This is an optimization exercise on Yosys and OpenROAD, whose aim is small area, a short achievable clock period and few clock cycles, not a production implementation.
The RTL was checked by simulation tests, not by an equivalence proof against the original design.
Some runs may be left out. An edit can pass the tests and still lose a function that they never use.
Power is estimated from default activity; no workload was simulated.

Figure 1. Floorplan with the power grid (run 1).
Pins as bars on the die edge.
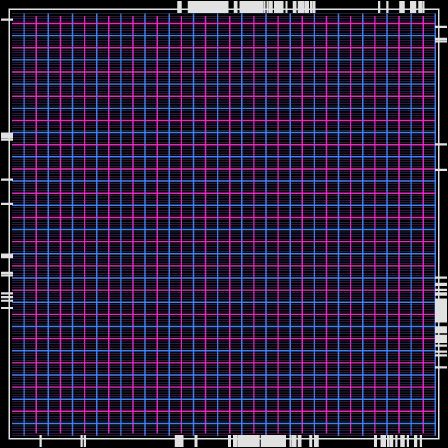
Figure 2. Placement by cell class (run 1).
Scale bar: 100 um. Fill, decap, tap and diode cells in grey.
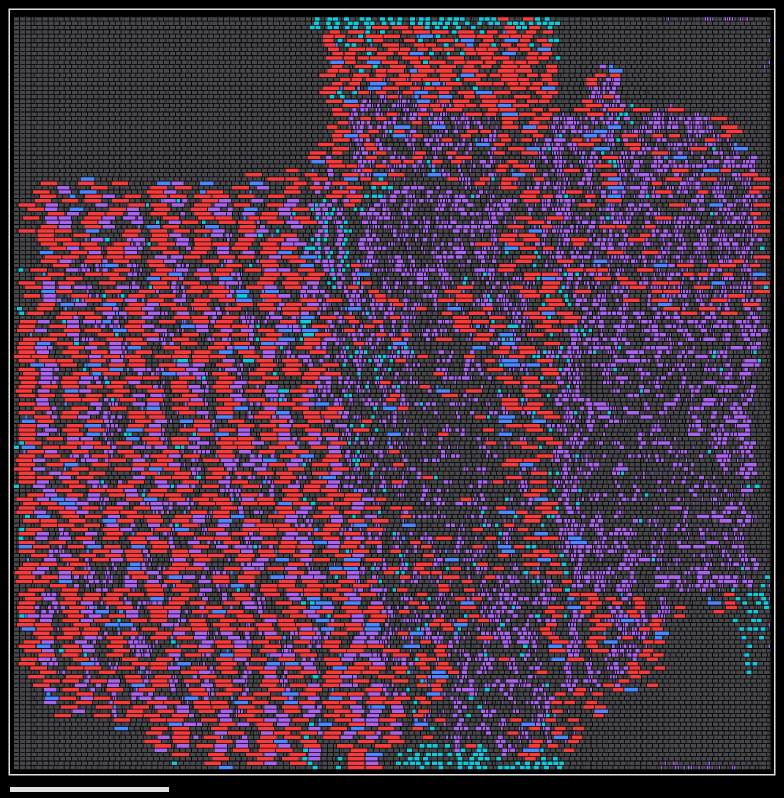
Figure 3. Clock distribution (run 1).
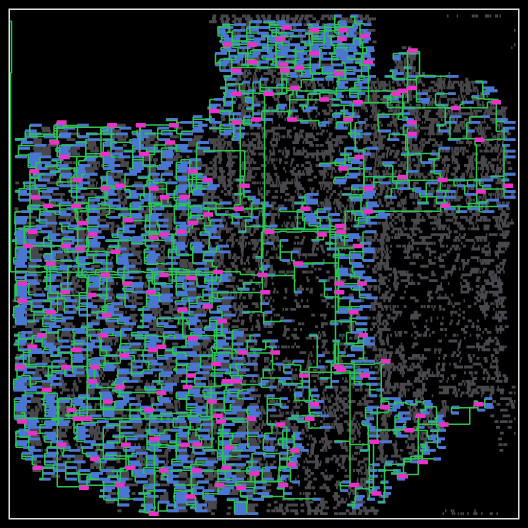
Figure 4. Wiring by layer (run 1).
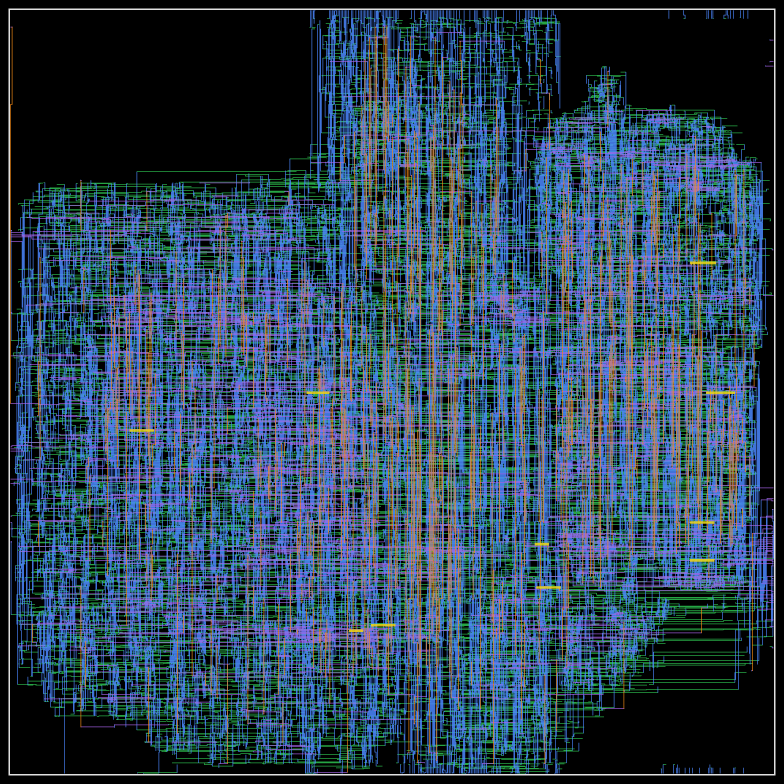
**run.sh**
```bash
#!/bin/bash
# synth_recipe.tcl (not shown) runs the flow's synth.tcl, then flattens the netlist and writes it again
# the make line also repeats each setting of config.mk as NAME=value (left out here)
make -C /OpenROAD-flow-scripts/flow DESIGN_CONFIG=/design/flow/config.mk WORK_HOME=/design/flow/orfs CLKGATE_MAP_FILE= SYNTH_SCRIPT=/design/flow/synth_recipe.tcl finish
```
**config.mk**
```make
export PLATFORM = sky130hd
export DESIGN_NAME = mycpu_top
export DESIGN_NICKNAME = mycpu_top
export VERILOG_FILES = /design/flow/design.v
export SDC_FILE = /design/flow/constraint.sdc
export NUM_CORES = 4
export LEC_CHECK = 0
export CAP_MARGIN = 20
export CORE_MARGIN = 2
export CORE_UTILIZATION = 40
export PLACE_DENSITY = 0.6
export SETUP_SLACK_MARGIN = 0.2
export SLEW_MARGIN = 20
```
**constraint.sdc**
```tcl
create_clock -name core_clock -period 12.0 [get_ports {clk}]
set_input_delay 2.4000 -clock core_clock [delete_from_list [all_inputs] [get_ports {clk}]]
set_output_delay 2.4000 -clock core_clock [all_outputs]
set_load 0.01 [all_outputs]
```
**design.v**
```verilog
module reg_file(
    input         clk,
    input  [ 4:0] waddr,
    input  [31:0] wdata,
    input  [ 4:0] raddr1,
    input  [ 4:0] raddr2,
    output [31:0] rdata1,
    output [31:0] rdata2
);
    reg [31:0] r [1:31];
    always @(posedge clk) begin
        if (waddr != 5'd0) r[waddr] <= wdata;
    end
    assign rdata1 = (raddr1 == 5'd0) ? 32'd0 : r[raddr1];
    assign rdata2 = (raddr2 == 5'd0) ? 32'd0 : r[raddr2];
endmodule
module muldiv(
    input         clk,
    input         resetn,
    input         start,         
    input         start_div,
    input         start_sgn,
    input  [31:0] x,             
    input  [31:0] y,             
    input         mthi,          
    input         mtlo,
    input  [31:0] mtval,
    output [31:0] hi,
    output [31:0] lo,
    output        busy_nl        
);
    reg [31:0] H, L, M;
    reg [ 5:0] cnt;
    reg        busy, isdiv, sgn, negq, negr;
    wire mul_last = ~isdiv & (cnt == 6'd31);
    wire div_last =  isdiv & (cnt == 6'd35);
    wire last     = mul_last | div_last;
    assign busy_nl = busy & ~last;
    assign hi = H;
    assign lo = L;
    wire neg_l  = isdiv & ((cnt == 6'd0) | (cnt == 6'd34));
    wire neg_m  = isdiv & (cnt == 6'd1);
    wire neg_h  = isdiv & (cnt == 6'd35);
    wire negph  = neg_l | neg_m | neg_h;
    wire dstep  = isdiv & ~negph;
    wire        msub = sgn & (cnt == 6'd31);
    wire [32:0] mext = {sgn & M[31], M};
    wire [32:0] a_in = negph ? 33'd0 :
                       isdiv ? {H, L[31]} : {sgn & H[31], H};
    wire [32:0] b_in = neg_l ? ~{1'b0, L} :
                       neg_m ? ~{1'b0, M} :
                       neg_h ? ~{1'b0, H} :
                       isdiv ? ~{1'b0, M} :
                       (L[0] ? (msub ? ~mext : mext) : 33'd0);
    wire        c_in = negph | isdiv | (L[0] & msub);
    wire [33:0] sum  = {1'b0, a_in} + {1'b0, b_in} + {33'd0, c_in};
    wire        q    = sum[33];
    always @(posedge clk) begin
        if (~resetn) begin
            busy <= 1'b0;
        end else if (start) begin
            busy <= 1'b1;
        end else if (last) begin
            busy <= 1'b0;
        end
    end
    always @(posedge clk) begin
        if (start) begin
            H     <= 32'd0;
            L     <= start_div ? x : y;
            M     <= start_div ? y : x;
            cnt   <= 6'd0;
            isdiv <= start_div;
            sgn   <= start_sgn;
            negq  <= start_sgn & (x[31] ^ y[31]);
            negr  <= start_sgn & x[31];
        end else if (mthi) begin
            H <= mtval;
        end else if (mtlo) begin
            L <= mtval;
        end else if (busy) begin
            cnt <= cnt + 6'd1;
            if (~isdiv) begin
                H <= sum[32:1];
                L <= {sum[0], L[31:1]};
            end else if (dstep) begin
                H <= q ? sum[31:0] : {H[30:0], L[31]};
                L <= {L[30:0], q};
            end else begin
                if (cnt == 6'd0  && sgn  && L[31]) L <= sum[31:0];
                if (cnt == 6'd1  && sgn  && M[31]) M <= sum[31:0];
                if (cnt == 6'd34 && negq)          L <= sum[31:0];
                if (cnt == 6'd35 && negr)          H <= sum[31:0];
            end
        end
    end
endmodule
module mycpu_top(
    input  resetn,
    input  clk,
    output        inst_sram_en,
    output [ 3:0] inst_sram_wen,
    output [31:0] inst_sram_addr,
    output [31:0] inst_sram_wdata,
    input  [31:0] inst_sram_rdata,
    output        data_sram_en,
    output [ 3:0] data_sram_wen,
    output [31:0] data_sram_addr,
    output [31:0] data_sram_wdata,
    input  [31:0] data_sram_rdata,
    output [31:0] debug_wb_pc,
    output [ 3:0] debug_wb_rf_wen,
    output [ 4:0] debug_wb_rf_wnum,
    output [31:0] debug_wb_rf_wdata
);
    assign inst_sram_en    = 1'b1;
    assign inst_sram_wen   = 4'b0;
    assign inst_sram_wdata = 32'b0;
    assign data_sram_en    = 1'b1;
    reg  [31:0] pc_f1, pc_f2;
    reg         f2v;
    reg         id_v;
    reg  [31:0] id_ir, id_pc;
    reg  [ 4:0] ex_dest;
    reg  [31:0] ex_a, ex_b, ex_st, ex_pc;
    reg  [ 4:0] ex_sa;
    reg         ex_add, ex_sub, ex_slt, ex_sltu, ex_and, ex_or, ex_xor, ex_nor;
    reg         ex_sll, ex_srl, ex_sra, ex_mfhi, ex_mflo;
    reg         ex_ld, ex_st_en, ex_md, ex_div, ex_sgn, ex_mthi, ex_mtlo;
    reg  [ 2:0] ex_w;        
    reg  [ 4:0] m1_dest;
    reg  [31:0] m1_res, m1_pc, m1_wdata;
    reg  [ 3:0] m1_wen;
    reg         m1_ld;
    reg  [ 2:0] m1_w;
    reg  [ 4:0] m2_dest;
    reg  [31:0] m2_res, m2_pc, m2_old;
    reg         m2_ld;
    reg  [ 2:0] m2_w;
    reg  [ 4:0] wb_dest;
    reg  [31:0] wb_val, wb_pc;
    reg  [ 3:0] wb_wen;
    wire [ 5:0] op = id_ir[31:26];
    wire [ 4:0] rs = id_ir[25:21];
    wire [ 4:0] rt = id_ir[20:16];
    wire [ 4:0] rd = id_ir[15:11];
    wire [ 5:0] fn = id_ir[5:0];
    wire [15:0] imm = id_ir[15:0];
    wire is_r      = (op == 6'd0);
    wire is_regimm = (op == 6'd1);
    wire is_j      = (op == 6'd2);
    wire is_jal    = (op == 6'd3);
    wire is_beq    = (op == 6'd4);
    wire is_bne    = (op == 6'd5);
    wire is_blez   = (op == 6'd6);
    wire is_bgtz   = (op == 6'd7);
    wire is_immalu = (op[5:3] == 3'b001);
    wire is_lui    = (op == 6'd15);
    wire is_load   = (op[5:3] == 3'b100);
    wire is_store  = (op[5:3] == 3'b101);
    wire is_lwlr   = is_load & (op[1:0] == 2'b10);
    wire r_jr   = is_r & (fn[5:1] == 5'b00100);
    wire r_jalr = is_r & (fn == 6'b001001);
    wire r_mfhi = is_r & (fn == 6'b010000);
    wire r_mflo = is_r & (fn == 6'b010010);
    wire r_mthi = is_r & (fn == 6'b010001);
    wire r_mtlo = is_r & (fn == 6'b010011);
    wire r_md   = is_r & (fn[5:2] == 4'b0110);
    wire r_shift = is_r & (fn[5:3] == 3'b000);
    wire link    = is_jal | r_jalr | (is_regimm & rt[4]);
    wire is_bj   = is_regimm | is_j | is_jal | is_beq | is_bne | is_blez | is_bgtz | r_jr;
    wire uses_rs = ~(is_j | is_jal | is_lui);
    wire uses_rt = is_r | is_beq | is_bne | is_store | is_lwlr;
    wire [4:0] dest = is_r ? rd :
                      (is_immalu | is_load) ? rt :
                      link ? 5'd31 : 5'd0;
    wire [31:0] rf_a, rf_b;
    wire [31:0] ex_res;
    wire [31:0] m2_val;
    wire rs_nz = (rs != 5'd0);
    wire rt_nz = (rt != 5'd0);
    wire a_ex = rs_nz & (rs == ex_dest);
    wire a_m1 = rs_nz & (rs == m1_dest);
    wire a_m2 = rs_nz & (rs == m2_dest);
    wire a_wb = rs_nz & (rs == wb_dest);
    wire b_ex = rt_nz & (rt == ex_dest);
    wire b_m1 = rt_nz & (rt == m1_dest);
    wire b_m2 = rt_nz & (rt == m2_dest);
    wire b_wb = rt_nz & (rt == wb_dest);
    wire [31:0] va = a_ex ? ex_res : a_m1 ? m1_res : a_m2 ? m2_val : a_wb ? wb_val : rf_a;
    wire [31:0] vb = b_ex ? ex_res : b_m1 ? m1_res : b_m2 ? m2_val : b_wb ? wb_val : rf_b;
    wire ld_haz = (uses_rs & ((a_ex & ex_ld) | (a_m1 & m1_ld))) |
                  (uses_rt & ((b_ex & ex_ld) | (b_m1 & m1_ld)));
    wire md_busy_nl;
    wire md_haz = (r_mfhi | r_mflo | r_mthi | r_mtlo) & (md_busy_nl | ex_md);
    wire br_haz = is_bj & ~f2v;
    wire id_stall = id_v & (ld_haz | md_haz | br_haz);
    wire id_go    = id_v & ~id_stall;
    wire a_zero = (va == 32'd0);
    wire eq     = (va == vb);
    wire taken  = is_j | is_jal | r_jr |
                  (is_beq & eq) | (is_bne & ~eq) |
                  (is_blez & (va[31] | a_zero)) | (is_bgtz & ~(va[31] | a_zero)) |
                  (is_regimm & (va[31] ^ rt[0]));
    wire [31:0] br_tgt = id_pc + 32'd4 + {{14{imm[15]}}, imm, 2'b00};
    wire [31:0] target = r_jr ? va :
                         (is_j | is_jal) ? {4'hb, id_ir[25:0], 2'b00} : br_tgt;
    wire zext = (op == 6'd12) | (op == 6'd13) | (op == 6'd14);
    wire [31:0] immv = is_lui ? {imm, 16'd0} :
                       zext   ? {16'd0, imm} : {{16{imm[15]}}, imm};
    wire [31:0] opa = link ? id_pc : is_lui ? 32'd0 : va;
    wire [31:0] opb = link ? 32'd8 : is_r ? vb : immv;
    wire f_add  = is_load | is_store | link | (op == 6'd8) | (op == 6'd9) |
                  (is_r & (fn[5:1] == 5'b10000));
    wire f_sub  = is_r & (fn[5:1] == 5'b10001);
    wire f_slt  = (op == 6'd10) | (is_r & (fn == 6'b101010));
    wire f_sltu = (op == 6'd11) | (is_r & (fn == 6'b101011));
    wire f_and  = (op == 6'd12) | (is_r & (fn == 6'b100100));
    wire f_or   = (op == 6'd13) | is_lui | (is_r & (fn == 6'b100101));
    wire f_xor  = (op == 6'd14) | (is_r & (fn == 6'b100110));
    wire f_nor  = is_r & (fn == 6'b100111);
    wire f_sll  = r_shift & (fn[1:0] == 2'b00);
    wire f_srl  = r_shift & (fn[1:0] == 2'b10);
    wire f_sra  = r_shift & (fn[1:0] == 2'b11);
    assign inst_sram_addr = pc_f1;
    always @(posedge clk) begin
        pc_f2 <= pc_f1;
        if (~resetn) begin
            pc_f1 <= 32'hbfc00000;
            f2v   <= 1'b0;
            id_v  <= 1'b0;
        end else if (id_stall) begin
            if (f2v) begin
                pc_f1 <= pc_f2;
                f2v   <= 1'b0;
            end else begin
                pc_f1 <= pc_f1 + 32'd4;
                f2v   <= 1'b1;
            end
        end else begin
            id_v <= f2v;
            if (id_v & taken) begin
                pc_f1 <= target;
                f2v   <= 1'b0;
            end else begin
                pc_f1 <= pc_f1 + 32'd4;
                f2v   <= 1'b1;
            end
        end
    end
    always @(posedge clk) begin
        if (~id_stall) begin
            id_ir <= inst_sram_rdata;
            id_pc <= pc_f2;
        end
    end
    always @(posedge clk) begin
        if (~resetn | ~id_go) begin
            ex_dest  <= 5'd0;
            ex_ld    <= 1'b0;
            ex_st_en <= 1'b0;
            ex_md    <= 1'b0;
            ex_mthi  <= 1'b0;
            ex_mtlo  <= 1'b0;
        end else begin
            ex_dest  <= dest;
            ex_ld    <= is_load;
            ex_st_en <= is_store;
            ex_md    <= r_md;
            ex_mthi  <= r_mthi;
            ex_mtlo  <= r_mtlo;
        end
    end
    always @(posedge clk) begin
        if (id_go) begin
            ex_a    <= opa;
            ex_b    <= opb;
            ex_st   <= vb;
            ex_pc   <= id_pc;
            ex_sa   <= fn[2] ? va[4:0] : id_ir[10:6];
            ex_add  <= f_add;
            ex_sub  <= f_sub;
            ex_slt  <= f_slt;
            ex_sltu <= f_sltu;
            ex_and  <= f_and;
            ex_or   <= f_or;
            ex_xor  <= f_xor;
            ex_nor  <= f_nor;
            ex_sll  <= f_sll;
            ex_srl  <= f_srl;
            ex_sra  <= f_sra;
            ex_mfhi <= r_mfhi;
            ex_mflo <= r_mflo;
            ex_div  <= fn[1];
            ex_sgn  <= ~fn[0];
            ex_w    <= op[2:0];
        end
    end
    wire [31:0] hi, lo;
    wire        cmp   = ex_sub | ex_slt | ex_sltu;
    wire [32:0] sum   = {1'b0, ex_a} + {1'b0, ex_b ^ {32{cmp}}} + {32'd0, cmp};
    wire        slt_r = (ex_a[31] & ~ex_b[31]) | (~(ex_a[31] ^ ex_b[31]) & sum[31]);
    wire        sltu_r = ~sum[32];
    wire [31:0] sll_r = ex_b << ex_sa;
    wire [31:0] sr_r  = $signed({ex_sra & ex_b[31], ex_b}) >>> ex_sa;
    assign ex_res = ({32{ex_add | ex_sub}} & sum[31:0]) |
                    ({32{ex_slt}}  & {31'd0, slt_r}) |
                    ({32{ex_sltu}} & {31'd0, sltu_r}) |
                    ({32{ex_and}}  & (ex_a & ex_b)) |
                    ({32{ex_or}}   & (ex_a | ex_b)) |
                    ({32{ex_xor}}  & (ex_a ^ ex_b)) |
                    ({32{ex_nor}}  & ~(ex_a | ex_b)) |
                    ({32{ex_sll}}  & sll_r) |
                    ({32{ex_srl | ex_sra}} & sr_r) |
                    ({32{ex_mfhi}} & hi) |
                    ({32{ex_mflo}} & lo);
    wire [1:0] ea = sum[1:0];
    reg  [3:0] st_wen;
    reg [31:0] st_data;
    always @(*) begin
        case (ex_w)
            3'd0:    st_wen = 4'b0001 << ea;                  
            3'd1:    st_wen = 4'b0011 << ea;                  
            3'd2:    st_wen = 4'b1111 >> (2'd3 - ea);         
            3'd6:    st_wen = 4'b1111 << ea;                  
            default: st_wen = 4'b1111;                        
        endcase
        if (ex_w == 3'd2) st_data = ex_st >> {(2'd3 - ea), 3'b000};
        else              st_data = ex_st << {ea, 3'b000};
    end
    muldiv md(
        .clk      (clk),
        .resetn   (resetn),
        .start    (ex_md),
        .start_div(ex_div),
        .start_sgn(ex_sgn),
        .x        (ex_a),
        .y        (ex_b),
        .mthi     (ex_mthi),
        .mtlo     (ex_mtlo),
        .mtval    (ex_a),
        .hi       (hi),
        .lo       (lo),
        .busy_nl  (md_busy_nl)
    );
    always @(posedge clk) begin
        if (~resetn) begin
            m1_dest <= 5'd0;
            m1_wen  <= 4'd0;
            m1_ld   <= 1'b0;
        end else begin
            m1_dest <= ex_dest;
            m1_wen  <= ex_st_en ? st_wen : 4'd0;
            m1_ld   <= ex_ld;
        end
        m1_res   <= ex_res;
        m1_pc    <= ex_pc;
        m1_wdata <= ex_st_en ? st_data : ex_st;
        m1_w     <= ex_w;
    end
    assign data_sram_addr  = m1_res;
    assign data_sram_wen   = m1_wen;
    assign data_sram_wdata = m1_wdata;
    always @(posedge clk) begin
        if (~resetn) begin
            m2_dest <= 5'd0;
            m2_ld   <= 1'b0;
        end else begin
            m2_dest <= m1_dest;
            m2_ld   <= m1_ld;
        end
        m2_res <= m1_res;
        m2_pc  <= m1_pc;
        m2_old <= m1_wdata;
        m2_w   <= m1_w;
    end
    wire [ 1:0] la = m2_res[1:0];
    wire [31:0] md_ = data_sram_rdata;
    wire [ 7:0] lbyte = la[1] ? (la[0] ? md_[31:24] : md_[23:16]) : (la[0] ? md_[15:8] : md_[7:0]);
    wire [15:0] lhalf = la[1] ? md_[31:16] : md_[15:0];
    reg  [31:0] ld_val;
    reg  [ 3:0] ld_wen;
    always @(*) begin
        ld_wen = 4'b1111;
        case (m2_w)
            3'd0: ld_val = {{24{lbyte[7]}}, lbyte};      
            3'd4: ld_val = {24'd0, lbyte};               
            3'd1: ld_val = {{16{lhalf[15]}}, lhalf};     
            3'd5: ld_val = {16'd0, lhalf};               
            3'd2: begin                                  
                case (la)
                    2'd0: begin ld_val = {md_[7:0],  m2_old[23:0]}; ld_wen = 4'b1000; end
                    2'd1: begin ld_val = {md_[15:0], m2_old[15:0]}; ld_wen = 4'b1100; end
                    2'd2: begin ld_val = {md_[23:0], m2_old[7:0]};  ld_wen = 4'b1110; end
                    default: ld_val = md_;
                endcase
            end
            3'd6: begin                                  
                case (la)
                    2'd1: begin ld_val = {m2_old[31:24], md_[31:8]};  ld_wen = 4'b0111; end
                    2'd2: begin ld_val = {m2_old[31:16], md_[31:16]}; ld_wen = 4'b0011; end
                    2'd3: begin ld_val = {m2_old[31:8],  md_[31:24]}; ld_wen = 4'b0001; end
                    default: ld_val = md_;
                endcase
            end
            default: ld_val = md_;                       
        endcase
    end
    assign m2_val = m2_ld ? ld_val : m2_res;
    always @(posedge clk) begin
        if (~resetn) wb_dest <= 5'd0;
        else         wb_dest <= m2_dest;
        wb_val <= m2_val;
        wb_pc  <= m2_pc;
        wb_wen <= m2_ld ? ld_wen : 4'b1111;
    end
    reg_file rf(
        .clk   (clk),
        .waddr (wb_dest),
        .wdata (wb_val),
        .raddr1(rs),
        .raddr2(rt),
        .rdata1(rf_a),
        .rdata2(rf_b)
    );
    assign debug_wb_pc       = wb_pc;
    assign debug_wb_rf_wen   = wb_wen;
    assign debug_wb_rf_wnum  = wb_dest;
    assign debug_wb_rf_wdata = wb_val;
endmodule
```
==> results by group, run 1 <==
Outcome
  • Run status: finished clean

Timing
  • Final hold slack: ~330 ps
  • Fmax: around 120 MHz
  • Post-layout min period: slightly above 8000 ps
  • Final setup viols: 0
  • Setup TNS: 0 ps
  • Measured slew at the worst slew-check pin: between 1000 and 1500 ps

Routing
  • # DRC: 0
  • Vias per Instance: between 6 and 7
  • DR WL met2: between 150 and 200 mm

Yosys
  • Synth Warn #: 3
  • Synth Area in Compound Gates: 0.138
  • Simple-gate share of the synthesized area: 0.0878
  • Netlist cell types: just under 100
  • Post-Syn Area: about 91000 um2
  • Post-synth top area cell: edfxtp_1
  • Syn avg cell area: 12.2 um2
  • Yosys top cell area share: 0.422
  • Share of synthesized registers carrying an async set or reset: 0
  • Ys flop type: edfxtp_1
  • XOR/XNOR Fraction of Synth Area: 0.0186

Finish
  • Multi-input logic area: ~41000 um2
  • Non-clock inverter count: around 200
  • Final Util: 0.457
  • Max reg flops: roughly 1000
  • Fraction of area in registers: 0.452
  • Commonest non-fill, non-tap cell in the layout: edfxtp_1
  • Fill cell count: 20.4k
  • Fraction of layout cells with a size suffix above 1: 0.165

Power
  • Worst IR drop on VDD: about 0.00015 V
  • Leakage power: 35.2 nW

Setup path
  • Critical Path Slowest Stage Cell: nor3b_1
  • CP Launch Type: flip-flop
  • CP Buf/Inv Count: 2
  • Worst path most repeated cell: a211oi_1

Placed design
  • Area post-placement: a little under 100000 um2
  • PortBufs: about 240

Floorplanning
  • Tapcells: about 3k
  • Core ar.: 225000 um2
  • Die area: roughly 230000 um2

CTS
  • CTS tree: done
  • Postcts setup bufs: 0
  • Clock root cell: clkbuf_16
  • Clock Path Buffers: 3

GRT
  • GR Util met2: 0.514
  • First-pass GRT wire length: about 530 mm
Testbench counts for the RTL of run 1, summed over its fixed seeds: cycles 32,560.
Back to the opening pictures, Figure 1:
[magenta] VDD
[blue] VSS
met4 straps: 35
met1 rails: 175
met5 straps: 34
signal pins: 277

Back to the opening pictures, Figure 2:
[purple] remaining logic cells | cells: 5144 | share of their area: 42%
[cyan] remaining buffers and delay cells | cells: 497 | share of their area: 4.5%
[red] registers | cells: 1687 | share of their area: 47%
[blue] clock drivers and dummy loads | cells: 339 | share of their area: 6.3%

Back to the opening pictures, Figure 3:
[blue] flip-flops | count: 1687
[green] clock wires | length: 21.5 mm
[magenta] clock-net drivers | count: 183
routed clock nets: 184
flops lie: widely spread

Back to the opening pictures, Figure 4:
[green] M1 | wire length: 141 mm
[yellow] M5 | wire length: 128 um
[blue] M2 | wire length: 178 mm
[orange] M4 | wire length: 27.4 mm
[purple] M3 | wire length: 37.6 mm

-- run 1: stage by stage --
stage	worst slack, ps	power, mW	std cells
after global placement	3420	8.95	10300
after global routing	3650	15.2	10700
final	3880	14.8	10700
after CTS	4070	14.8	10700
after floorplan	3910	7.96	7447
after detailed placement	3330	8.96	10300
-- run 1: report_power, final --
part           switching (mW)  internal [mW]
registers               0.227           6.46
logic                    1.46          0.772
clock network            2.53           3.35
total                    4.21           10.6
-- run 1: how the worst min path moves through the flow --
stage                                 start                end  slack, ps  cells past startpoint
after global placement      m1_w[2]$_DFF_P_    m2_w[2]$_DFF_P_        310                      0
after detailed placement  m1_pc[12]$_DFF_P_  m2_pc[12]$_DFF_P_        310                      0
after floorplan            m1_pc[0]$_DFF_P_   m2_pc[0]$_DFF_P_        310                      0
final                     m1_pc[12]$_DFF_P_  m2_pc[12]$_DFF_P_        330                      0
after global routing        m1_w[2]$_DFF_P_    m2_w[2]$_DFF_P_        330                      0
after CTS                 m1_pc[12]$_DFF_P_  m2_pc[12]$_DFF_P_        330                      0
Figure 5. The clock network (run 1).
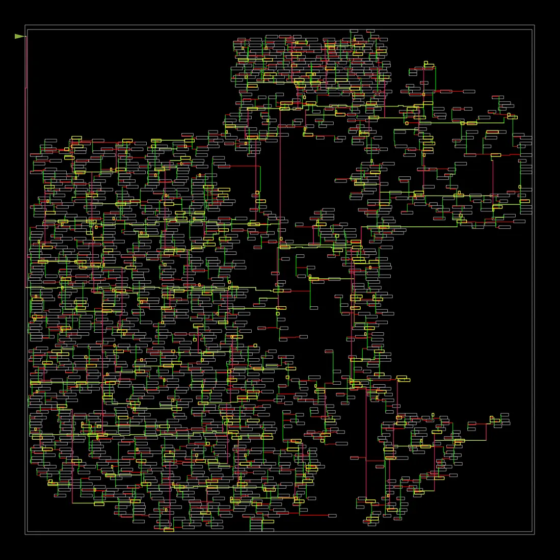

==> inputs of run 2 (changes only) <==
--- a/design.v
+++ b/design.v
@@ -120,6 +120,7 @@
     reg  [31:0] pc_f1, pc_f2;
     reg         f2v;
     reg         id_v;
+    reg         id_pred;     
     reg  [31:0] id_ir, id_pc;
     reg  [ 4:0] ex_dest;
     reg  [31:0] ex_a, ex_b, ex_st, ex_pc;
@@ -223,25 +224,39 @@
     wire f_srl  = r_shift & (fn[1:0] == 2'b10);
     wire f_sra  = r_shift & (fn[1:0] == 2'b11);
     assign inst_sram_addr = pc_f1;
+    wire [31:0] fi     = inst_sram_rdata;
+    wire        f_isj  = (fi[31:27] == 5'b00001);
+    wire        f_isb  = ((fi[31:26] == 6'd1) | (fi[31:28] == 4'b0001)) & fi[15];
+    wire        f_pred = f2v & (f_isj | f_isb);
+    wire [31:0] f_tgt  = f_isj ? {4'hb, fi[25:0], 2'b00} :
+                                 pc_f1 + {{14{fi[15]}}, fi[15:0], 2'b00};
+    wire        redirect = id_v & (id_pred ? ~taken : taken);
+    wire [31:0] red_tgt  = id_pred ? pc_f2 + 32'd4 : target;
     always @(posedge clk) begin
         pc_f2 <= pc_f1;
         if (~resetn) begin
             pc_f1 <= 32'hbfc00000;
             f2v   <= 1'b0;
             id_v  <= 1'b0;
+            id_pred <= 1'b0;
         end else if (id_stall) begin
             if (f2v) begin
                 pc_f1 <= pc_f2;
                 f2v   <= 1'b0;
+                id_pred <= 1'b0;
             end else begin
                 pc_f1 <= pc_f1 + 32'd4;
                 f2v   <= 1'b1;
             end
         end else begin
             id_v <= f2v;
-            if (id_v & taken) begin
-                pc_f1 <= target;
+            id_pred <= f_pred;
+            if (redirect) begin
+                pc_f1 <= red_tgt;
                 f2v   <= 1'b0;
+            end else if (f_pred) begin
+                pc_f1 <= f_tgt;
+                f2v   <= 1'b1;
             end else begin
                 pc_f1 <= pc_f1 + 32'd4;
                 f2v   <= 1'b1;
@@ -272,7 +287,7 @@
         end
     end
     always @(posedge clk) begin
-        if (id_go) begin
+        begin
             ex_a    <= opa;
             ex_b    <= opb;
             ex_st   <= vb;
==> flow/run.sh (new file) <==
#!/bin/bash
set -euo pipefail
bash standard.sh SETUP_SLACK_MARGIN=7.5 finish > standard_make.log 2>&1
==> standard.sh (new file) <==
#!/bin/bash
# synth_recipe.tcl (not shown) runs the flow's synth.tcl, then flattens the netlist and writes it again
# the make line also repeats each setting of config.mk as NAME=value (left out here)
make -C /OpenROAD-flow-scripts/flow DESIGN_CONFIG=/design/flow/config.mk WORK_HOME=/design/flow/orfs CLKGATE_MAP_FILE= SYNTH_SCRIPT=/design/flow/synth_recipe.tcl "${@:-finish}"
removed: run.sh
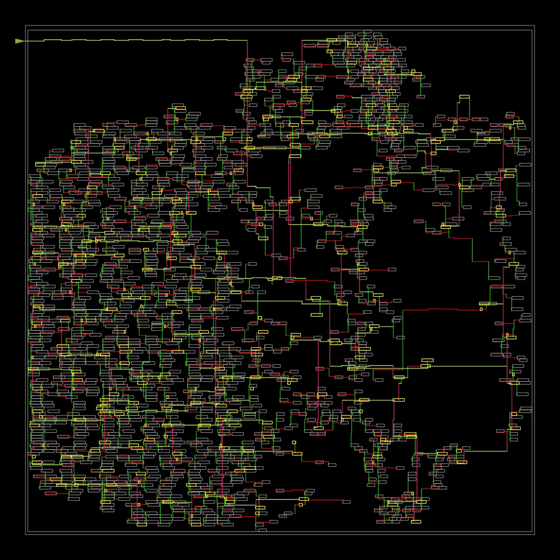
Figure 6: run 2, the clock network.
Clock group: 5.98 mW
CLK BUF: 241
Sink Count: 1688
Num CTS Buffers: 183

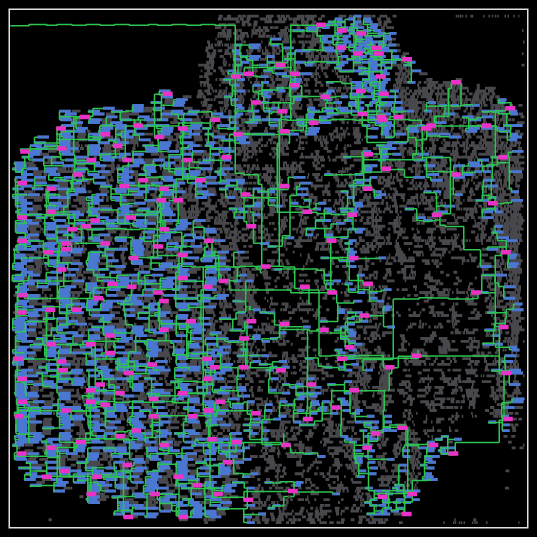
Figure 7: run 2, clock distribution.
[blue] flip-flops | count: 1688
[magenta] clock-net drivers | count: 183
[green] clock wires | length: 22.2 mm
routed clock nets: 184
flops lie: widely spread

==> run 2 against run 1 <==
Effect of this change:
- still clean on timing, DRC and antenna
- first-iteration DRC count rose by 3.8%
- utilization grew 2.7 points
- combinational power grew 84%
- global-route usage rose by 3.1 points
- synthesized cell count up 7.1%
- via count up 9.5%
- critical path depth is the same
- sequential power increased by 6.9%
- critical path type unchanged
- largest cell class is now multi-input combinational cells
==> results by group, run 2 <==
Yosys
  • Post-Syn Area: 93900 um2 (+3.5%)
  • Yosys top cell area share: 0.359 (-0.0627)
  • Post-synth top area cell: edfxtp_1
  • Synth Warn #: 3 (unchanged)
  • Netlist cell types: 129 (+30%)
  • Ys flop type: edfxtp_1
  • Syn avg cell area: 11.8 um2 (-3.3%)

Finish
  • Final Util: 0.484 (+0.0266)
  • Commonest non-fill, non-tap cell in the layout: edfxtp_1
  • Fraction of layout cells with a size suffix above 1: 0.242 (+0.0774)
  • Finished Layout Cells: 11.6k (+8.9%)
  • Fraction of area in registers: 0.401 (-0.0517)
  • Fill cell count: 20.5k (+0.45%)
  • Max reg flops: 992 (unchanged)
  • Non-clock inverter count: 212 (+5.5%)

Floorplanning
  • Die area: 239000 um2 (+3.5%)
  • Tapcells: 3132 (+4.7%)
  • Core ar.: 233000 um2 (+3.5%)

Placed design
  • Worst slack, placed: 2930 ps (-403 ps)
  • Area post-placement: 99700 um2 (+3.1%)
  • Placed Cells: 11.0k (+6.4%)

Setup path
  • Critical Path Slowest Stage Cell: a31oi_1
  • Worst path most repeated cell: buf_4
  • CP Launch Type: flip-flop

GRT
  • First-pass GRT wire length: 596 mm (+12%)
  • GR Util met2: 0.560 (+0.0464)

Routing
  • # DRC: 0 (unchanged)
  • Vias per Instance: 6.65 (+0.57%)
  • DR WL met2: 199 mm (+12%)

Timing
  • Post-layout min period: 6350 ps (-1770 ps)
  • Post-route setup slack: 5650 ps (+1770 ps)
  • Setup TNS: 0 ps (unchanged)
  • Final hold slack: 320 ps (-5.44 ps)
  • Fmax: 157 MHz (+28%)

CTS
  • Clock Path Buffers: 3 (unchanged)
  • CTS tree: done
  • Clock root cell: clkbuf_16

Power
  • Total power: 17.2 mW (+16%)
  • Worst IR drop on VDD: 0.000140 V (-5.1%)

Outcome
  • Run status: finished clean
Testbench counts for the RTL of run 2, summed over its fixed seeds: cycles 31,784.
==> run 2: logic make-up after synthesis <==
| kind of cell | share of synthesized area |
|---|---|
| and+or+nand+nor | 0.0989 |
| xor gates and xnor gates | 0.0227 |
| AOI/OAI and AO/OA | 0.149 |
| buffers and inverters | 0.0467 |
| DFF | 0.479 |
| other | 0.0000799 |
| adders and majority gates | 0.0305 |
| muxes | 0.173 |
==> run 2: power by group <==
part           internal (mW)  switching, mW
registers               6.67          0.483
logic                   1.56           2.54
clock network           3.40           2.57
total                   11.6           5.60
==> run 2: worst paths after layout <==
| kind | from | depth (start not counted) | slack, ps | to |
|---|---|---|---|---|
| max | flip-flop | 20 | 5650 | pc_f1[18]$_SDFF_PN0_ |
| min | ex_pc[11]$_DFF_P_ | 0 | 320 | m1_pc[11]$_DFF_P_ |
| max reg2reg | flip-flop | 20 | 5650 | pc_f1[18]$_SDFF_PN0_ |
| min reg2reg | ex_pc[11]$_DFF_P_ | 0 | 320 | m1_pc[11]$_DFF_P_ |
Figure 8. Wiring by layer (run 2).
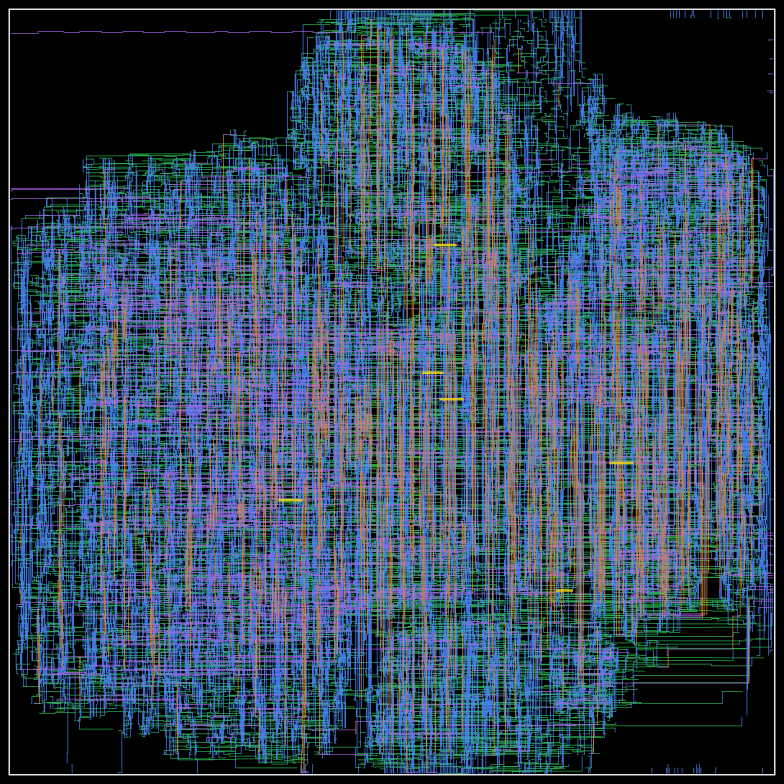

==> inputs of run 3 (changes only) <==
--- a/design.v
+++ b/design.v
@@ -30,37 +30,55 @@
     output        busy_nl        
 );
     reg [31:0] H, L, M;
-    reg [ 5:0] cnt;
+    reg [33:0] T3;
+    reg [ 4:0] cnt;
     reg        busy, isdiv, sgn, negq, negr;
-    wire mul_last = ~isdiv & (cnt == 6'd31);
-    wire div_last =  isdiv & (cnt == 6'd35);
-    wire last     = mul_last | div_last;
-    assign busy_nl = busy & ~last;
+    wire prep  = (cnt == 5'd0);
+    wire trip  = (cnt == 5'd1);
+    wire fix   = (cnt == 5'd18);
+    wire step  = ~prep & ~trip & ~fix;
+    assign busy_nl = busy & ~fix;
     assign hi = H;
     assign lo = L;
-    wire neg_l  = isdiv & ((cnt == 6'd0) | (cnt == 6'd34));
-    wire neg_m  = isdiv & (cnt == 6'd1);
-    wire neg_h  = isdiv & (cnt == 6'd35);
-    wire negph  = neg_l | neg_m | neg_h;
-    wire dstep  = isdiv & ~negph;
-    wire        msub = sgn & (cnt == 6'd31);
-    wire [32:0] mext = {sgn & M[31], M};
-    wire [32:0] a_in = negph ? 33'd0 :
-                       isdiv ? {H, L[31]} : {sgn & H[31], H};
-    wire [32:0] b_in = neg_l ? ~{1'b0, L} :
-                       neg_m ? ~{1'b0, M} :
-                       neg_h ? ~{1'b0, H} :
-                       isdiv ? ~{1'b0, M} :
-                       (L[0] ? (msub ? ~mext : mext) : 33'd0);
-    wire        c_in = negph | isdiv | (L[0] & msub);
-    wire [33:0] sum  = {1'b0, a_in} + {1'b0, b_in} + {33'd0, c_in};
-    wire        q    = sum[33];
+    wire [33:0] P   = isdiv ? {H, L[31:30]} : {2'b00, H};
+    wire [33:0] M1  = {2'b00, M};
+    wire [33:0] M2  = {1'b0, M, 1'b0};
+    wire        sub = step & isdiv;
+    wire [33:0] p1  = step ? P : 34'd0;
+    wire [33:0] q1  = step ? M1 : {2'b00, L};
+    wire        i1  = sub | ~step;
+    wire [34:0] s1  = {1'b0, p1} + {1'b0, q1 ^ {34{i1}}} + {34'd0, i1};
+    wire        l_zero = (L == 32'd0);
+    wire [33:0] p2  = step ? P : trip ? M1 : 34'd0;
+    wire [33:0] q2  = (step | trip) ? M2 : prep ? M1 : {2'b00, H};
+    wire        i2  = sub | prep | fix;
+    wire        c2  = sub | prep | (fix & (isdiv | l_zero));
+    wire [34:0] s2  = {1'b0, p2} + {1'b0, q2 ^ {34{i2}}} + {34'd0, c2};
+    wire [34:0] s3  = {1'b0, P} + {1'b0, T3 ^ {34{sub}}} + {34'd0, sub};
+    reg  [33:0] sel;
+    reg  [ 1:0] qd;
+    always @(*) begin
+        if (isdiv) begin
+            if (s3[34])      begin sel = s3[33:0]; qd = 2'd3; end
+            else if (s2[34]) begin sel = s2[33:0]; qd = 2'd2; end
+            else if (s1[34]) begin sel = s1[33:0]; qd = 2'd1; end
+            else             begin sel = P;        qd = 2'd0; end
+        end else begin
+            qd = 2'd0;
+            case (L[1:0])
+                2'd0: sel = P;
+                2'd1: sel = s1[33:0];
+                2'd2: sel = s2[33:0];
+                default: sel = s3[33:0];
+            endcase
+        end
+    end
     always @(posedge clk) begin
         if (~resetn) begin
             busy <= 1'b0;
         end else if (start) begin
             busy <= 1'b1;
-        end else if (last) begin
+        end else if (fix) begin
             busy <= 1'b0;
         end
     end
@@ -69,7 +87,7 @@
             H     <= 32'd0;
             L     <= start_div ? x : y;
             M     <= start_div ? y : x;
-            cnt   <= 6'd0;
+            cnt   <= 5'd0;
             isdiv <= start_div;
             sgn   <= start_sgn;
             negq  <= start_sgn & (x[31] ^ y[31]);
@@ -79,18 +97,21 @@
         end else if (mtlo) begin
             L <= mtval;
         end else if (busy) begin
-            cnt <= cnt + 6'd1;
-            if (~isdiv) begin
-                H <= sum[32:1];
-                L <= {sum[0], L[31:1]};
-            end else if (dstep) begin
-                H <= q ? sum[31:0] : {H[30:0], L[31]};
-                L <= {L[30:0], q};
+            cnt <= cnt + 5'd1;
+            if (prep) begin
+                if (sgn & L[31]) L <= s1[31:0];
+                if (sgn & M[31]) M <= s2[31:0];
+            end else if (trip) begin
+                T3 <= s2[33:0];
+            end else if (fix) begin
+                if (negq)                 L <= s1[31:0];
+                if (isdiv ? negr : negq)  H <= s2[31:0];
+            end else if (isdiv) begin
+                H <= sel[31:0];
+                L <= {L[29:0], qd};
             end else begin
-                if (cnt == 6'd0  && sgn  && L[31]) L <= sum[31:0];
-                if (cnt == 6'd1  && sgn  && M[31]) M <= sum[31:0];
-                if (cnt == 6'd34 && negq)          L <= sum[31:0];
-                if (cnt == 6'd35 && negr)          H <= sum[31:0];
+                H <= sel[33:2];
+                L <= {sel[1:0], L[31:2]};
             end
         end
     end
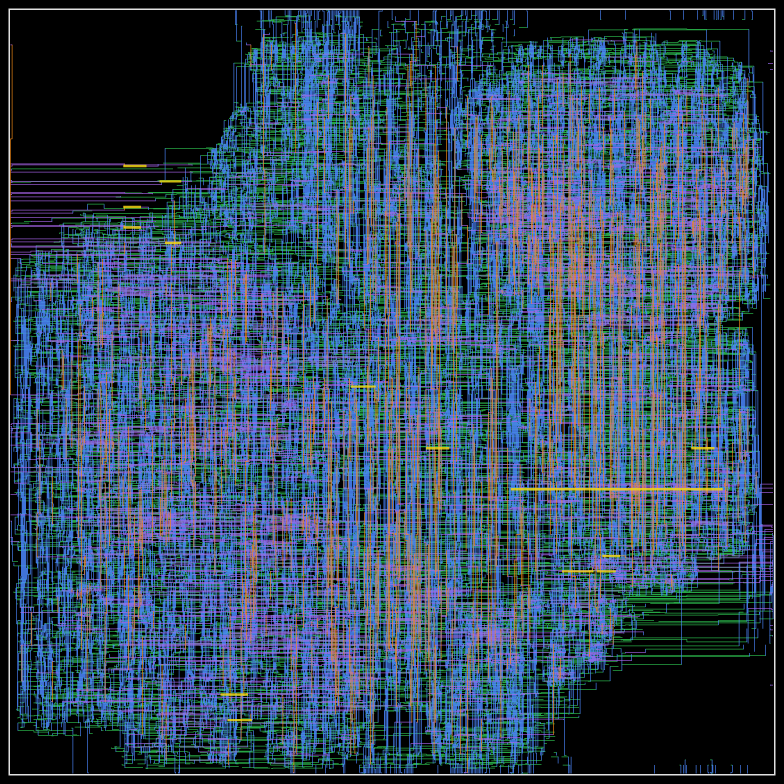
Figure 9: run 3, wiring by layer.
[orange] M4 | wire length: 35.5 mm
[blue] M2 | wire length: 212 mm
[yellow] M5 | wire length: 309 um
[green] M1 | wire length: 175 mm
[purple] M3 | wire length: 53.9 mm

==> run 3 against run 2 <==
Effect of this change:
- still clean
- first-iteration DRC count up 24%
- wire length up 9.3%
- synthesized cell count up 12%
- global-route usage up 0.077 points
- final cell count up 11%
==> results by group, run 3 <==
Finish
  • Max reg flops: 992 (unchanged)
  • Commonest non-fill, non-tap cell in the layout: edfxtp_1
  • Fraction of layout cells with a size suffix above 1: 0.253 (+0.0112)

Floorplanning
  • Core ar.: 251000 um2 (+7.8%)
  • Die area: 256000 um2 (+7.4%)

Setup path
  • Critical Path Slowest Stage Cell: and2_1
  • CP Launch Type: flip-flop
  • Worst path depth: 21 (+5.0%)
  • Internal reg-to-reg setup slack: 5570 ps (-80 ps)
  • Depth of the most critical reg-to-reg path: 21 (+5.0%)

Yosys
  • Ys flop type: edfxtp_1
  • Post-Syn Area: 101000 um2 (+7.4%)
  • Netlist cell types: 122 (-5.4%)
  • Post-synth top area cell: edfxtp_1
  • Yosys top cell area share: 0.345 (-0.0147)

Routing
  • DR WL met2: 212 mm (+6.6%)

Timing
  • Post-route setup slack: 5570 ps (-75.2 ps)

Outcome
  • Run status: finished clean

Placed design
  • Placed Cells: 12.1k (+10%)
  • Area post-placement: 107000 um2 (+7.8%)

CTS
  • Sink Count: 1721 (+2.0%)
  • Num CTS Buffers: 192 (+4.9%)
  • Clock Path Buffers: 3 (unchanged)
  • Clock root cell: clkbuf_16

Min path
  • Hold path cells: 0 (unchanged)

GRT
  • GR Util met2: 0.549 (-0.0118)
Testbench counts for the RTL of run 3, summed over its fixed seeds: cycles 29,532.
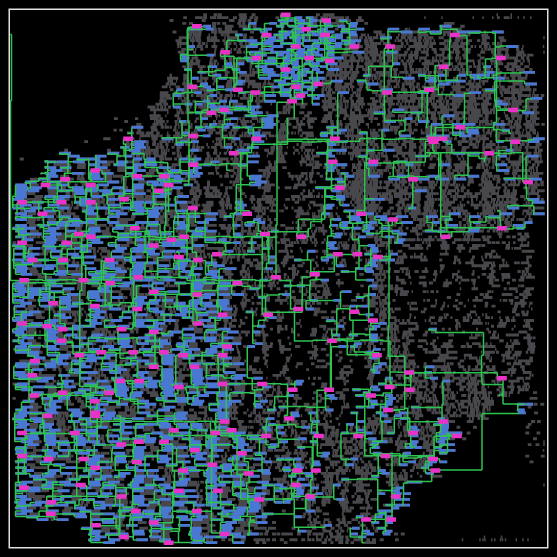
Figure 10: run 3, clock distribution.
[magenta] clock-net drivers | count: 192
[green] clock wires | length: 23.8 mm
[blue] flip-flops | count: 1721
routed clock nets: 193

## run 3: changes by cell type after synthesis, moves of 68 or more
cell      before  now
xnor2_1      161  268
ha_1         221  289
a21oi_1      423  583
nor2_1       502  596
clkbuf_1     313  394
nand2_1      543  660
## run 3: power by group
group	switching, mW	internal [mW]	total [mW]
sequential	0.504	6.85	7.35
clock	2.71	3.54	6.25
combinational	2.87	1.77	4.64
total	6.09	12.2	18.2
## run 3: logic make-up (layout without fill, tap and decap cells)
kind of cell	after synthesis	count (layout)	synth area share
DFF	1721	1721	0.456
other	2	51	0.0000744
AOI/OAI and AO/OA	2390	2391	0.159
muxes	1055	1055	0.171
and+or+nand+nor	2137	2143	0.0994
buffers and inverters	916	1496	0.0420
xor gates and xnor gates	402	402	0.0349
adders and majority gates	296	296	0.0372
## run 3: layout make-up
class	instances	area [um2]
fillers	22200	128000
multi-input cells	6325	55300
flip-flops and latches	1721	46200
repair buffers	930	9550
clock buffers	237	5130
well taps	3348	4190
clock inverters	118	1510
inverters	211	816
diodes	13	32.5
Figure 11. Floorplan with the power grid (run 3).
Pins as bars on the die edge.
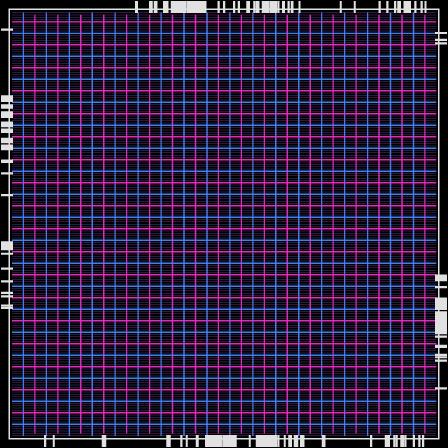

==> run 4: a larger rewrite; changed files in full <==
==> design.v <==
module reg_file(
    input         clk,
    input  [ 4:0] waddr,
    input  [31:0] wdata,
    input  [ 4:0] raddr1,
    input  [ 4:0] raddr2,
    output [31:0] rdata1,
    output [31:0] rdata2
);
    reg [31:0] r [1:31];
    always @(posedge clk) begin
        if (waddr != 5'd0) r[waddr] <= wdata;
    end
    assign rdata1 = (raddr1 == 5'd0) ? 32'd0 : r[raddr1];
    assign rdata2 = (raddr2 == 5'd0) ? 32'd0 : r[raddr2];
endmodule
module muldiv(
    input         clk,
    input         resetn,
    input         start,         
    input         start_div,
    input         start_sgn,
    input  [31:0] x,             
    input  [31:0] y,             
    input         mthi,          
    input         mtlo,
    input  [31:0] mtval,
    output [31:0] hi,
    output [31:0] lo,
    output        busy_nl        
);
    reg [31:0] H, L, M;
    reg [ 5:0] cnt;
    reg        busy, isdiv, sgn, negq, negr;
    reg  last, neg_l, neg_m, neg_h, negph, dstep, msub;
    wire [5:0] cnt_n   = start ? 6'd0 : cnt + 6'd1;
    wire       isdiv_n = start ? start_div : isdiv;
    wire       sgn_n   = start ? start_sgn : sgn;
    always @(posedge clk) begin
        if (start | busy) begin
            last  <= isdiv_n ? (cnt_n == 6'd35) : (cnt_n == 6'd31);
            neg_l <= isdiv_n & ((cnt_n == 6'd0) | (cnt_n == 6'd34));
            neg_m <= isdiv_n & (cnt_n == 6'd1);
            neg_h <= isdiv_n & (cnt_n == 6'd35);
            negph <= isdiv_n & ((cnt_n == 6'd0) | (cnt_n == 6'd1) | (cnt_n == 6'd34) | (cnt_n == 6'd35));
            dstep <= isdiv_n & ~((cnt_n == 6'd0) | (cnt_n == 6'd1) | (cnt_n == 6'd34) | (cnt_n == 6'd35));
            msub  <= sgn_n & (cnt_n == 6'd31);
        end
    end
    assign busy_nl = busy & ~last;
    assign hi = H;
    assign lo = L;
    wire [32:0] mext = {sgn & M[31], M};
    wire [32:0] a_in = negph ? 33'd0 :
                       isdiv ? {H, L[31]} : {sgn & H[31], H};
    wire [32:0] b_in = neg_l ? ~{1'b0, L} :
                       neg_m ? ~{1'b0, M} :
                       neg_h ? ~{1'b0, H} :
                       isdiv ? ~{1'b0, M} :
                       (L[0] ? (msub ? ~mext : mext) : 33'd0);
    wire        c_in = negph | isdiv | (L[0] & msub);
    wire [33:0] sum  = {1'b0, a_in} + {1'b0, b_in} + {33'd0, c_in};
    wire        q    = sum[33];
    always @(posedge clk) begin
        if (~resetn) begin
            busy <= 1'b0;
        end else if (start) begin
            busy <= 1'b1;
        end else if (last) begin
            busy <= 1'b0;
        end
    end
    always @(posedge clk) begin
        if (start) begin
            H     <= 32'd0;
            L     <= start_div ? x : y;
            M     <= start_div ? y : x;
            cnt   <= 6'd0;
            isdiv <= start_div;
            sgn   <= start_sgn;
            negq  <= start_sgn & (x[31] ^ y[31]);
            negr  <= start_sgn & x[31];
        end else if (mthi) begin
            H <= mtval;
        end else if (mtlo) begin
            L <= mtval;
        end else if (busy) begin
            cnt <= cnt + 6'd1;
            if (~isdiv) begin
                H <= sum[32:1];
                L <= {sum[0], L[31:1]};
            end else if (dstep) begin
                H <= q ? sum[31:0] : {H[30:0], L[31]};
                L <= {L[30:0], q};
            end else begin
                if (cnt == 6'd0  && sgn  && L[31]) L <= sum[31:0];
                if (cnt == 6'd1  && sgn  && M[31]) M <= sum[31:0];
                if (cnt == 6'd34 && negq)          L <= sum[31:0];
                if (cnt == 6'd35 && negr)          H <= sum[31:0];
            end
        end
    end
endmodule
module mycpu_top(
    input  resetn,
    input  clk,
    output        inst_sram_en,
    output [ 3:0] inst_sram_wen,
    output [31:0] inst_sram_addr,
    output [31:0] inst_sram_wdata,
    input  [31:0] inst_sram_rdata,
    output        data_sram_en,
    output [ 3:0] data_sram_wen,
    output [31:0] data_sram_addr,
    output [31:0] data_sram_wdata,
    input  [31:0] data_sram_rdata,
    output [31:0] debug_wb_pc,
    output [ 3:0] debug_wb_rf_wen,
    output [ 4:0] debug_wb_rf_wnum,
    output [31:0] debug_wb_rf_wdata
);
    assign inst_sram_en    = 1'b1;
    assign inst_sram_wen   = 4'b0;
    assign inst_sram_wdata = 32'b0;
    assign data_sram_en    = 1'b1;
    reg  [31:0] pc_f1, pc_f2;
    reg         f2v;
    reg         id_v;
    reg         id_pred;     
    reg  [31:0] id_ir, id_pc;
    reg  [31:0] id_ra, id_rb;    
    reg  [ 4:0] ex_dest;
    reg  [31:0] ex_a, ex_b, ex_st, ex_pc;
    reg  [ 4:0] ex_sa;
    reg         ex_add, ex_sub, ex_slt, ex_sltu, ex_and, ex_or, ex_xor, ex_nor;
    reg         ex_sll, ex_srl, ex_sra, ex_mfhi, ex_mflo;
    reg         ex_ld, ex_st_en, ex_md, ex_div, ex_sgn, ex_mthi, ex_mtlo;
    reg         ex_cin;      
    reg         ex_addsub;   
    reg         ex_slow;     
    reg  [ 2:0] ex_w;        
    reg  [ 4:0] m1_dest;
    reg  [31:0] m1_res, m1_pc, m1_wdata;
    reg  [ 3:0] m1_wen;
    reg         m1_ld;
    reg  [ 2:0] m1_w;
    reg  [ 4:0] m2_dest;
    reg  [31:0] m2_res, m2_pc, m2_old;
    reg         m2_ld;
    reg  [ 2:0] m2_w;
    reg  [ 4:0] wb_dest;
    reg  [31:0] wb_val, wb_pc;
    reg  [ 3:0] wb_wen;
    wire [ 5:0] op = id_ir[31:26];
    wire [ 4:0] rs = id_ir[25:21];
    wire [ 4:0] rt = id_ir[20:16];
    wire [ 4:0] rd = id_ir[15:11];
    wire [ 5:0] fn = id_ir[5:0];
    wire [15:0] imm = id_ir[15:0];
    wire is_r      = (op == 6'd0);
    wire is_regimm = (op == 6'd1);
    wire is_j      = (op == 6'd2);
    wire is_jal    = (op == 6'd3);
    wire is_beq    = (op == 6'd4);
    wire is_bne    = (op == 6'd5);
    wire is_blez   = (op == 6'd6);
    wire is_bgtz   = (op == 6'd7);
    wire is_immalu = (op[5:3] == 3'b001);
    wire is_lui    = (op == 6'd15);
    wire is_load   = (op[5:3] == 3'b100);
    wire is_store  = (op[5:3] == 3'b101);
    wire is_lwlr   = is_load & (op[1:0] == 2'b10);
    wire r_jr   = is_r & (fn[5:1] == 5'b00100);
    wire r_jalr = is_r & (fn == 6'b001001);
    wire r_mfhi = is_r & (fn == 6'b010000);
    wire r_mflo = is_r & (fn == 6'b010010);
    wire r_mthi = is_r & (fn == 6'b010001);
    wire r_mtlo = is_r & (fn == 6'b010011);
    wire r_md   = is_r & (fn[5:2] == 4'b0110);
    wire r_shift = is_r & (fn[5:3] == 3'b000);
    wire link    = is_jal | r_jalr | (is_regimm & rt[4]);
    wire is_bj   = is_regimm | is_j | is_jal | is_beq | is_bne | is_blez | is_bgtz | r_jr;
    wire uses_rs = ~(is_j | is_jal | is_lui);
    wire uses_rt = is_r | is_beq | is_bne | is_store | is_lwlr;
    wire [4:0] dest = is_r ? rd :
                      (is_immalu | is_load) ? rt :
                      link ? 5'd31 : 5'd0;
    wire [31:0] rf_a, rf_b;
    wire [31:0] ex_res;
    wire [31:0] m2_val;
    reg  [31:0] ld_val;
    wire rs_nz = (rs != 5'd0);
    wire rt_nz = (rt != 5'd0);
    wire a_ex = rs_nz & (rs == ex_dest);
    wire a_m1 = rs_nz & (rs == m1_dest);
    wire a_m2 = rs_nz & (rs == m2_dest);
    wire a_wb = rs_nz & (rs == wb_dest);
    wire b_ex = rt_nz & (rt == ex_dest);
    wire b_m1 = rt_nz & (rt == m1_dest);
    wire b_m2 = rt_nz & (rt == m2_dest);
    wire b_wb = rt_nz & (rt == wb_dest);
    wire [31:0] ra = a_m1 ? m1_res : a_m2 ? m2_res : a_wb ? wb_val : id_ra;
    wire [31:0] rb = b_m1 ? m1_res : b_m2 ? m2_res : b_wb ? wb_val : id_rb;
    wire [31:0] ex_fres;
    wire [31:0] va = a_ex ? ex_res : ra;
    wire [31:0] vb = b_ex ? ex_res : rb;
    wire [31:0] ba = a_ex ? ex_fres : ra;
    wire a_m2ld = a_m2 & m2_ld & ~a_ex & ~a_m1;
    wire b_m2ld = b_m2 & m2_ld & ~b_ex & ~b_m1;
    wire [31:0] fa = a_m2ld ? ld_val : va;
    wire [31:0] fb = b_m2ld ? ld_val : vb;
    wire is_beqne = is_beq | is_bne;
    wire ld_haz = (uses_rs & ((a_ex & ex_ld) | (a_m1 & m1_ld))) |
                  (uses_rt & ((b_ex & ex_ld) | (b_m1 & m1_ld))) |
                  (is_bj & ((uses_rs & a_m2ld) | (uses_rt & b_m2ld))) |
                  (is_bj & uses_rs & a_ex & ex_slow & ~(is_beqne & ex_addsub)) |
                  (is_beqne & b_ex & ex_slow & ~ex_addsub);
    wire md_busy_nl;
    wire md_haz = (r_mfhi | r_mflo | r_mthi | r_mtlo) & (md_busy_nl | ex_md);
    wire br_haz = is_bj & ~f2v;
    wire id_stall = id_v & (ld_haz | md_haz | br_haz);
    wire id_go    = id_v & ~id_stall;
    wire [31:0] cmp_c = a_ex ? rb : ra;
    wire [32:0] cmp_k = {(ex_a & ex_b) | ((ex_a | ex_b) & ~cmp_c), ex_cin};
    wire        sum_eq = ((ex_a ^ ex_b ^ cmp_c) == cmp_k[31:0]);
    wire        ex_eq  = ex_addsub ? sum_eq : (ex_fres == cmp_c);
    wire eq     = (a_ex & b_ex) ? 1'b1 : (a_ex | b_ex) ? ex_eq : (ra == rb);
    wire a_zero = (ba == 32'd0);
    wire taken  = is_j | is_jal | r_jr |
                  (is_beq & eq) | (is_bne & ~eq) |
                  (is_blez & (ba[31] | a_zero)) | (is_bgtz & ~(ba[31] | a_zero)) |
                  (is_regimm & (ba[31] ^ rt[0]));
    wire [29:0] br_off = id_pred ? 30'd1 : {{14{imm[15]}}, imm};
    wire [31:0] br_tgt = {id_pc[31:2] + br_off + 30'd1, id_pc[1:0]};
    wire [31:0] target = r_jr ? ba :
                         (is_j | is_jal) ? {4'hb, id_ir[25:0], 2'b00} : br_tgt;
    wire zext = (op == 6'd12) | (op == 6'd13) | (op == 6'd14);
    wire [31:0] immv = is_lui ? {imm, 16'd0} :
                       zext   ? {16'd0, imm} : {{16{imm[15]}}, imm};
    wire [31:0] opa = link ? id_pc : is_lui ? 32'd0 : fa;
    wire [31:0] opb = link ? 32'd8 : is_r ? fb : immv;
    wire f_add  = is_load | is_store | link | (op == 6'd8) | (op == 6'd9) |
                  (is_r & (fn[5:1] == 5'b10000));
    wire f_sub  = is_r & (fn[5:1] == 5'b10001);
    wire f_slt  = (op == 6'd10) | (is_r & (fn == 6'b101010));
    wire f_sltu = (op == 6'd11) | (is_r & (fn == 6'b101011));
    wire f_and  = (op == 6'd12) | (is_r & (fn == 6'b100100));
    wire f_or   = (op == 6'd13) | is_lui | (is_r & (fn == 6'b100101));
    wire f_xor  = (op == 6'd14) | (is_r & (fn == 6'b100110));
    wire f_nor  = is_r & (fn == 6'b100111);
    wire f_sll  = r_shift & (fn[1:0] == 2'b00);
    wire f_cmp  = f_sub | f_slt | f_sltu;
    wire f_srl  = r_shift & (fn[1:0] == 2'b10);
    wire f_sra  = r_shift & (fn[1:0] == 2'b11);
    assign inst_sram_addr = pc_f1;
    wire [31:0] fi     = inst_sram_rdata;
    wire        f_isj  = (fi[31:27] == 5'b00001);
    wire        f_isb  = ((fi[31:26] == 6'd1) | (fi[31:28] == 4'b0001)) & fi[15];
    wire        f_pred = f2v & (f_isj | f_isb);
    wire [16:0] f_lo    = {1'b0, pc_f1[17:2]} + {1'b0, fi[15:0]};
    wire [13:0] f_hi_m1 = pc_f1[31:18] - 14'd1;
    wire [31:0] f_btgt  = {f_lo[16] ? pc_f1[31:18] : f_hi_m1, f_lo[15:0], pc_f1[1:0]};
    wire [31:0] f_tgt   = f_isj ? {4'hb, fi[25:0], 2'b00} : f_btgt;
    wire        redirect = id_v & (id_pred ? ~taken : taken);
    wire [31:0] red_tgt  = target;
    always @(posedge clk) begin
        pc_f2 <= pc_f1;
        if (~resetn) begin
            pc_f1 <= 32'hbfc00000;
            f2v   <= 1'b0;
            id_v  <= 1'b0;
            id_pred <= 1'b0;
        end else if (id_stall) begin
            if (f2v) begin
                pc_f1 <= pc_f2;
                f2v   <= 1'b0;
                id_pred <= 1'b0;
            end else begin
                pc_f1 <= pc_f1 + 32'd4;
                f2v   <= 1'b1;
            end
        end else begin
            id_v <= f2v;
            id_pred <= f_pred;
            if (redirect) begin
                pc_f1 <= red_tgt;
                f2v   <= 1'b0;
            end else if (f_pred) begin
                pc_f1 <= f_tgt;
                f2v   <= 1'b1;
            end else begin
                pc_f1 <= pc_f1 + 32'd4;
                f2v   <= 1'b1;
            end
        end
    end
    wire [4:0] f_rs = fi[25:21];
    wire [4:0] f_rt = fi[20:16];
    always @(posedge clk) begin
        if (~id_stall) begin
            id_ir <= inst_sram_rdata;
            id_pc <= pc_f2;
            id_ra <= (wb_dest != 5'd0 && wb_dest == f_rs) ? wb_val : rf_a;
            id_rb <= (wb_dest != 5'd0 && wb_dest == f_rt) ? wb_val : rf_b;
        end else begin
            if (a_wb) id_ra <= wb_val;
            if (b_wb) id_rb <= wb_val;
        end
    end
    always @(posedge clk) begin
        if (~resetn | ~id_go) begin
            ex_dest  <= 5'd0;
            ex_ld    <= 1'b0;
            ex_st_en <= 1'b0;
            ex_md    <= 1'b0;
            ex_mthi  <= 1'b0;
            ex_mtlo  <= 1'b0;
        end else begin
            ex_dest  <= dest;
            ex_ld    <= is_load;
            ex_st_en <= is_store;
            ex_md    <= r_md;
            ex_mthi  <= r_mthi;
            ex_mtlo  <= r_mtlo;
        end
    end
    always @(posedge clk) begin
        begin
            ex_a    <= opa;
            ex_b    <= opb ^ {32{f_cmp}};
            ex_cin  <= f_cmp;
            ex_addsub <= f_add | f_sub;
            ex_slow <= f_add | f_sub | f_slt | f_sltu | r_shift;
            ex_st   <= fb;
            ex_pc   <= id_pc;
            ex_sa   <= fn[2] ? fa[4:0] : id_ir[10:6];
            ex_add  <= f_add;
            ex_sub  <= f_sub;
            ex_slt  <= f_slt;
            ex_sltu <= f_sltu;
            ex_and  <= f_and;
            ex_or   <= f_or;
            ex_xor  <= f_xor;
            ex_nor  <= f_nor;
            ex_sll  <= f_sll;
            ex_srl  <= f_srl;
            ex_sra  <= f_sra;
            ex_mfhi <= r_mfhi;
            ex_mflo <= r_mflo;
            ex_div  <= fn[1];
            ex_sgn  <= ~fn[0];
            ex_w    <= op[2:0];
        end
    end
    wire [31:0] hi, lo;
    wire [32:0] sum   = {1'b0, ex_a} + {1'b0, ex_b} + {32'd0, ex_cin};
    wire        slt_r = (ex_a[31] & ex_b[31]) | ((ex_a[31] ^ ex_b[31]) & sum[31]);
    wire        sltu_r = ~sum[32];
    reg  [31:0] sh_in, sh_rev;
    wire [31:0] sh_out = $signed({ex_sra & ex_b[31], sh_in}) >>> ex_sa;
    integer k;
    always @(*) begin
        for (k = 0; k < 32; k = k + 1) begin
            sh_in[k]  = ex_sll ? ex_b[31-k] : ex_b[k];
            sh_rev[k] = sh_out[31-k];
        end
    end
    wire [31:0] sll_r = sh_rev;
    wire [31:0] sr_r  = sh_out;
    assign ex_fres = ({32{ex_and}}  & (ex_a & ex_b)) |
                     ({32{ex_or}}   & (ex_a | ex_b)) |
                     ({32{ex_xor}}  & (ex_a ^ ex_b)) |
                     ({32{ex_nor}}  & ~(ex_a | ex_b)) |
                     ({32{ex_mfhi}} & hi) |
                     ({32{ex_mflo}} & lo);
    assign ex_res = ex_fres |
                    ({32{ex_add | ex_sub}} & sum[31:0]) |
                    ({32{ex_slt}}  & {31'd0, slt_r}) |
                    ({32{ex_sltu}} & {31'd0, sltu_r}) |
                    ({32{ex_sll}}  & sll_r) |
                    ({32{ex_srl | ex_sra}} & sr_r);
    wire [1:0] ea = sum[1:0];
    reg  [3:0] st_wen;
    reg [31:0] st_data;
    always @(*) begin
        case (ex_w)
            3'd0:    st_wen = 4'b0001 << ea;                  
            3'd1:    st_wen = 4'b0011 << ea;                  
            3'd2:    st_wen = 4'b1111 >> (2'd3 - ea);         
            3'd6:    st_wen = 4'b1111 << ea;                  
            default: st_wen = 4'b1111;                        
        endcase
        if (ex_w == 3'd2) st_data = ex_st >> {(2'd3 - ea), 3'b000};
        else              st_data = ex_st << {ea, 3'b000};
    end
    muldiv md(
        .clk      (clk),
        .resetn   (resetn),
        .start    (ex_md),
        .start_div(ex_div),
        .start_sgn(ex_sgn),
        .x        (ex_a),
        .y        (ex_b),
        .mthi     (ex_mthi),
        .mtlo     (ex_mtlo),
        .mtval    (ex_a),
        .hi       (hi),
        .lo       (lo),
        .busy_nl  (md_busy_nl)
    );
    always @(posedge clk) begin
        if (~resetn) begin
            m1_dest <= 5'd0;
            m1_wen  <= 4'd0;
            m1_ld   <= 1'b0;
        end else begin
            m1_dest <= ex_dest;
            m1_wen  <= ex_st_en ? st_wen : 4'd0;
            m1_ld   <= ex_ld;
        end
        m1_res   <= ex_res;
        m1_pc    <= ex_pc;
        m1_wdata <= ex_st_en ? st_data : ex_st;
        m1_w     <= ex_w;
    end
    assign data_sram_addr  = m1_res;
    assign data_sram_wen   = m1_wen;
    assign data_sram_wdata = m1_wdata;
    always @(posedge clk) begin
        if (~resetn) begin
            m2_dest <= 5'd0;
            m2_ld   <= 1'b0;
        end else begin
            m2_dest <= m1_dest;
            m2_ld   <= m1_ld;
        end
        m2_res <= m1_res;
        m2_pc  <= m1_pc;
        m2_old <= m1_wdata;
        m2_w   <= m1_w;
    end
    wire [ 1:0] la = m2_res[1:0];
    wire [31:0] md_ = data_sram_rdata;
    wire [ 7:0] lbyte = la[1] ? (la[0] ? md_[31:24] : md_[23:16]) : (la[0] ? md_[15:8] : md_[7:0]);
    wire [15:0] lhalf = la[1] ? md_[31:16] : md_[15:0];
    reg  [ 3:0] ld_wen;
    always @(*) begin
        ld_wen = 4'b1111;
        case (m2_w)
            3'd0: ld_val = {{24{lbyte[7]}}, lbyte};      
            3'd4: ld_val = {24'd0, lbyte};               
            3'd1: ld_val = {{16{lhalf[15]}}, lhalf};     
            3'd5: ld_val = {16'd0, lhalf};               
            3'd2: begin                                  
                case (la)
                    2'd0: begin ld_val = {md_[7:0],  m2_old[23:0]}; ld_wen = 4'b1000; end
                    2'd1: begin ld_val = {md_[15:0], m2_old[15:0]}; ld_wen = 4'b1100; end
                    2'd2: begin ld_val = {md_[23:0], m2_old[7:0]};  ld_wen = 4'b1110; end
                    default: ld_val = md_;
                endcase
            end
            3'd6: begin                                  
                case (la)
                    2'd1: begin ld_val = {m2_old[31:24], md_[31:8]};  ld_wen = 4'b0111; end
                    2'd2: begin ld_val = {m2_old[31:16], md_[31:16]}; ld_wen = 4'b0011; end
                    2'd3: begin ld_val = {m2_old[31:8],  md_[31:24]}; ld_wen = 4'b0001; end
                    default: ld_val = md_;
                endcase
            end
            default: ld_val = md_;                       
        endcase
    end
    assign m2_val = m2_ld ? ld_val : m2_res;
    always @(posedge clk) begin
        if (~resetn) wb_dest <= 5'd0;
        else         wb_dest <= m2_dest;
        wb_val <= m2_val;
        wb_pc  <= m2_pc;
        wb_wen <= m2_ld ? ld_wen : 4'b1111;
    end
    reg_file rf(
        .clk   (clk),
        .waddr (wb_dest),
        .wdata (wb_val),
        .raddr1(f_rs),
        .raddr2(f_rt),
        .rdata1(rf_a),
        .rdata2(rf_b)
    );
    assign debug_wb_pc       = wb_pc;
    assign debug_wb_rf_wen   = wb_wen;
    assign debug_wb_rf_wnum  = wb_dest;
    assign debug_wb_rf_wdata = wb_val;
endmodule
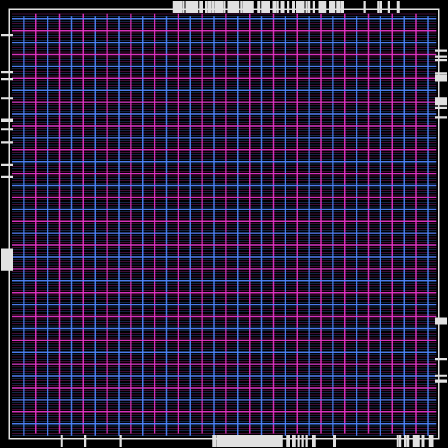
Figure 12: run 4, floorplan with the power grid.
Pins as bars on the die edge.
[magenta] VDD
[blue] VSS
signal pins: 277
met1 rails: 178

==> run 4 against run 3 <==
Effect of this change:
- critical path type unchanged
- combinational power down 19%
- largest power group unchanged
- synthesized area shrank 6.9%
- sequential share of layout area increased by 3.0 points
- critical endpoint is now pc_f1[19]$_SDFFE_PN0P_
- synthesized cell count is 11% lower
==> results by group, run 4 <==
Finish
  • Max reg flops: 992 (unchanged)
  • CLK BUF: 250 (+5.5%)
  • Multi-input logic area: 47800 um2 (-14%)
  • Clock buf/inv share: 0.0554 (+0.00133)
  • Fraction of layout cells with a size suffix above 1: 0.250 (-0.00358)
  • Fill cell count: 20.4k (-8.1%)
  • Buffers excl. clock: 829 (-11%)
  • Register area: 46500 um2 (+0.72%)
  • Antenna diode count: 13 (unchanged)
  • Fraction of area in multi-input gates: 0.418 (-0.0330)
  • Multi-input gates: 5355 (-15%)
  • Non-clock inverter count: 210 (-0.47%)
  • Commonest non-fill, non-tap cell in the layout: edfxtp_1
  • Fraction of area in registers: 0.406 (+0.0300)

Power
  • Clock group: 6.01 mW (-3.8%)
  • Sequential cell power: 7.28 mW (-1%)
  • Power share of the sequential group: 0.426 (+0.023)
  • Cell-internal power: 11.7 mW (-3.8%)
  • Combinational share of power: 0.222 (-0.032)
  • Comb group: 3.78 mW (-19%)
  • Main power group: registers

GRT
  • GR Util met2: 0.539 (-0.00962)

Floorplanning
  • Core ar.: 233000 um2 (-7.2%)
  • Die area: 239000 um2 (-6.8%)
  • Tapcells: 3132 (-6.5%)

Yosys
  • Post-Syn Area: 94000 um2 (-6.9%)
  • Netlist cell types: 97 (-20%)
  • Post-synth top area cell: edfxtp_1

Timing
  • Post-route setup slack: 6280 ps (+709 ps)

Setup path
  • CP Launch Type: flip-flop
  • Worst path depth: 25 (+19%)
  • Critical Path Slowest Stage Cell: mux2i_2

Routing
  • DR WL met2: 191 mm (-9.9%)

CTS
  • Clock root cell: clkbuf_16
  • Sink Count: 1752 (+1.8%)
  • Num CTS Buffers: 189 (-1.6%)

Outcome
  • Run status: finished clean
Testbench counts for the RTL of run 4, summed over its fixed seeds: cycles 31,838.
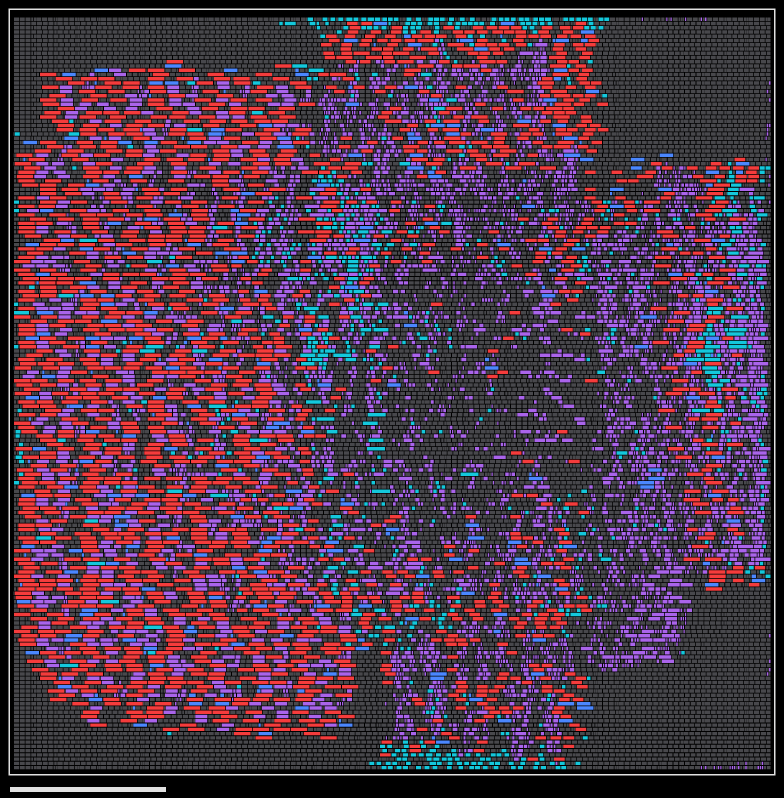
Figure 13: run 4, placement by cell class.
Scale bar: 100 um. Fill, decap, tap and diode cells in grey.
[cyan] remaining buffers and delay cells | cells: 829 | share of their area: 8.2%
[red] registers | cells: 1752 | share of their area: 42%
[blue] clock drivers and dummy loads | cells: 348 | share of their area: 5.7%
[purple] remaining logic cells | cells: 5565 | share of their area: 44%

run 4: cell types whose count changed after synthesis, moves of 74 or more:
cell / delta
a211oi_1: -84
a21o_1: -74
a21oi_1: -171
buf_2: -82
ha_1: -141
mux2i_1: +92
nand2_1: -175
xnor2_1: -112
run 4: kinds of logic (layout without fill, tap and decap cells):
kind of cell | count (synthesis) | count (layout) | synth area share
and+or+nand+nor | 1713 | 1720 | 0.0833
buffers and inverters | 852 | 1387 | 0.0372
other | 2 | 51 | 0.0000799
AOI/OAI and AO/OA | 2022 | 2022 | 0.144
DFF | 1752 | 1752 | 0.493
adders and majority gates | 186 | 186 | 0.0278
muxes | 1088 | 1088 | 0.185
xor gates and xnor gates | 301 | 301 | 0.0290
run 4: repair_timing:
action,in CTS,in global routing
setup buffers,211,80
endpoints found under the setup margin,414,269
gates resized for setup,765,295
cloned,43,2
pin swaps,197,130
endpoints found under the hold margin,0,0
run 4: per-stage QoR:
step                area, um2  cells   util  hold slack (ps)
finish                 114000  11600  0.491              321
global route           114000  11600  0.491              328
CTS                    113000  11500  0.483              320
detailed placement     100000  10900  0.430              312
global placement       100000  10900  0.430              312
floorplan               94900   7952      -              310
==> inputs of run 5 (changes only) <==
--- a/config.mk
+++ b/config.mk
@@ -7,7 +7,6 @@
 export LEC_CHECK = 0
 export CAP_MARGIN = 20
 export CORE_MARGIN = 2
-export CORE_UTILIZATION = 40
-export PLACE_DENSITY = 0.6
-export SETUP_SLACK_MARGIN = 0.2
+export CORE_UTILIZATION = 65
+export PLACE_DENSITY = 0.75
 export SLEW_MARGIN = 20
==> run 5 against run 4 <==
Effect of this change:
- the flow now stops in 5_1_grt
- synthesized area unchanged
- synthesized cell count is the same
==> results by group, run 5 <==
Yosys
  • Post-Syn Area: 94000 um2 (unchanged)
  • Largest family of logic cells by synthesized area: multiplexers
  • Post-synthesis sequential area ratio: 0.493
  • Ys flop type: edfxtp_1
  • Synth Warn #: 3
  • Synth cell count leaders: edfxtp_1 (1129), nor2_1 (632), dfxtp_1 (623), mux4_2 (510), mux2i_1 (496)
  • Most common cell in the netlist: edfxtp_1
  • Post-synthesis mux area share: 0.185 (unchanged)
  • XOR/XNOR Fraction of Synth Area: 0.0290 (unchanged)
  • Top cells by area, synth: edfxtp_1 (36%), dfxtp_1 (13%), mux4_2 (12%)
  • Simple-gate share of the synthesized area: 0.0833 (unchanged)
  • Netlist cell types: 97 (unchanged)
  • Adder-cell share of the synthesized area: 0.0278 (unchanged)
  • Share of synthesized registers carrying an async set or reset: 0
  • Synth Area in Compound Gates: 0.144 (unchanged)
  • Yosys top cell area share: 0.361
  • Post-Syn Instances: 7916
  • Post-synth top area cell: edfxtp_1
  • Number of synthesized flops with an enable pin: approximately 1.1k

Placed design
  • HPWL reported at the end of detailed placement: 267 mm
  • Area post-placement: 98600 um2 (-1.7%)
  • RePlAce Congestion: roughly 1.1
  • Placed Cells: 9690 (-11%)

Outcome
  • Run Error: [ERROR GRT-0232] Routing congestion too high. Check the congestion heatmap in the GUI.
  • Run status: did not finish
  • Stop stage: 5_1_grt

Floorplanning
  • IO Pins: around 280
  • # rows: 139
  • Starting Density: 0.654
  • Chip width: slightly below 400 um

CTS
  • Hold bufs inserted after CTS: 0
  • Num CTS Buffers: 177 (-6.3%)
  • Clock root cell: clkbuf_16
  • Clock Path Buffers: 3
  • Sink Count: 1752 (unchanged)

GRT
  • Largest net degree at the start of global routing: just over 80
  • Remaining Overflow, GRT: 19
==> run 5: cell counts after synthesis <==
No cell type changed its count.
==> run 5: cells by family after synthesis <==
family / after synthesis
simple gates: 1713
other cells: 2
mux: 1088
xor+xnor: 301
fa+ha+maj: 186
buf+inv: 852
flops: 1752
compound gates: 2022
==> run 5: worst max-delay path by stage <==
stage	slack [ps]	end	depth (start not counted)
CTS	6450	pc_f1[23]$_SDFFE_PN1P_	24
floorplan	6740	pc_f1[30]$_SDFFE_PN0P_	18
detailed placement	5230	md.H[23]$_SDFFE_PP0P_	22
global placement	5350	md.H[23]$_SDFFE_PP0P_	22
==> run 5: power by group through the flow <==
| stage | logic, mW | registers [mW] | clock network, mW |
|---|---|---|---|
| CTS | 3.48 | 7.27 | 6.03 |
| detailed placement | 3.17 | 7.38 | 0 |
| global placement | 3.11 | 7.38 | 0 |
| floorplan | 1.73 | 7.31 | 0 |
==> run 5: per-layer routing <==
metal,global-route usage,overflow
met1,0.758,1
met2,0.905,10
met3,0.573,0
met4,0.729,8
met5,0.265,0
==> run 5: repair_timing <==
item,CTS
pin swaps,182
resized for setup,710
setup buffers,193
gates cloned,40
endpoints found under the setup margin,386
==> inputs of run 6 (changes only) <==
--- a/design.v
+++ b/design.v
@@ -189,16 +189,8 @@
     wire [31:0] ex_res;
     wire [31:0] m2_val;
     reg  [31:0] ld_val;
-    wire rs_nz = (rs != 5'd0);
-    wire rt_nz = (rt != 5'd0);
-    wire a_ex = rs_nz & (rs == ex_dest);
-    wire a_m1 = rs_nz & (rs == m1_dest);
-    wire a_m2 = rs_nz & (rs == m2_dest);
-    wire a_wb = rs_nz & (rs == wb_dest);
-    wire b_ex = rt_nz & (rt == ex_dest);
-    wire b_m1 = rt_nz & (rt == m1_dest);
-    wire b_m2 = rt_nz & (rt == m2_dest);
-    wire b_wb = rt_nz & (rt == wb_dest);
+    reg  a_ex, a_m1, a_m2, a_wb;
+    reg  b_ex, b_m1, b_m2, b_wb;
     wire [31:0] ra = a_m1 ? m1_res : a_m2 ? m2_res : a_wb ? wb_val : id_ra;
     wire [31:0] rb = b_m1 ? m1_res : b_m2 ? m2_res : b_wb ? wb_val : id_rb;
     wire [31:0] ex_fres;
@@ -307,6 +299,30 @@
             if (b_wb) id_rb <= wb_val;
         end
     end
+    wire       f_rs_nz = (f_rs != 5'd0);
+    wire       f_rt_nz = (f_rt != 5'd0);
+    wire [4:0] ex_dest_n = id_go ? dest : 5'd0;
+    always @(posedge clk) begin
+        if (~id_stall) begin
+            a_ex <= f_rs_nz & (f_rs == ex_dest_n);
+            a_m1 <= f_rs_nz & (f_rs == ex_dest);
+            a_m2 <= f_rs_nz & (f_rs == m1_dest);
+            a_wb <= f_rs_nz & (f_rs == m2_dest);
+            b_ex <= f_rt_nz & (f_rt == ex_dest_n);
+            b_m1 <= f_rt_nz & (f_rt == ex_dest);
+            b_m2 <= f_rt_nz & (f_rt == m1_dest);
+            b_wb <= f_rt_nz & (f_rt == m2_dest);
+        end else begin
+            a_ex <= 1'b0;
+            a_m1 <= a_ex;
+            a_m2 <= a_m1;
+            a_wb <= a_m2;
+            b_ex <= 1'b0;
+            b_m1 <= b_ex;
+            b_m2 <= b_m1;
+            b_wb <= b_m2;
+        end
+    end
     always @(posedge clk) begin
         if (~resetn | ~id_go) begin
             ex_dest  <= 5'd0;
--- a/config.mk
+++ b/config.mk
@@ -7,6 +7,7 @@
 export LEC_CHECK = 0
 export CAP_MARGIN = 20
 export CORE_MARGIN = 2
-export CORE_UTILIZATION = 65
-export PLACE_DENSITY = 0.75
+export CORE_UTILIZATION = 40
+export PLACE_DENSITY = 0.6
+export SETUP_SLACK_MARGIN = 0.2
 export SLEW_MARGIN = 20
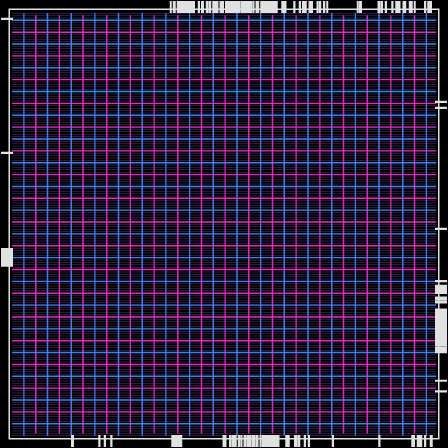
Figure 14: run 6, floorplan with the power grid.
Pins as bars on the die edge.
[blue] VSS
[magenta] VDD
signal pins: 277
met1 rails: 179
met5 straps: 35
met4 straps: 35

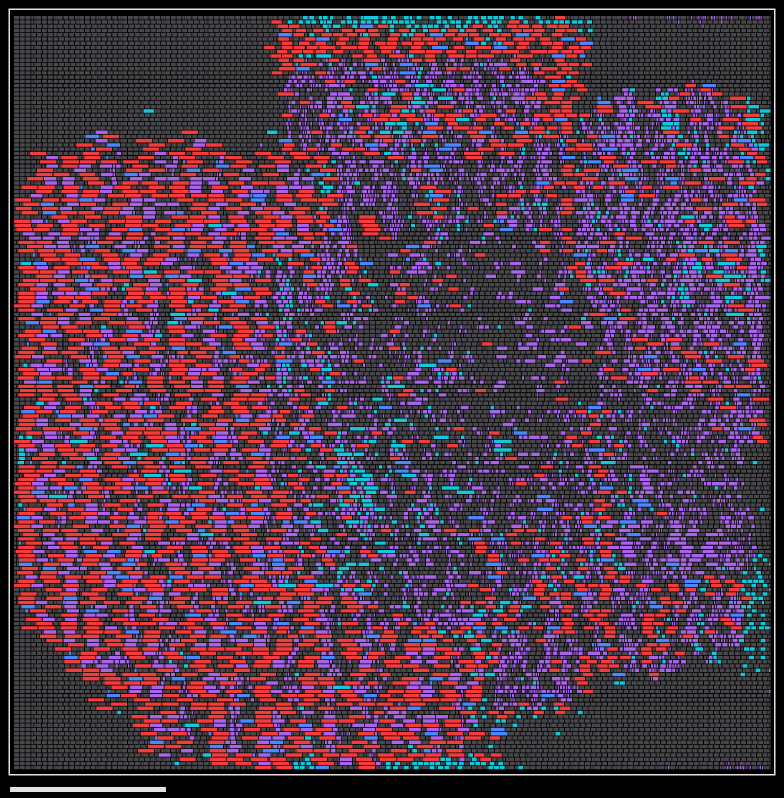
Figure 15: run 6, placement by cell class.
Scale bar: 100 um. Fill, decap, tap and diode cells in grey.
[cyan] remaining buffers and delay cells | cells: 780 | share of their area: 7.8%
[blue] clock drivers and dummy loads | cells: 364 | share of their area: 6.0%
[purple] remaining logic cells | cells: 5682 | share of their area: 44%
[red] registers | cells: 1760 | share of their area: 42%

==> run 6 against run 5 <==
Effect of this change:
- now clean on timing, DRC and antenna
- synthesized cell count up 1.5%
- synthesized area up 0.75%
==> results by group, run 6 <==
Yosys
  • Largest family of logic cells by synthesized area: multiplexers
  • Yosys top cell area share: 0.358 (-0.00269)
  • Top cells by area, synth: edfxtp_1 (36%), dfxtp_1 (13%), mux4_2 (12%)
  • Ys flop type: edfxtp_1
  • Synth Warn #: 3 (unchanged)
  • Synth cell count leaders: edfxtp_1 (1129), dfxtp_1 (631), nor2_1 (605), nand2_1 (498), mux2i_1 (495)
  • Post-Syn Instances: 8034 (+1.5%)
  • Post-synthesis mux area share: 0.185 (-0.000189)
  • Number of synthesized flops with an enable pin: 1129 (unchanged)
  • Netlist cell types: 100 (+3.1%)
  • Most common cell in the netlist: edfxtp_1
  • Post-synthesis sequential area ratio: 0.491 (-0.00199)
  • Simple-gate share of the synthesized area: 0.0835 (+0.000172)
  • Post-synth top area cell: edfxtp_1
  • Synth Area in Compound Gates: 0.144 (-0.000480)
  • Post-Syn Area: 94700 um2 (+0.75%)

Timing
  • Fmax: between 150 and 200 MHz
  • Setup TNS: 0 ps
  • Post-layout min period: between 5000 and 6000 ps

Finish
  • Register area: 46700 um2

GRT
  • Met3 Usage GRT: 0.0712
  • Met1 Resource Use GR: 0.442
  • Largest net degree at the start of global routing: 108
  • GR Util met2: 0.541
  • GR peak layer: met2
  • Total track usage: 0.350
  • Remaining Overflow, GRT: 0

Placed design
  • HPWL reported at the end of detailed placement: 285 mm (+6.4%)
  • RePlAce Congestion: 1.03 (-5.7%)
  • Placed Cells: 11.1k (+14%)
  • Area post-placement: 101000 um2 (+2.3%)

CTS
  • Postcts setup bufs: 153 (-21%)
  • Sink Count: 1760 (+0.46%)
  • Num CTS Buffers: 193 (+9.0%)
  • Post-CTS sizing: 626 (-12%)
  • Hold bufs inserted after CTS: 0 (unchanged)
  • Clock Path Buffers: 3 (unchanged)
  • Clock root cell: clkbuf_16

Floorplanning
  • IO Pins: 277 (unchanged)
  • Chip width: 491 um (+28%)
  • Starting Density: 0.402 (-0.252)
  • Die Y: between 400 and 500 um
  • # rows: 178 (+28%)

Setup path
  • Crit-path max FO: 8
  • Critical Path Slowest Stage Cell: dfxtp_2

Min path
  • Hold path cells: 0

Outcome
  • Run status: finished clean

Power
  • Switching Fraction: 0.328
  • Combinational share of power: 0.233
Testbench counts for the RTL of run 6, summed over its fixed seeds: cycles 31,838.
-- run 6: power groups by stage --
stage | Sequential, mW | Combinational (mW) | Clock (mW)
6_report | 7.51 | 4.19 | 6.24
5_1_grt | 7.52 | 4.32 | 6.52
4_1_cts | 7.49 | 3.93 | 6.29
3_5_place_dp | 7.59 | 3.62 | 0
3_3_place_gp | 7.60 | 3.60 | 0
2_1_floorplan | 7.45 | 1.93 | 0
-- run 6: path summary, 6_finish.rpt --
| kind | slack [ps] | start | endpoint |
|---|---|---|---|
| max | 6900 | ex_a[28]$_DFF_P_ | pc_f1[30]$_SDFFE_PN0P_ |
| min | 320 | ex_pc[18]$_DFF_P_ | m1_pc[18]$_DFF_P_ |
| max reg2reg | 6900 | ex_a[28]$_DFF_P_ | pc_f1[30]$_SDFFE_PN0P_ |
| min reg2reg | 320 | ex_pc[18]$_DFF_P_ | m1_pc[18]$_DFF_P_ |
-- run 6: area by class of cell --
cell class / count / area share
flip-flops and latches: 1760 / 0.407
clock buffers: 248 / 0.0469
repair buffers: 780 / 0.0749
clock inverters: 116 / 0.0111
multi-input cells: 5468 / 0.418
inverters: 213 / 0.00737
well taps: 3150 / 0.0344
repair inverters: 1 / 0.0000436
diodes: 12 / 0.000262
Figure 16. Clock distribution (run 6).
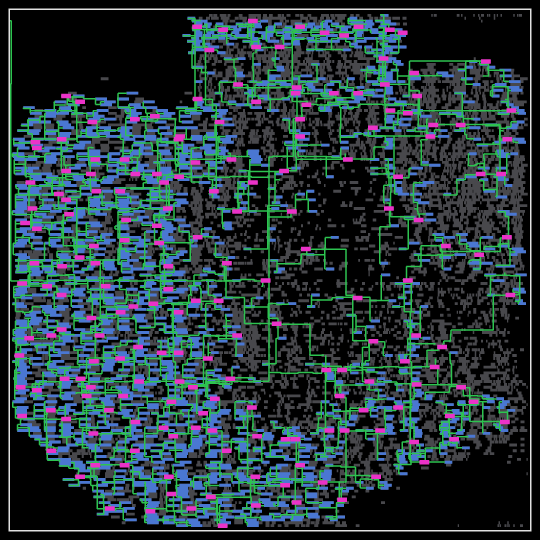

==> inputs of run 7 (changes only) <==
--- a/design.v
+++ b/design.v
@@ -27,18 +27,35 @@
     input  [31:0] mtval,
     output [31:0] hi,
     output [31:0] lo,
-    output        busy_nl        
+    output        busy_nl,       
+    output        mtb_full       
 );
+    reg [31:0] mtb;
+    reg        mtb_hi, mtb_lo;
+    assign mtb_full = mtb_hi | mtb_lo;
     reg [31:0] H, L, M;
     reg [ 5:0] cnt;
     reg        busy, isdiv, sgn, negq, negr;
     reg  last, neg_l, neg_m, neg_h, negph, dstep, msub;
-    wire [5:0] cnt_n   = start ? 6'd0 : cnt + 6'd1;
+    wire       negq_s  = start_sgn & (x[31] ^ y[31]);
+    wire       negr_s  = start_sgn & x[31];
+    wire [5:0] cnt_s   = ~start_div ? 6'd0 :
+                         (start_sgn & x[31]) ? 6'd0 :
+                         (start_sgn & y[31]) ? 6'd1 : 6'd2;
+    wire [5:0] cnt_b   = ~isdiv ? cnt + 6'd1 :
+                         (cnt == 6'd0)  ? ((sgn & M[31]) ? 6'd1 : 6'd2) :
+                         (cnt == 6'd33) ? (negq ? 6'd34 : 6'd35) :
+                         cnt + 6'd1;
+    wire [5:0] cnt_n   = start ? cnt_s : cnt_b;
     wire       isdiv_n = start ? start_div : isdiv;
     wire       sgn_n   = start ? start_sgn : sgn;
+    wire       negq_n  = start ? negq_s : negq;
+    wire       negr_n  = start ? negr_s : negr;
     always @(posedge clk) begin
         if (start | busy) begin
-            last  <= isdiv_n ? (cnt_n == 6'd35) : (cnt_n == 6'd31);
+            last  <= isdiv_n ? ((cnt_n == 6'd35) | ((cnt_n == 6'd34) & ~negr_n) |
+                                ((cnt_n == 6'd33) & ~negq_n & ~negr_n))
+                             : (cnt_n == 6'd31);
             neg_l <= isdiv_n & ((cnt_n == 6'd0) | (cnt_n == 6'd34));
             neg_m <= isdiv_n & (cnt_n == 6'd1);
             neg_h <= isdiv_n & (cnt_n == 6'd35);
@@ -70,22 +87,29 @@
             busy <= 1'b0;
         end
     end
+    wire mt_hold = (mthi | mtlo) & busy & ~last;
+    always @(posedge clk) begin
+        if (~resetn | start | (busy & last)) begin
+            mtb_hi <= 1'b0;
+            mtb_lo <= 1'b0;
+        end else if (mt_hold) begin
+            mtb_hi <= mthi;
+            mtb_lo <= mtlo;
+        end
+        if (mt_hold) mtb <= mtval;
+    end
     always @(posedge clk) begin
         if (start) begin
             H     <= 32'd0;
             L     <= start_div ? x : y;
             M     <= start_div ? y : x;
-            cnt   <= 6'd0;
+            cnt   <= cnt_n;
             isdiv <= start_div;
             sgn   <= start_sgn;
-            negq  <= start_sgn & (x[31] ^ y[31]);
-            negr  <= start_sgn & x[31];
-        end else if (mthi) begin
-            H <= mtval;
-        end else if (mtlo) begin
-            L <= mtval;
+            negq  <= negq_s;
+            negr  <= negr_s;
         end else if (busy) begin
-            cnt <= cnt + 6'd1;
+            cnt <= cnt_n;
             if (~isdiv) begin
                 H <= sum[32:1];
                 L <= {sum[0], L[31:1]};
@@ -98,6 +122,15 @@
                 if (cnt == 6'd34 && negq)          L <= sum[31:0];
                 if (cnt == 6'd35 && negr)          H <= sum[31:0];
             end
+            if (last) begin
+                if (mthi)        H <= mtval;
+                else if (mtb_hi) H <= mtb;
+                if (mtlo)        L <= mtval;
+                else if (mtb_lo) L <= mtb;
+            end
+        end else begin
+            if (mthi) H <= mtval;
+            if (mtlo) L <= mtval;
         end
     end
 endmodule
@@ -123,7 +156,10 @@
     assign inst_sram_wen   = 4'b0;
     assign inst_sram_wdata = 32'b0;
     assign data_sram_en    = 1'b1;
-    reg  [31:0] pc_f1, pc_f2;
+    wire [31:0] pc_f1;
+    reg  [31:0] pc_f2;
+    reg  [31:0] pc_r, pc_s;      
+    reg         pc_sel;          
     reg         f2v;
     reg         id_v;
     reg         id_pred;     
@@ -208,7 +244,9 @@
                   (is_bj & uses_rs & a_ex & ex_slow & ~(is_beqne & ex_addsub)) |
                   (is_beqne & b_ex & ex_slow & ~ex_addsub);
     wire md_busy_nl;
-    wire md_haz = (r_mfhi | r_mflo | r_mthi | r_mtlo) & (md_busy_nl | ex_md);
+    wire md_mtb_full;
+    wire md_haz = ((r_mfhi | r_mflo) & (md_busy_nl | ex_md)) |
+                  ((r_mthi | r_mtlo) & (md_busy_nl | ex_md) & (md_mtb_full | ex_mthi | ex_mtlo));
     wire br_haz = is_bj & ~f2v;
     wire id_stall = id_v & (ld_haz | md_haz | br_haz);
     wire id_go    = id_v & ~id_stall;
@@ -218,10 +256,6 @@
     wire        ex_eq  = ex_addsub ? sum_eq : (ex_fres == cmp_c);
     wire eq     = (a_ex & b_ex) ? 1'b1 : (a_ex | b_ex) ? ex_eq : (ra == rb);
     wire a_zero = (ba == 32'd0);
-    wire taken  = is_j | is_jal | r_jr |
-                  (is_beq & eq) | (is_bne & ~eq) |
-                  (is_blez & (ba[31] | a_zero)) | (is_bgtz & ~(ba[31] | a_zero)) |
-                  (is_regimm & (ba[31] ^ rt[0]));
     wire [29:0] br_off = id_pred ? 30'd1 : {{14{imm[15]}}, imm};
     wire [31:0] br_tgt = {id_pc[31:2] + br_off + 30'd1, id_pc[1:0]};
     wire [31:0] target = r_jr ? ba :
@@ -229,8 +263,14 @@
     wire zext = (op == 6'd12) | (op == 6'd13) | (op == 6'd14);
     wire [31:0] immv = is_lui ? {imm, 16'd0} :
                        zext   ? {16'd0, imm} : {{16{imm[15]}}, imm};
-    wire [31:0] opa = link ? id_pc : is_lui ? 32'd0 : fa;
-    wire [31:0] opb = link ? 32'd8 : is_r ? fb : immv;
+    wire [31:0] ra_l = a_m2ld ? ld_val : ra;
+    wire [31:0] rb_l = b_m2ld ? ld_val : rb;
+    wire        opa_ex = a_ex & ~link & ~is_lui;
+    wire        opb_ex = b_ex & ~link & is_r;
+    wire [31:0] opa_o = link ? id_pc : is_lui ? 32'd0 : ra_l;
+    wire [31:0] opb_o = (link ? 32'd8 : is_r ? rb_l : immv) ^ {32{f_cmp}};
+    wire [31:0] opa = opa_ex ? ex_res : opa_o;
+    wire [31:0] opb = opb_ex ? (ex_res ^ {32{f_cmp}}) : opb_o;
     wire f_add  = is_load | is_store | link | (op == 6'd8) | (op == 6'd9) |
                   (is_r & (fn[5:1] == 5'b10000));
     wire f_sub  = is_r & (fn[5:1] == 5'b10001);
@@ -253,36 +293,32 @@
     wire [13:0] f_hi_m1 = pc_f1[31:18] - 14'd1;
     wire [31:0] f_btgt  = {f_lo[16] ? pc_f1[31:18] : f_hi_m1, f_lo[15:0], pc_f1[1:0]};
     wire [31:0] f_tgt   = f_isj ? {4'hb, fi[25:0], 2'b00} : f_btgt;
-    wire        redirect = id_v & (id_pred ? ~taken : taken);
+    wire        t_other  = is_j | is_jal | r_jr |
+                           (is_blez & (ba[31] | a_zero)) | (is_bgtz & ~(ba[31] | a_zero)) |
+                           (is_regimm & (ba[31] ^ rt[0]));
+    wire        redirect = id_go & (is_beqne ? (eq ^ is_bne ^ id_pred) : (t_other ^ id_pred));
     wire [31:0] red_tgt  = target;
+    wire [31:0] pc_inc = pc_f1 + 32'd4;
+    wire [31:0] pc_seq = id_stall ? (f2v ? pc_f2 : pc_inc) : (f_pred ? f_tgt : pc_inc);
+    assign pc_f1 = pc_sel ? pc_r : pc_s;
     always @(posedge clk) begin
         pc_f2 <= pc_f1;
+        pc_r  <= red_tgt;
         if (~resetn) begin
-            pc_f1 <= 32'hbfc00000;
+            pc_s   <= 32'hbfc00000;
+            pc_sel <= 1'b0;
             f2v   <= 1'b0;
             id_v  <= 1'b0;
             id_pred <= 1'b0;
-        end else if (id_stall) begin
-            if (f2v) begin
-                pc_f1 <= pc_f2;
-                f2v   <= 1'b0;
-                id_pred <= 1'b0;
-            end else begin
-                pc_f1 <= pc_f1 + 32'd4;
-                f2v   <= 1'b1;
-            end
         end else begin
-            id_v <= f2v;
-            id_pred <= f_pred;
-            if (redirect) begin
-                pc_f1 <= red_tgt;
-                f2v   <= 1'b0;
-            end else if (f_pred) begin
-                pc_f1 <= f_tgt;
-                f2v   <= 1'b1;
-            end else begin
-                pc_f1 <= pc_f1 + 32'd4;
-                f2v   <= 1'b1;
+            pc_s   <= pc_seq;
+            pc_sel <= redirect;
+            f2v   <= ~redirect & ~(id_stall & f2v);
+            if (~id_stall) begin
+                id_v    <= f2v;
+                id_pred <= f_pred;
+            end else if (f2v) begin
+                id_pred <= 1'b0;
             end
         end
     end
@@ -343,11 +379,11 @@
     always @(posedge clk) begin
         begin
             ex_a    <= opa;
-            ex_b    <= opb ^ {32{f_cmp}};
+            ex_b    <= opb;
             ex_cin  <= f_cmp;
             ex_addsub <= f_add | f_sub;
             ex_slow <= f_add | f_sub | f_slt | f_sltu | r_shift;
-            ex_st   <= fb;
+            ex_st   <= b_ex ? ex_res : rb_l;
             ex_pc   <= id_pc;
             ex_sa   <= fn[2] ? fa[4:0] : id_ir[10:6];
             ex_add  <= f_add;
@@ -422,7 +458,8 @@
         .mtval    (ex_a),
         .hi       (hi),
         .lo       (lo),
-        .busy_nl  (md_busy_nl)
+        .busy_nl  (md_busy_nl),
+        .mtb_full (md_mtb_full)
     );
     always @(posedge clk) begin
         if (~resetn) begin
==> flow/run.sh (replaced) <==
#!/bin/bash
set -euo pipefail
bash standard.sh SETUP_SLACK_MARGIN=7.6 finish > standard_make.log 2>&1
--- a/config.mk
+++ b/config.mk
@@ -8,6 +8,8 @@
 export CAP_MARGIN = 20
 export CORE_MARGIN = 2
 export CORE_UTILIZATION = 40
+export CTS_CLUSTER_DIAMETER = 100
+export CTS_CLUSTER_SIZE = 30
 export PLACE_DENSITY = 0.6
-export SETUP_SLACK_MARGIN = 0.2
 export SLEW_MARGIN = 20
+export TNS_END_PERCENT = 10
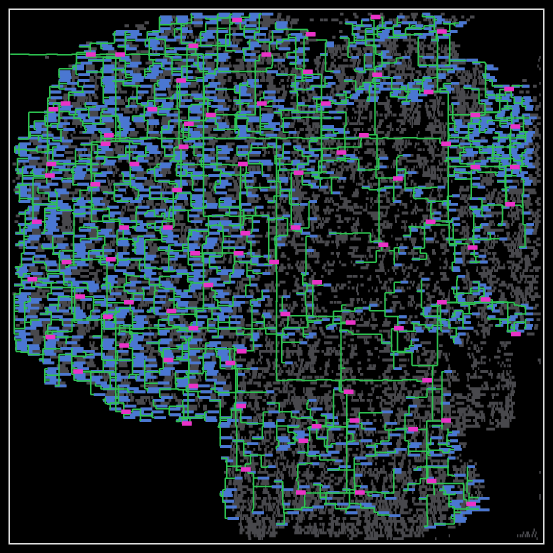
Figure 17: run 7, clock distribution.
[green] clock wires | length: 21.7 mm
[magenta] clock-net drivers | count: 88
[blue] flip-flops | count: 1827
routed clock nets: 89
flops lie: widely spread

==> run 7 against run 6 <==
Effect of this change:
- sequential power rose by 2%
- first-iteration DRC count increased by 18%
- synthesized cell count increased by 9.3%
- utilization fell by 3.1 points
- largest power group unchanged
- highest routed layer unchanged
==> results by group, run 7 <==
Yosys
  • Netlist cell types: 108 (+8.0%)
  • Post-synth top area cell: edfxtp_1
  • Top cells by area, synth: edfxtp_1 (35%), dfxtp_1 (13%), mux4_2 (9.6%)
  • Number of synthesized flops with an enable pin: 1165 (+3.2%)
  • Synth Area in Compound Gates: 0.158 (+0.0140)
  • Most common cell in the netlist: edfxtp_1
  • Synth cell count leaders: edfxtp_1 (1165), dfxtp_1 (662), nor2_1 (658), nand2_1 (613), mux2i_1 (586)
  • Synth Warn #: 3 (unchanged)
  • Post-Syn Instances: 8783 (+9.3%)
  • Largest family of logic cells by synthesized area: multiplexers
  • Post-synthesis mux area share: 0.171 (-0.0137)

GRT
  • Remaining Overflow, GRT: 0 (unchanged)
  • Total track usage: 0.332 (-0.0177)
  • GR Util met2: 0.501 (-0.0399)
  • GR peak layer: met2

Timing
  • Setup TNS: 0 ps (unchanged)
  • Post-layout min period: 4800 ps (-306 ps)
  • Fmax: 209 MHz (+6.4%)

Setup path
  • Crit-path max FO: 6 (-2)
  • Critical Path Slowest Stage Cell: o22ai_1
  • Internal reg-to-reg setup slack: 7280 ps (+380 ps)
  • R2R Path Start: ex_sll$_DFF_P_

CTS
  • Clock root cell: clkbuf_16
  • Clock Path Buffers: 3 (unchanged)
  • Hold bufs inserted after CTS: 0 (unchanged)

Power
  • Comb group: 4.08 mW (-3%)
  • Switching Fraction: 0.348 (+0.0191)
  • Sequential cell power: 7.65 mW (+2%)

Outcome
  • Run status: finished clean

Floorplanning
  • Starting Density: 0.401 (-0.000889)
  • Die Y: 503 um (+2.5%)

Placed design
  • Area post-placement: 106000 um2 (+4.9%)
  • RePlAce Congestion: 1.07 (+3.8%)

Min path
  • Hold_sp: m1_pc[0]$_DFF_P_
Testbench counts for the RTL of run 7, summed over its fixed seeds: cycles 30,300.
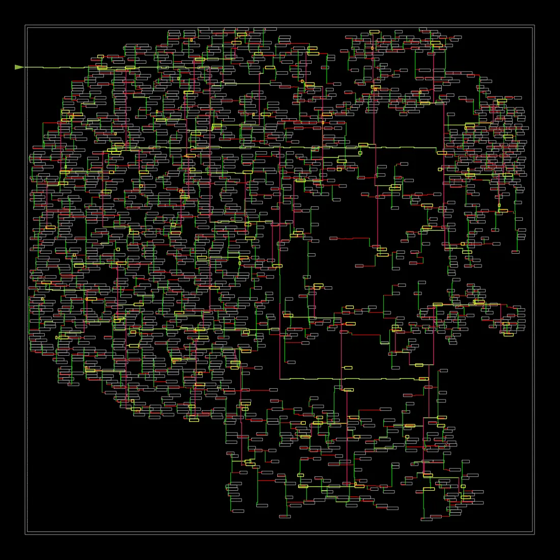
Figure 18: run 7, the clock network.
clock latency (worst-skew pair): 830 ps
Sink Count: 1827

==> run 7: cell count changes after synthesis, sizes merged, moves of 60 or more <==
| cell | delta |
|---|---|
| o21ai | +84 |
| nand2 | +115 |
| buf | +68 |
| a21oi | +65 |
| inv | +60 |
| mux2i | +89 |
==> run 7: cell type report <==
cell class              count  area [um2]  area share
multi-input cells        6016       50000       0.442
flip-flops and latches   1827       48400       0.427
repair buffers            670        6500      0.0574
well taps                3330        4170      0.0368
clock buffers             115        2410      0.0213
inverters                 279        1060     0.00939
clock inverters            46         684     0.00604
diodes                     17        42.5    0.000376
==> run 7: cells by family (layout without fill, tap and decap cells) <==
group                    count (synthesis)  count (layout)
AO/OA/AOI/OAI                         2329            2329
XOR/XNOR                               311             311
adder cells (fa/ha/maj)                186             186
buffers and inverters                  980            1110
flip-flops                            1827            1827
multiplexers                          1148            1149
other                                    2              55
AND/OR/NAND/NOR                       2000            2003
==> run 7: what timing repair did <==
item	4_1_cts	5_1_grt
cloned	13	3
resized for setup	446	205
hold endpoints to repair	0	0
setup buffers	105	58
endpoints found under the setup margin	425	383
pin swaps	66	60

==> re-timing with driven ports <==
The results above use ideal ports. As a check the final layouts listed here were re-extracted and re-timed, cells and wires unchanged.
Step 1 sets driving cells, clkbuf_16 on the clock port and buf_2 on the other inputs (assumed; they add their load-dependent delay and slew).
Step 2 moves the port delays by t, midway between the first and last clock arrival at a register: inputs arrive t later, outputs are due t later. That takes back most of the time a late clock gives input paths.
a / b / c = no drivers / after step 1 / after step 2; a / b = the first two.
run | shift t [ns] | setup slack, ns | clock arrival spread, ns | slew at the worst register clock pin (ns)
run 1 | 0.930 | 3.881 / 3.881 / 3.131 | 0.122 / 0.122 | 0.07 / 0.07
run 2 | 0.943 | 5.648 / 5.648 / 4.793 | 0.116 / 0.116 | 0.08 / 0.08
run 3 | 0.970 | 5.572 / 5.572 / 4.711 | 0.132 / 0.131 | 0.07 / 0.07
run 4 | 0.944 | 6.282 / 6.282 / 5.879 | 0.090 / 0.090 | 0.07 / 0.07
run 6 | 0.975 | 6.899 / 6.899 / 6.300 | 0.061 / 0.062 | 0.07 / 0.07
run 7 | 0.901 | 7.205 / 7.188 / 6.373 | 0.057 / 0.057 | 0.12 / 0.12
After both steps setup and hold are still met in every run listed. The setup slack of run 3, which loses most, moves by 0.000 ns with the drivers and by -0.861 ns with both steps.
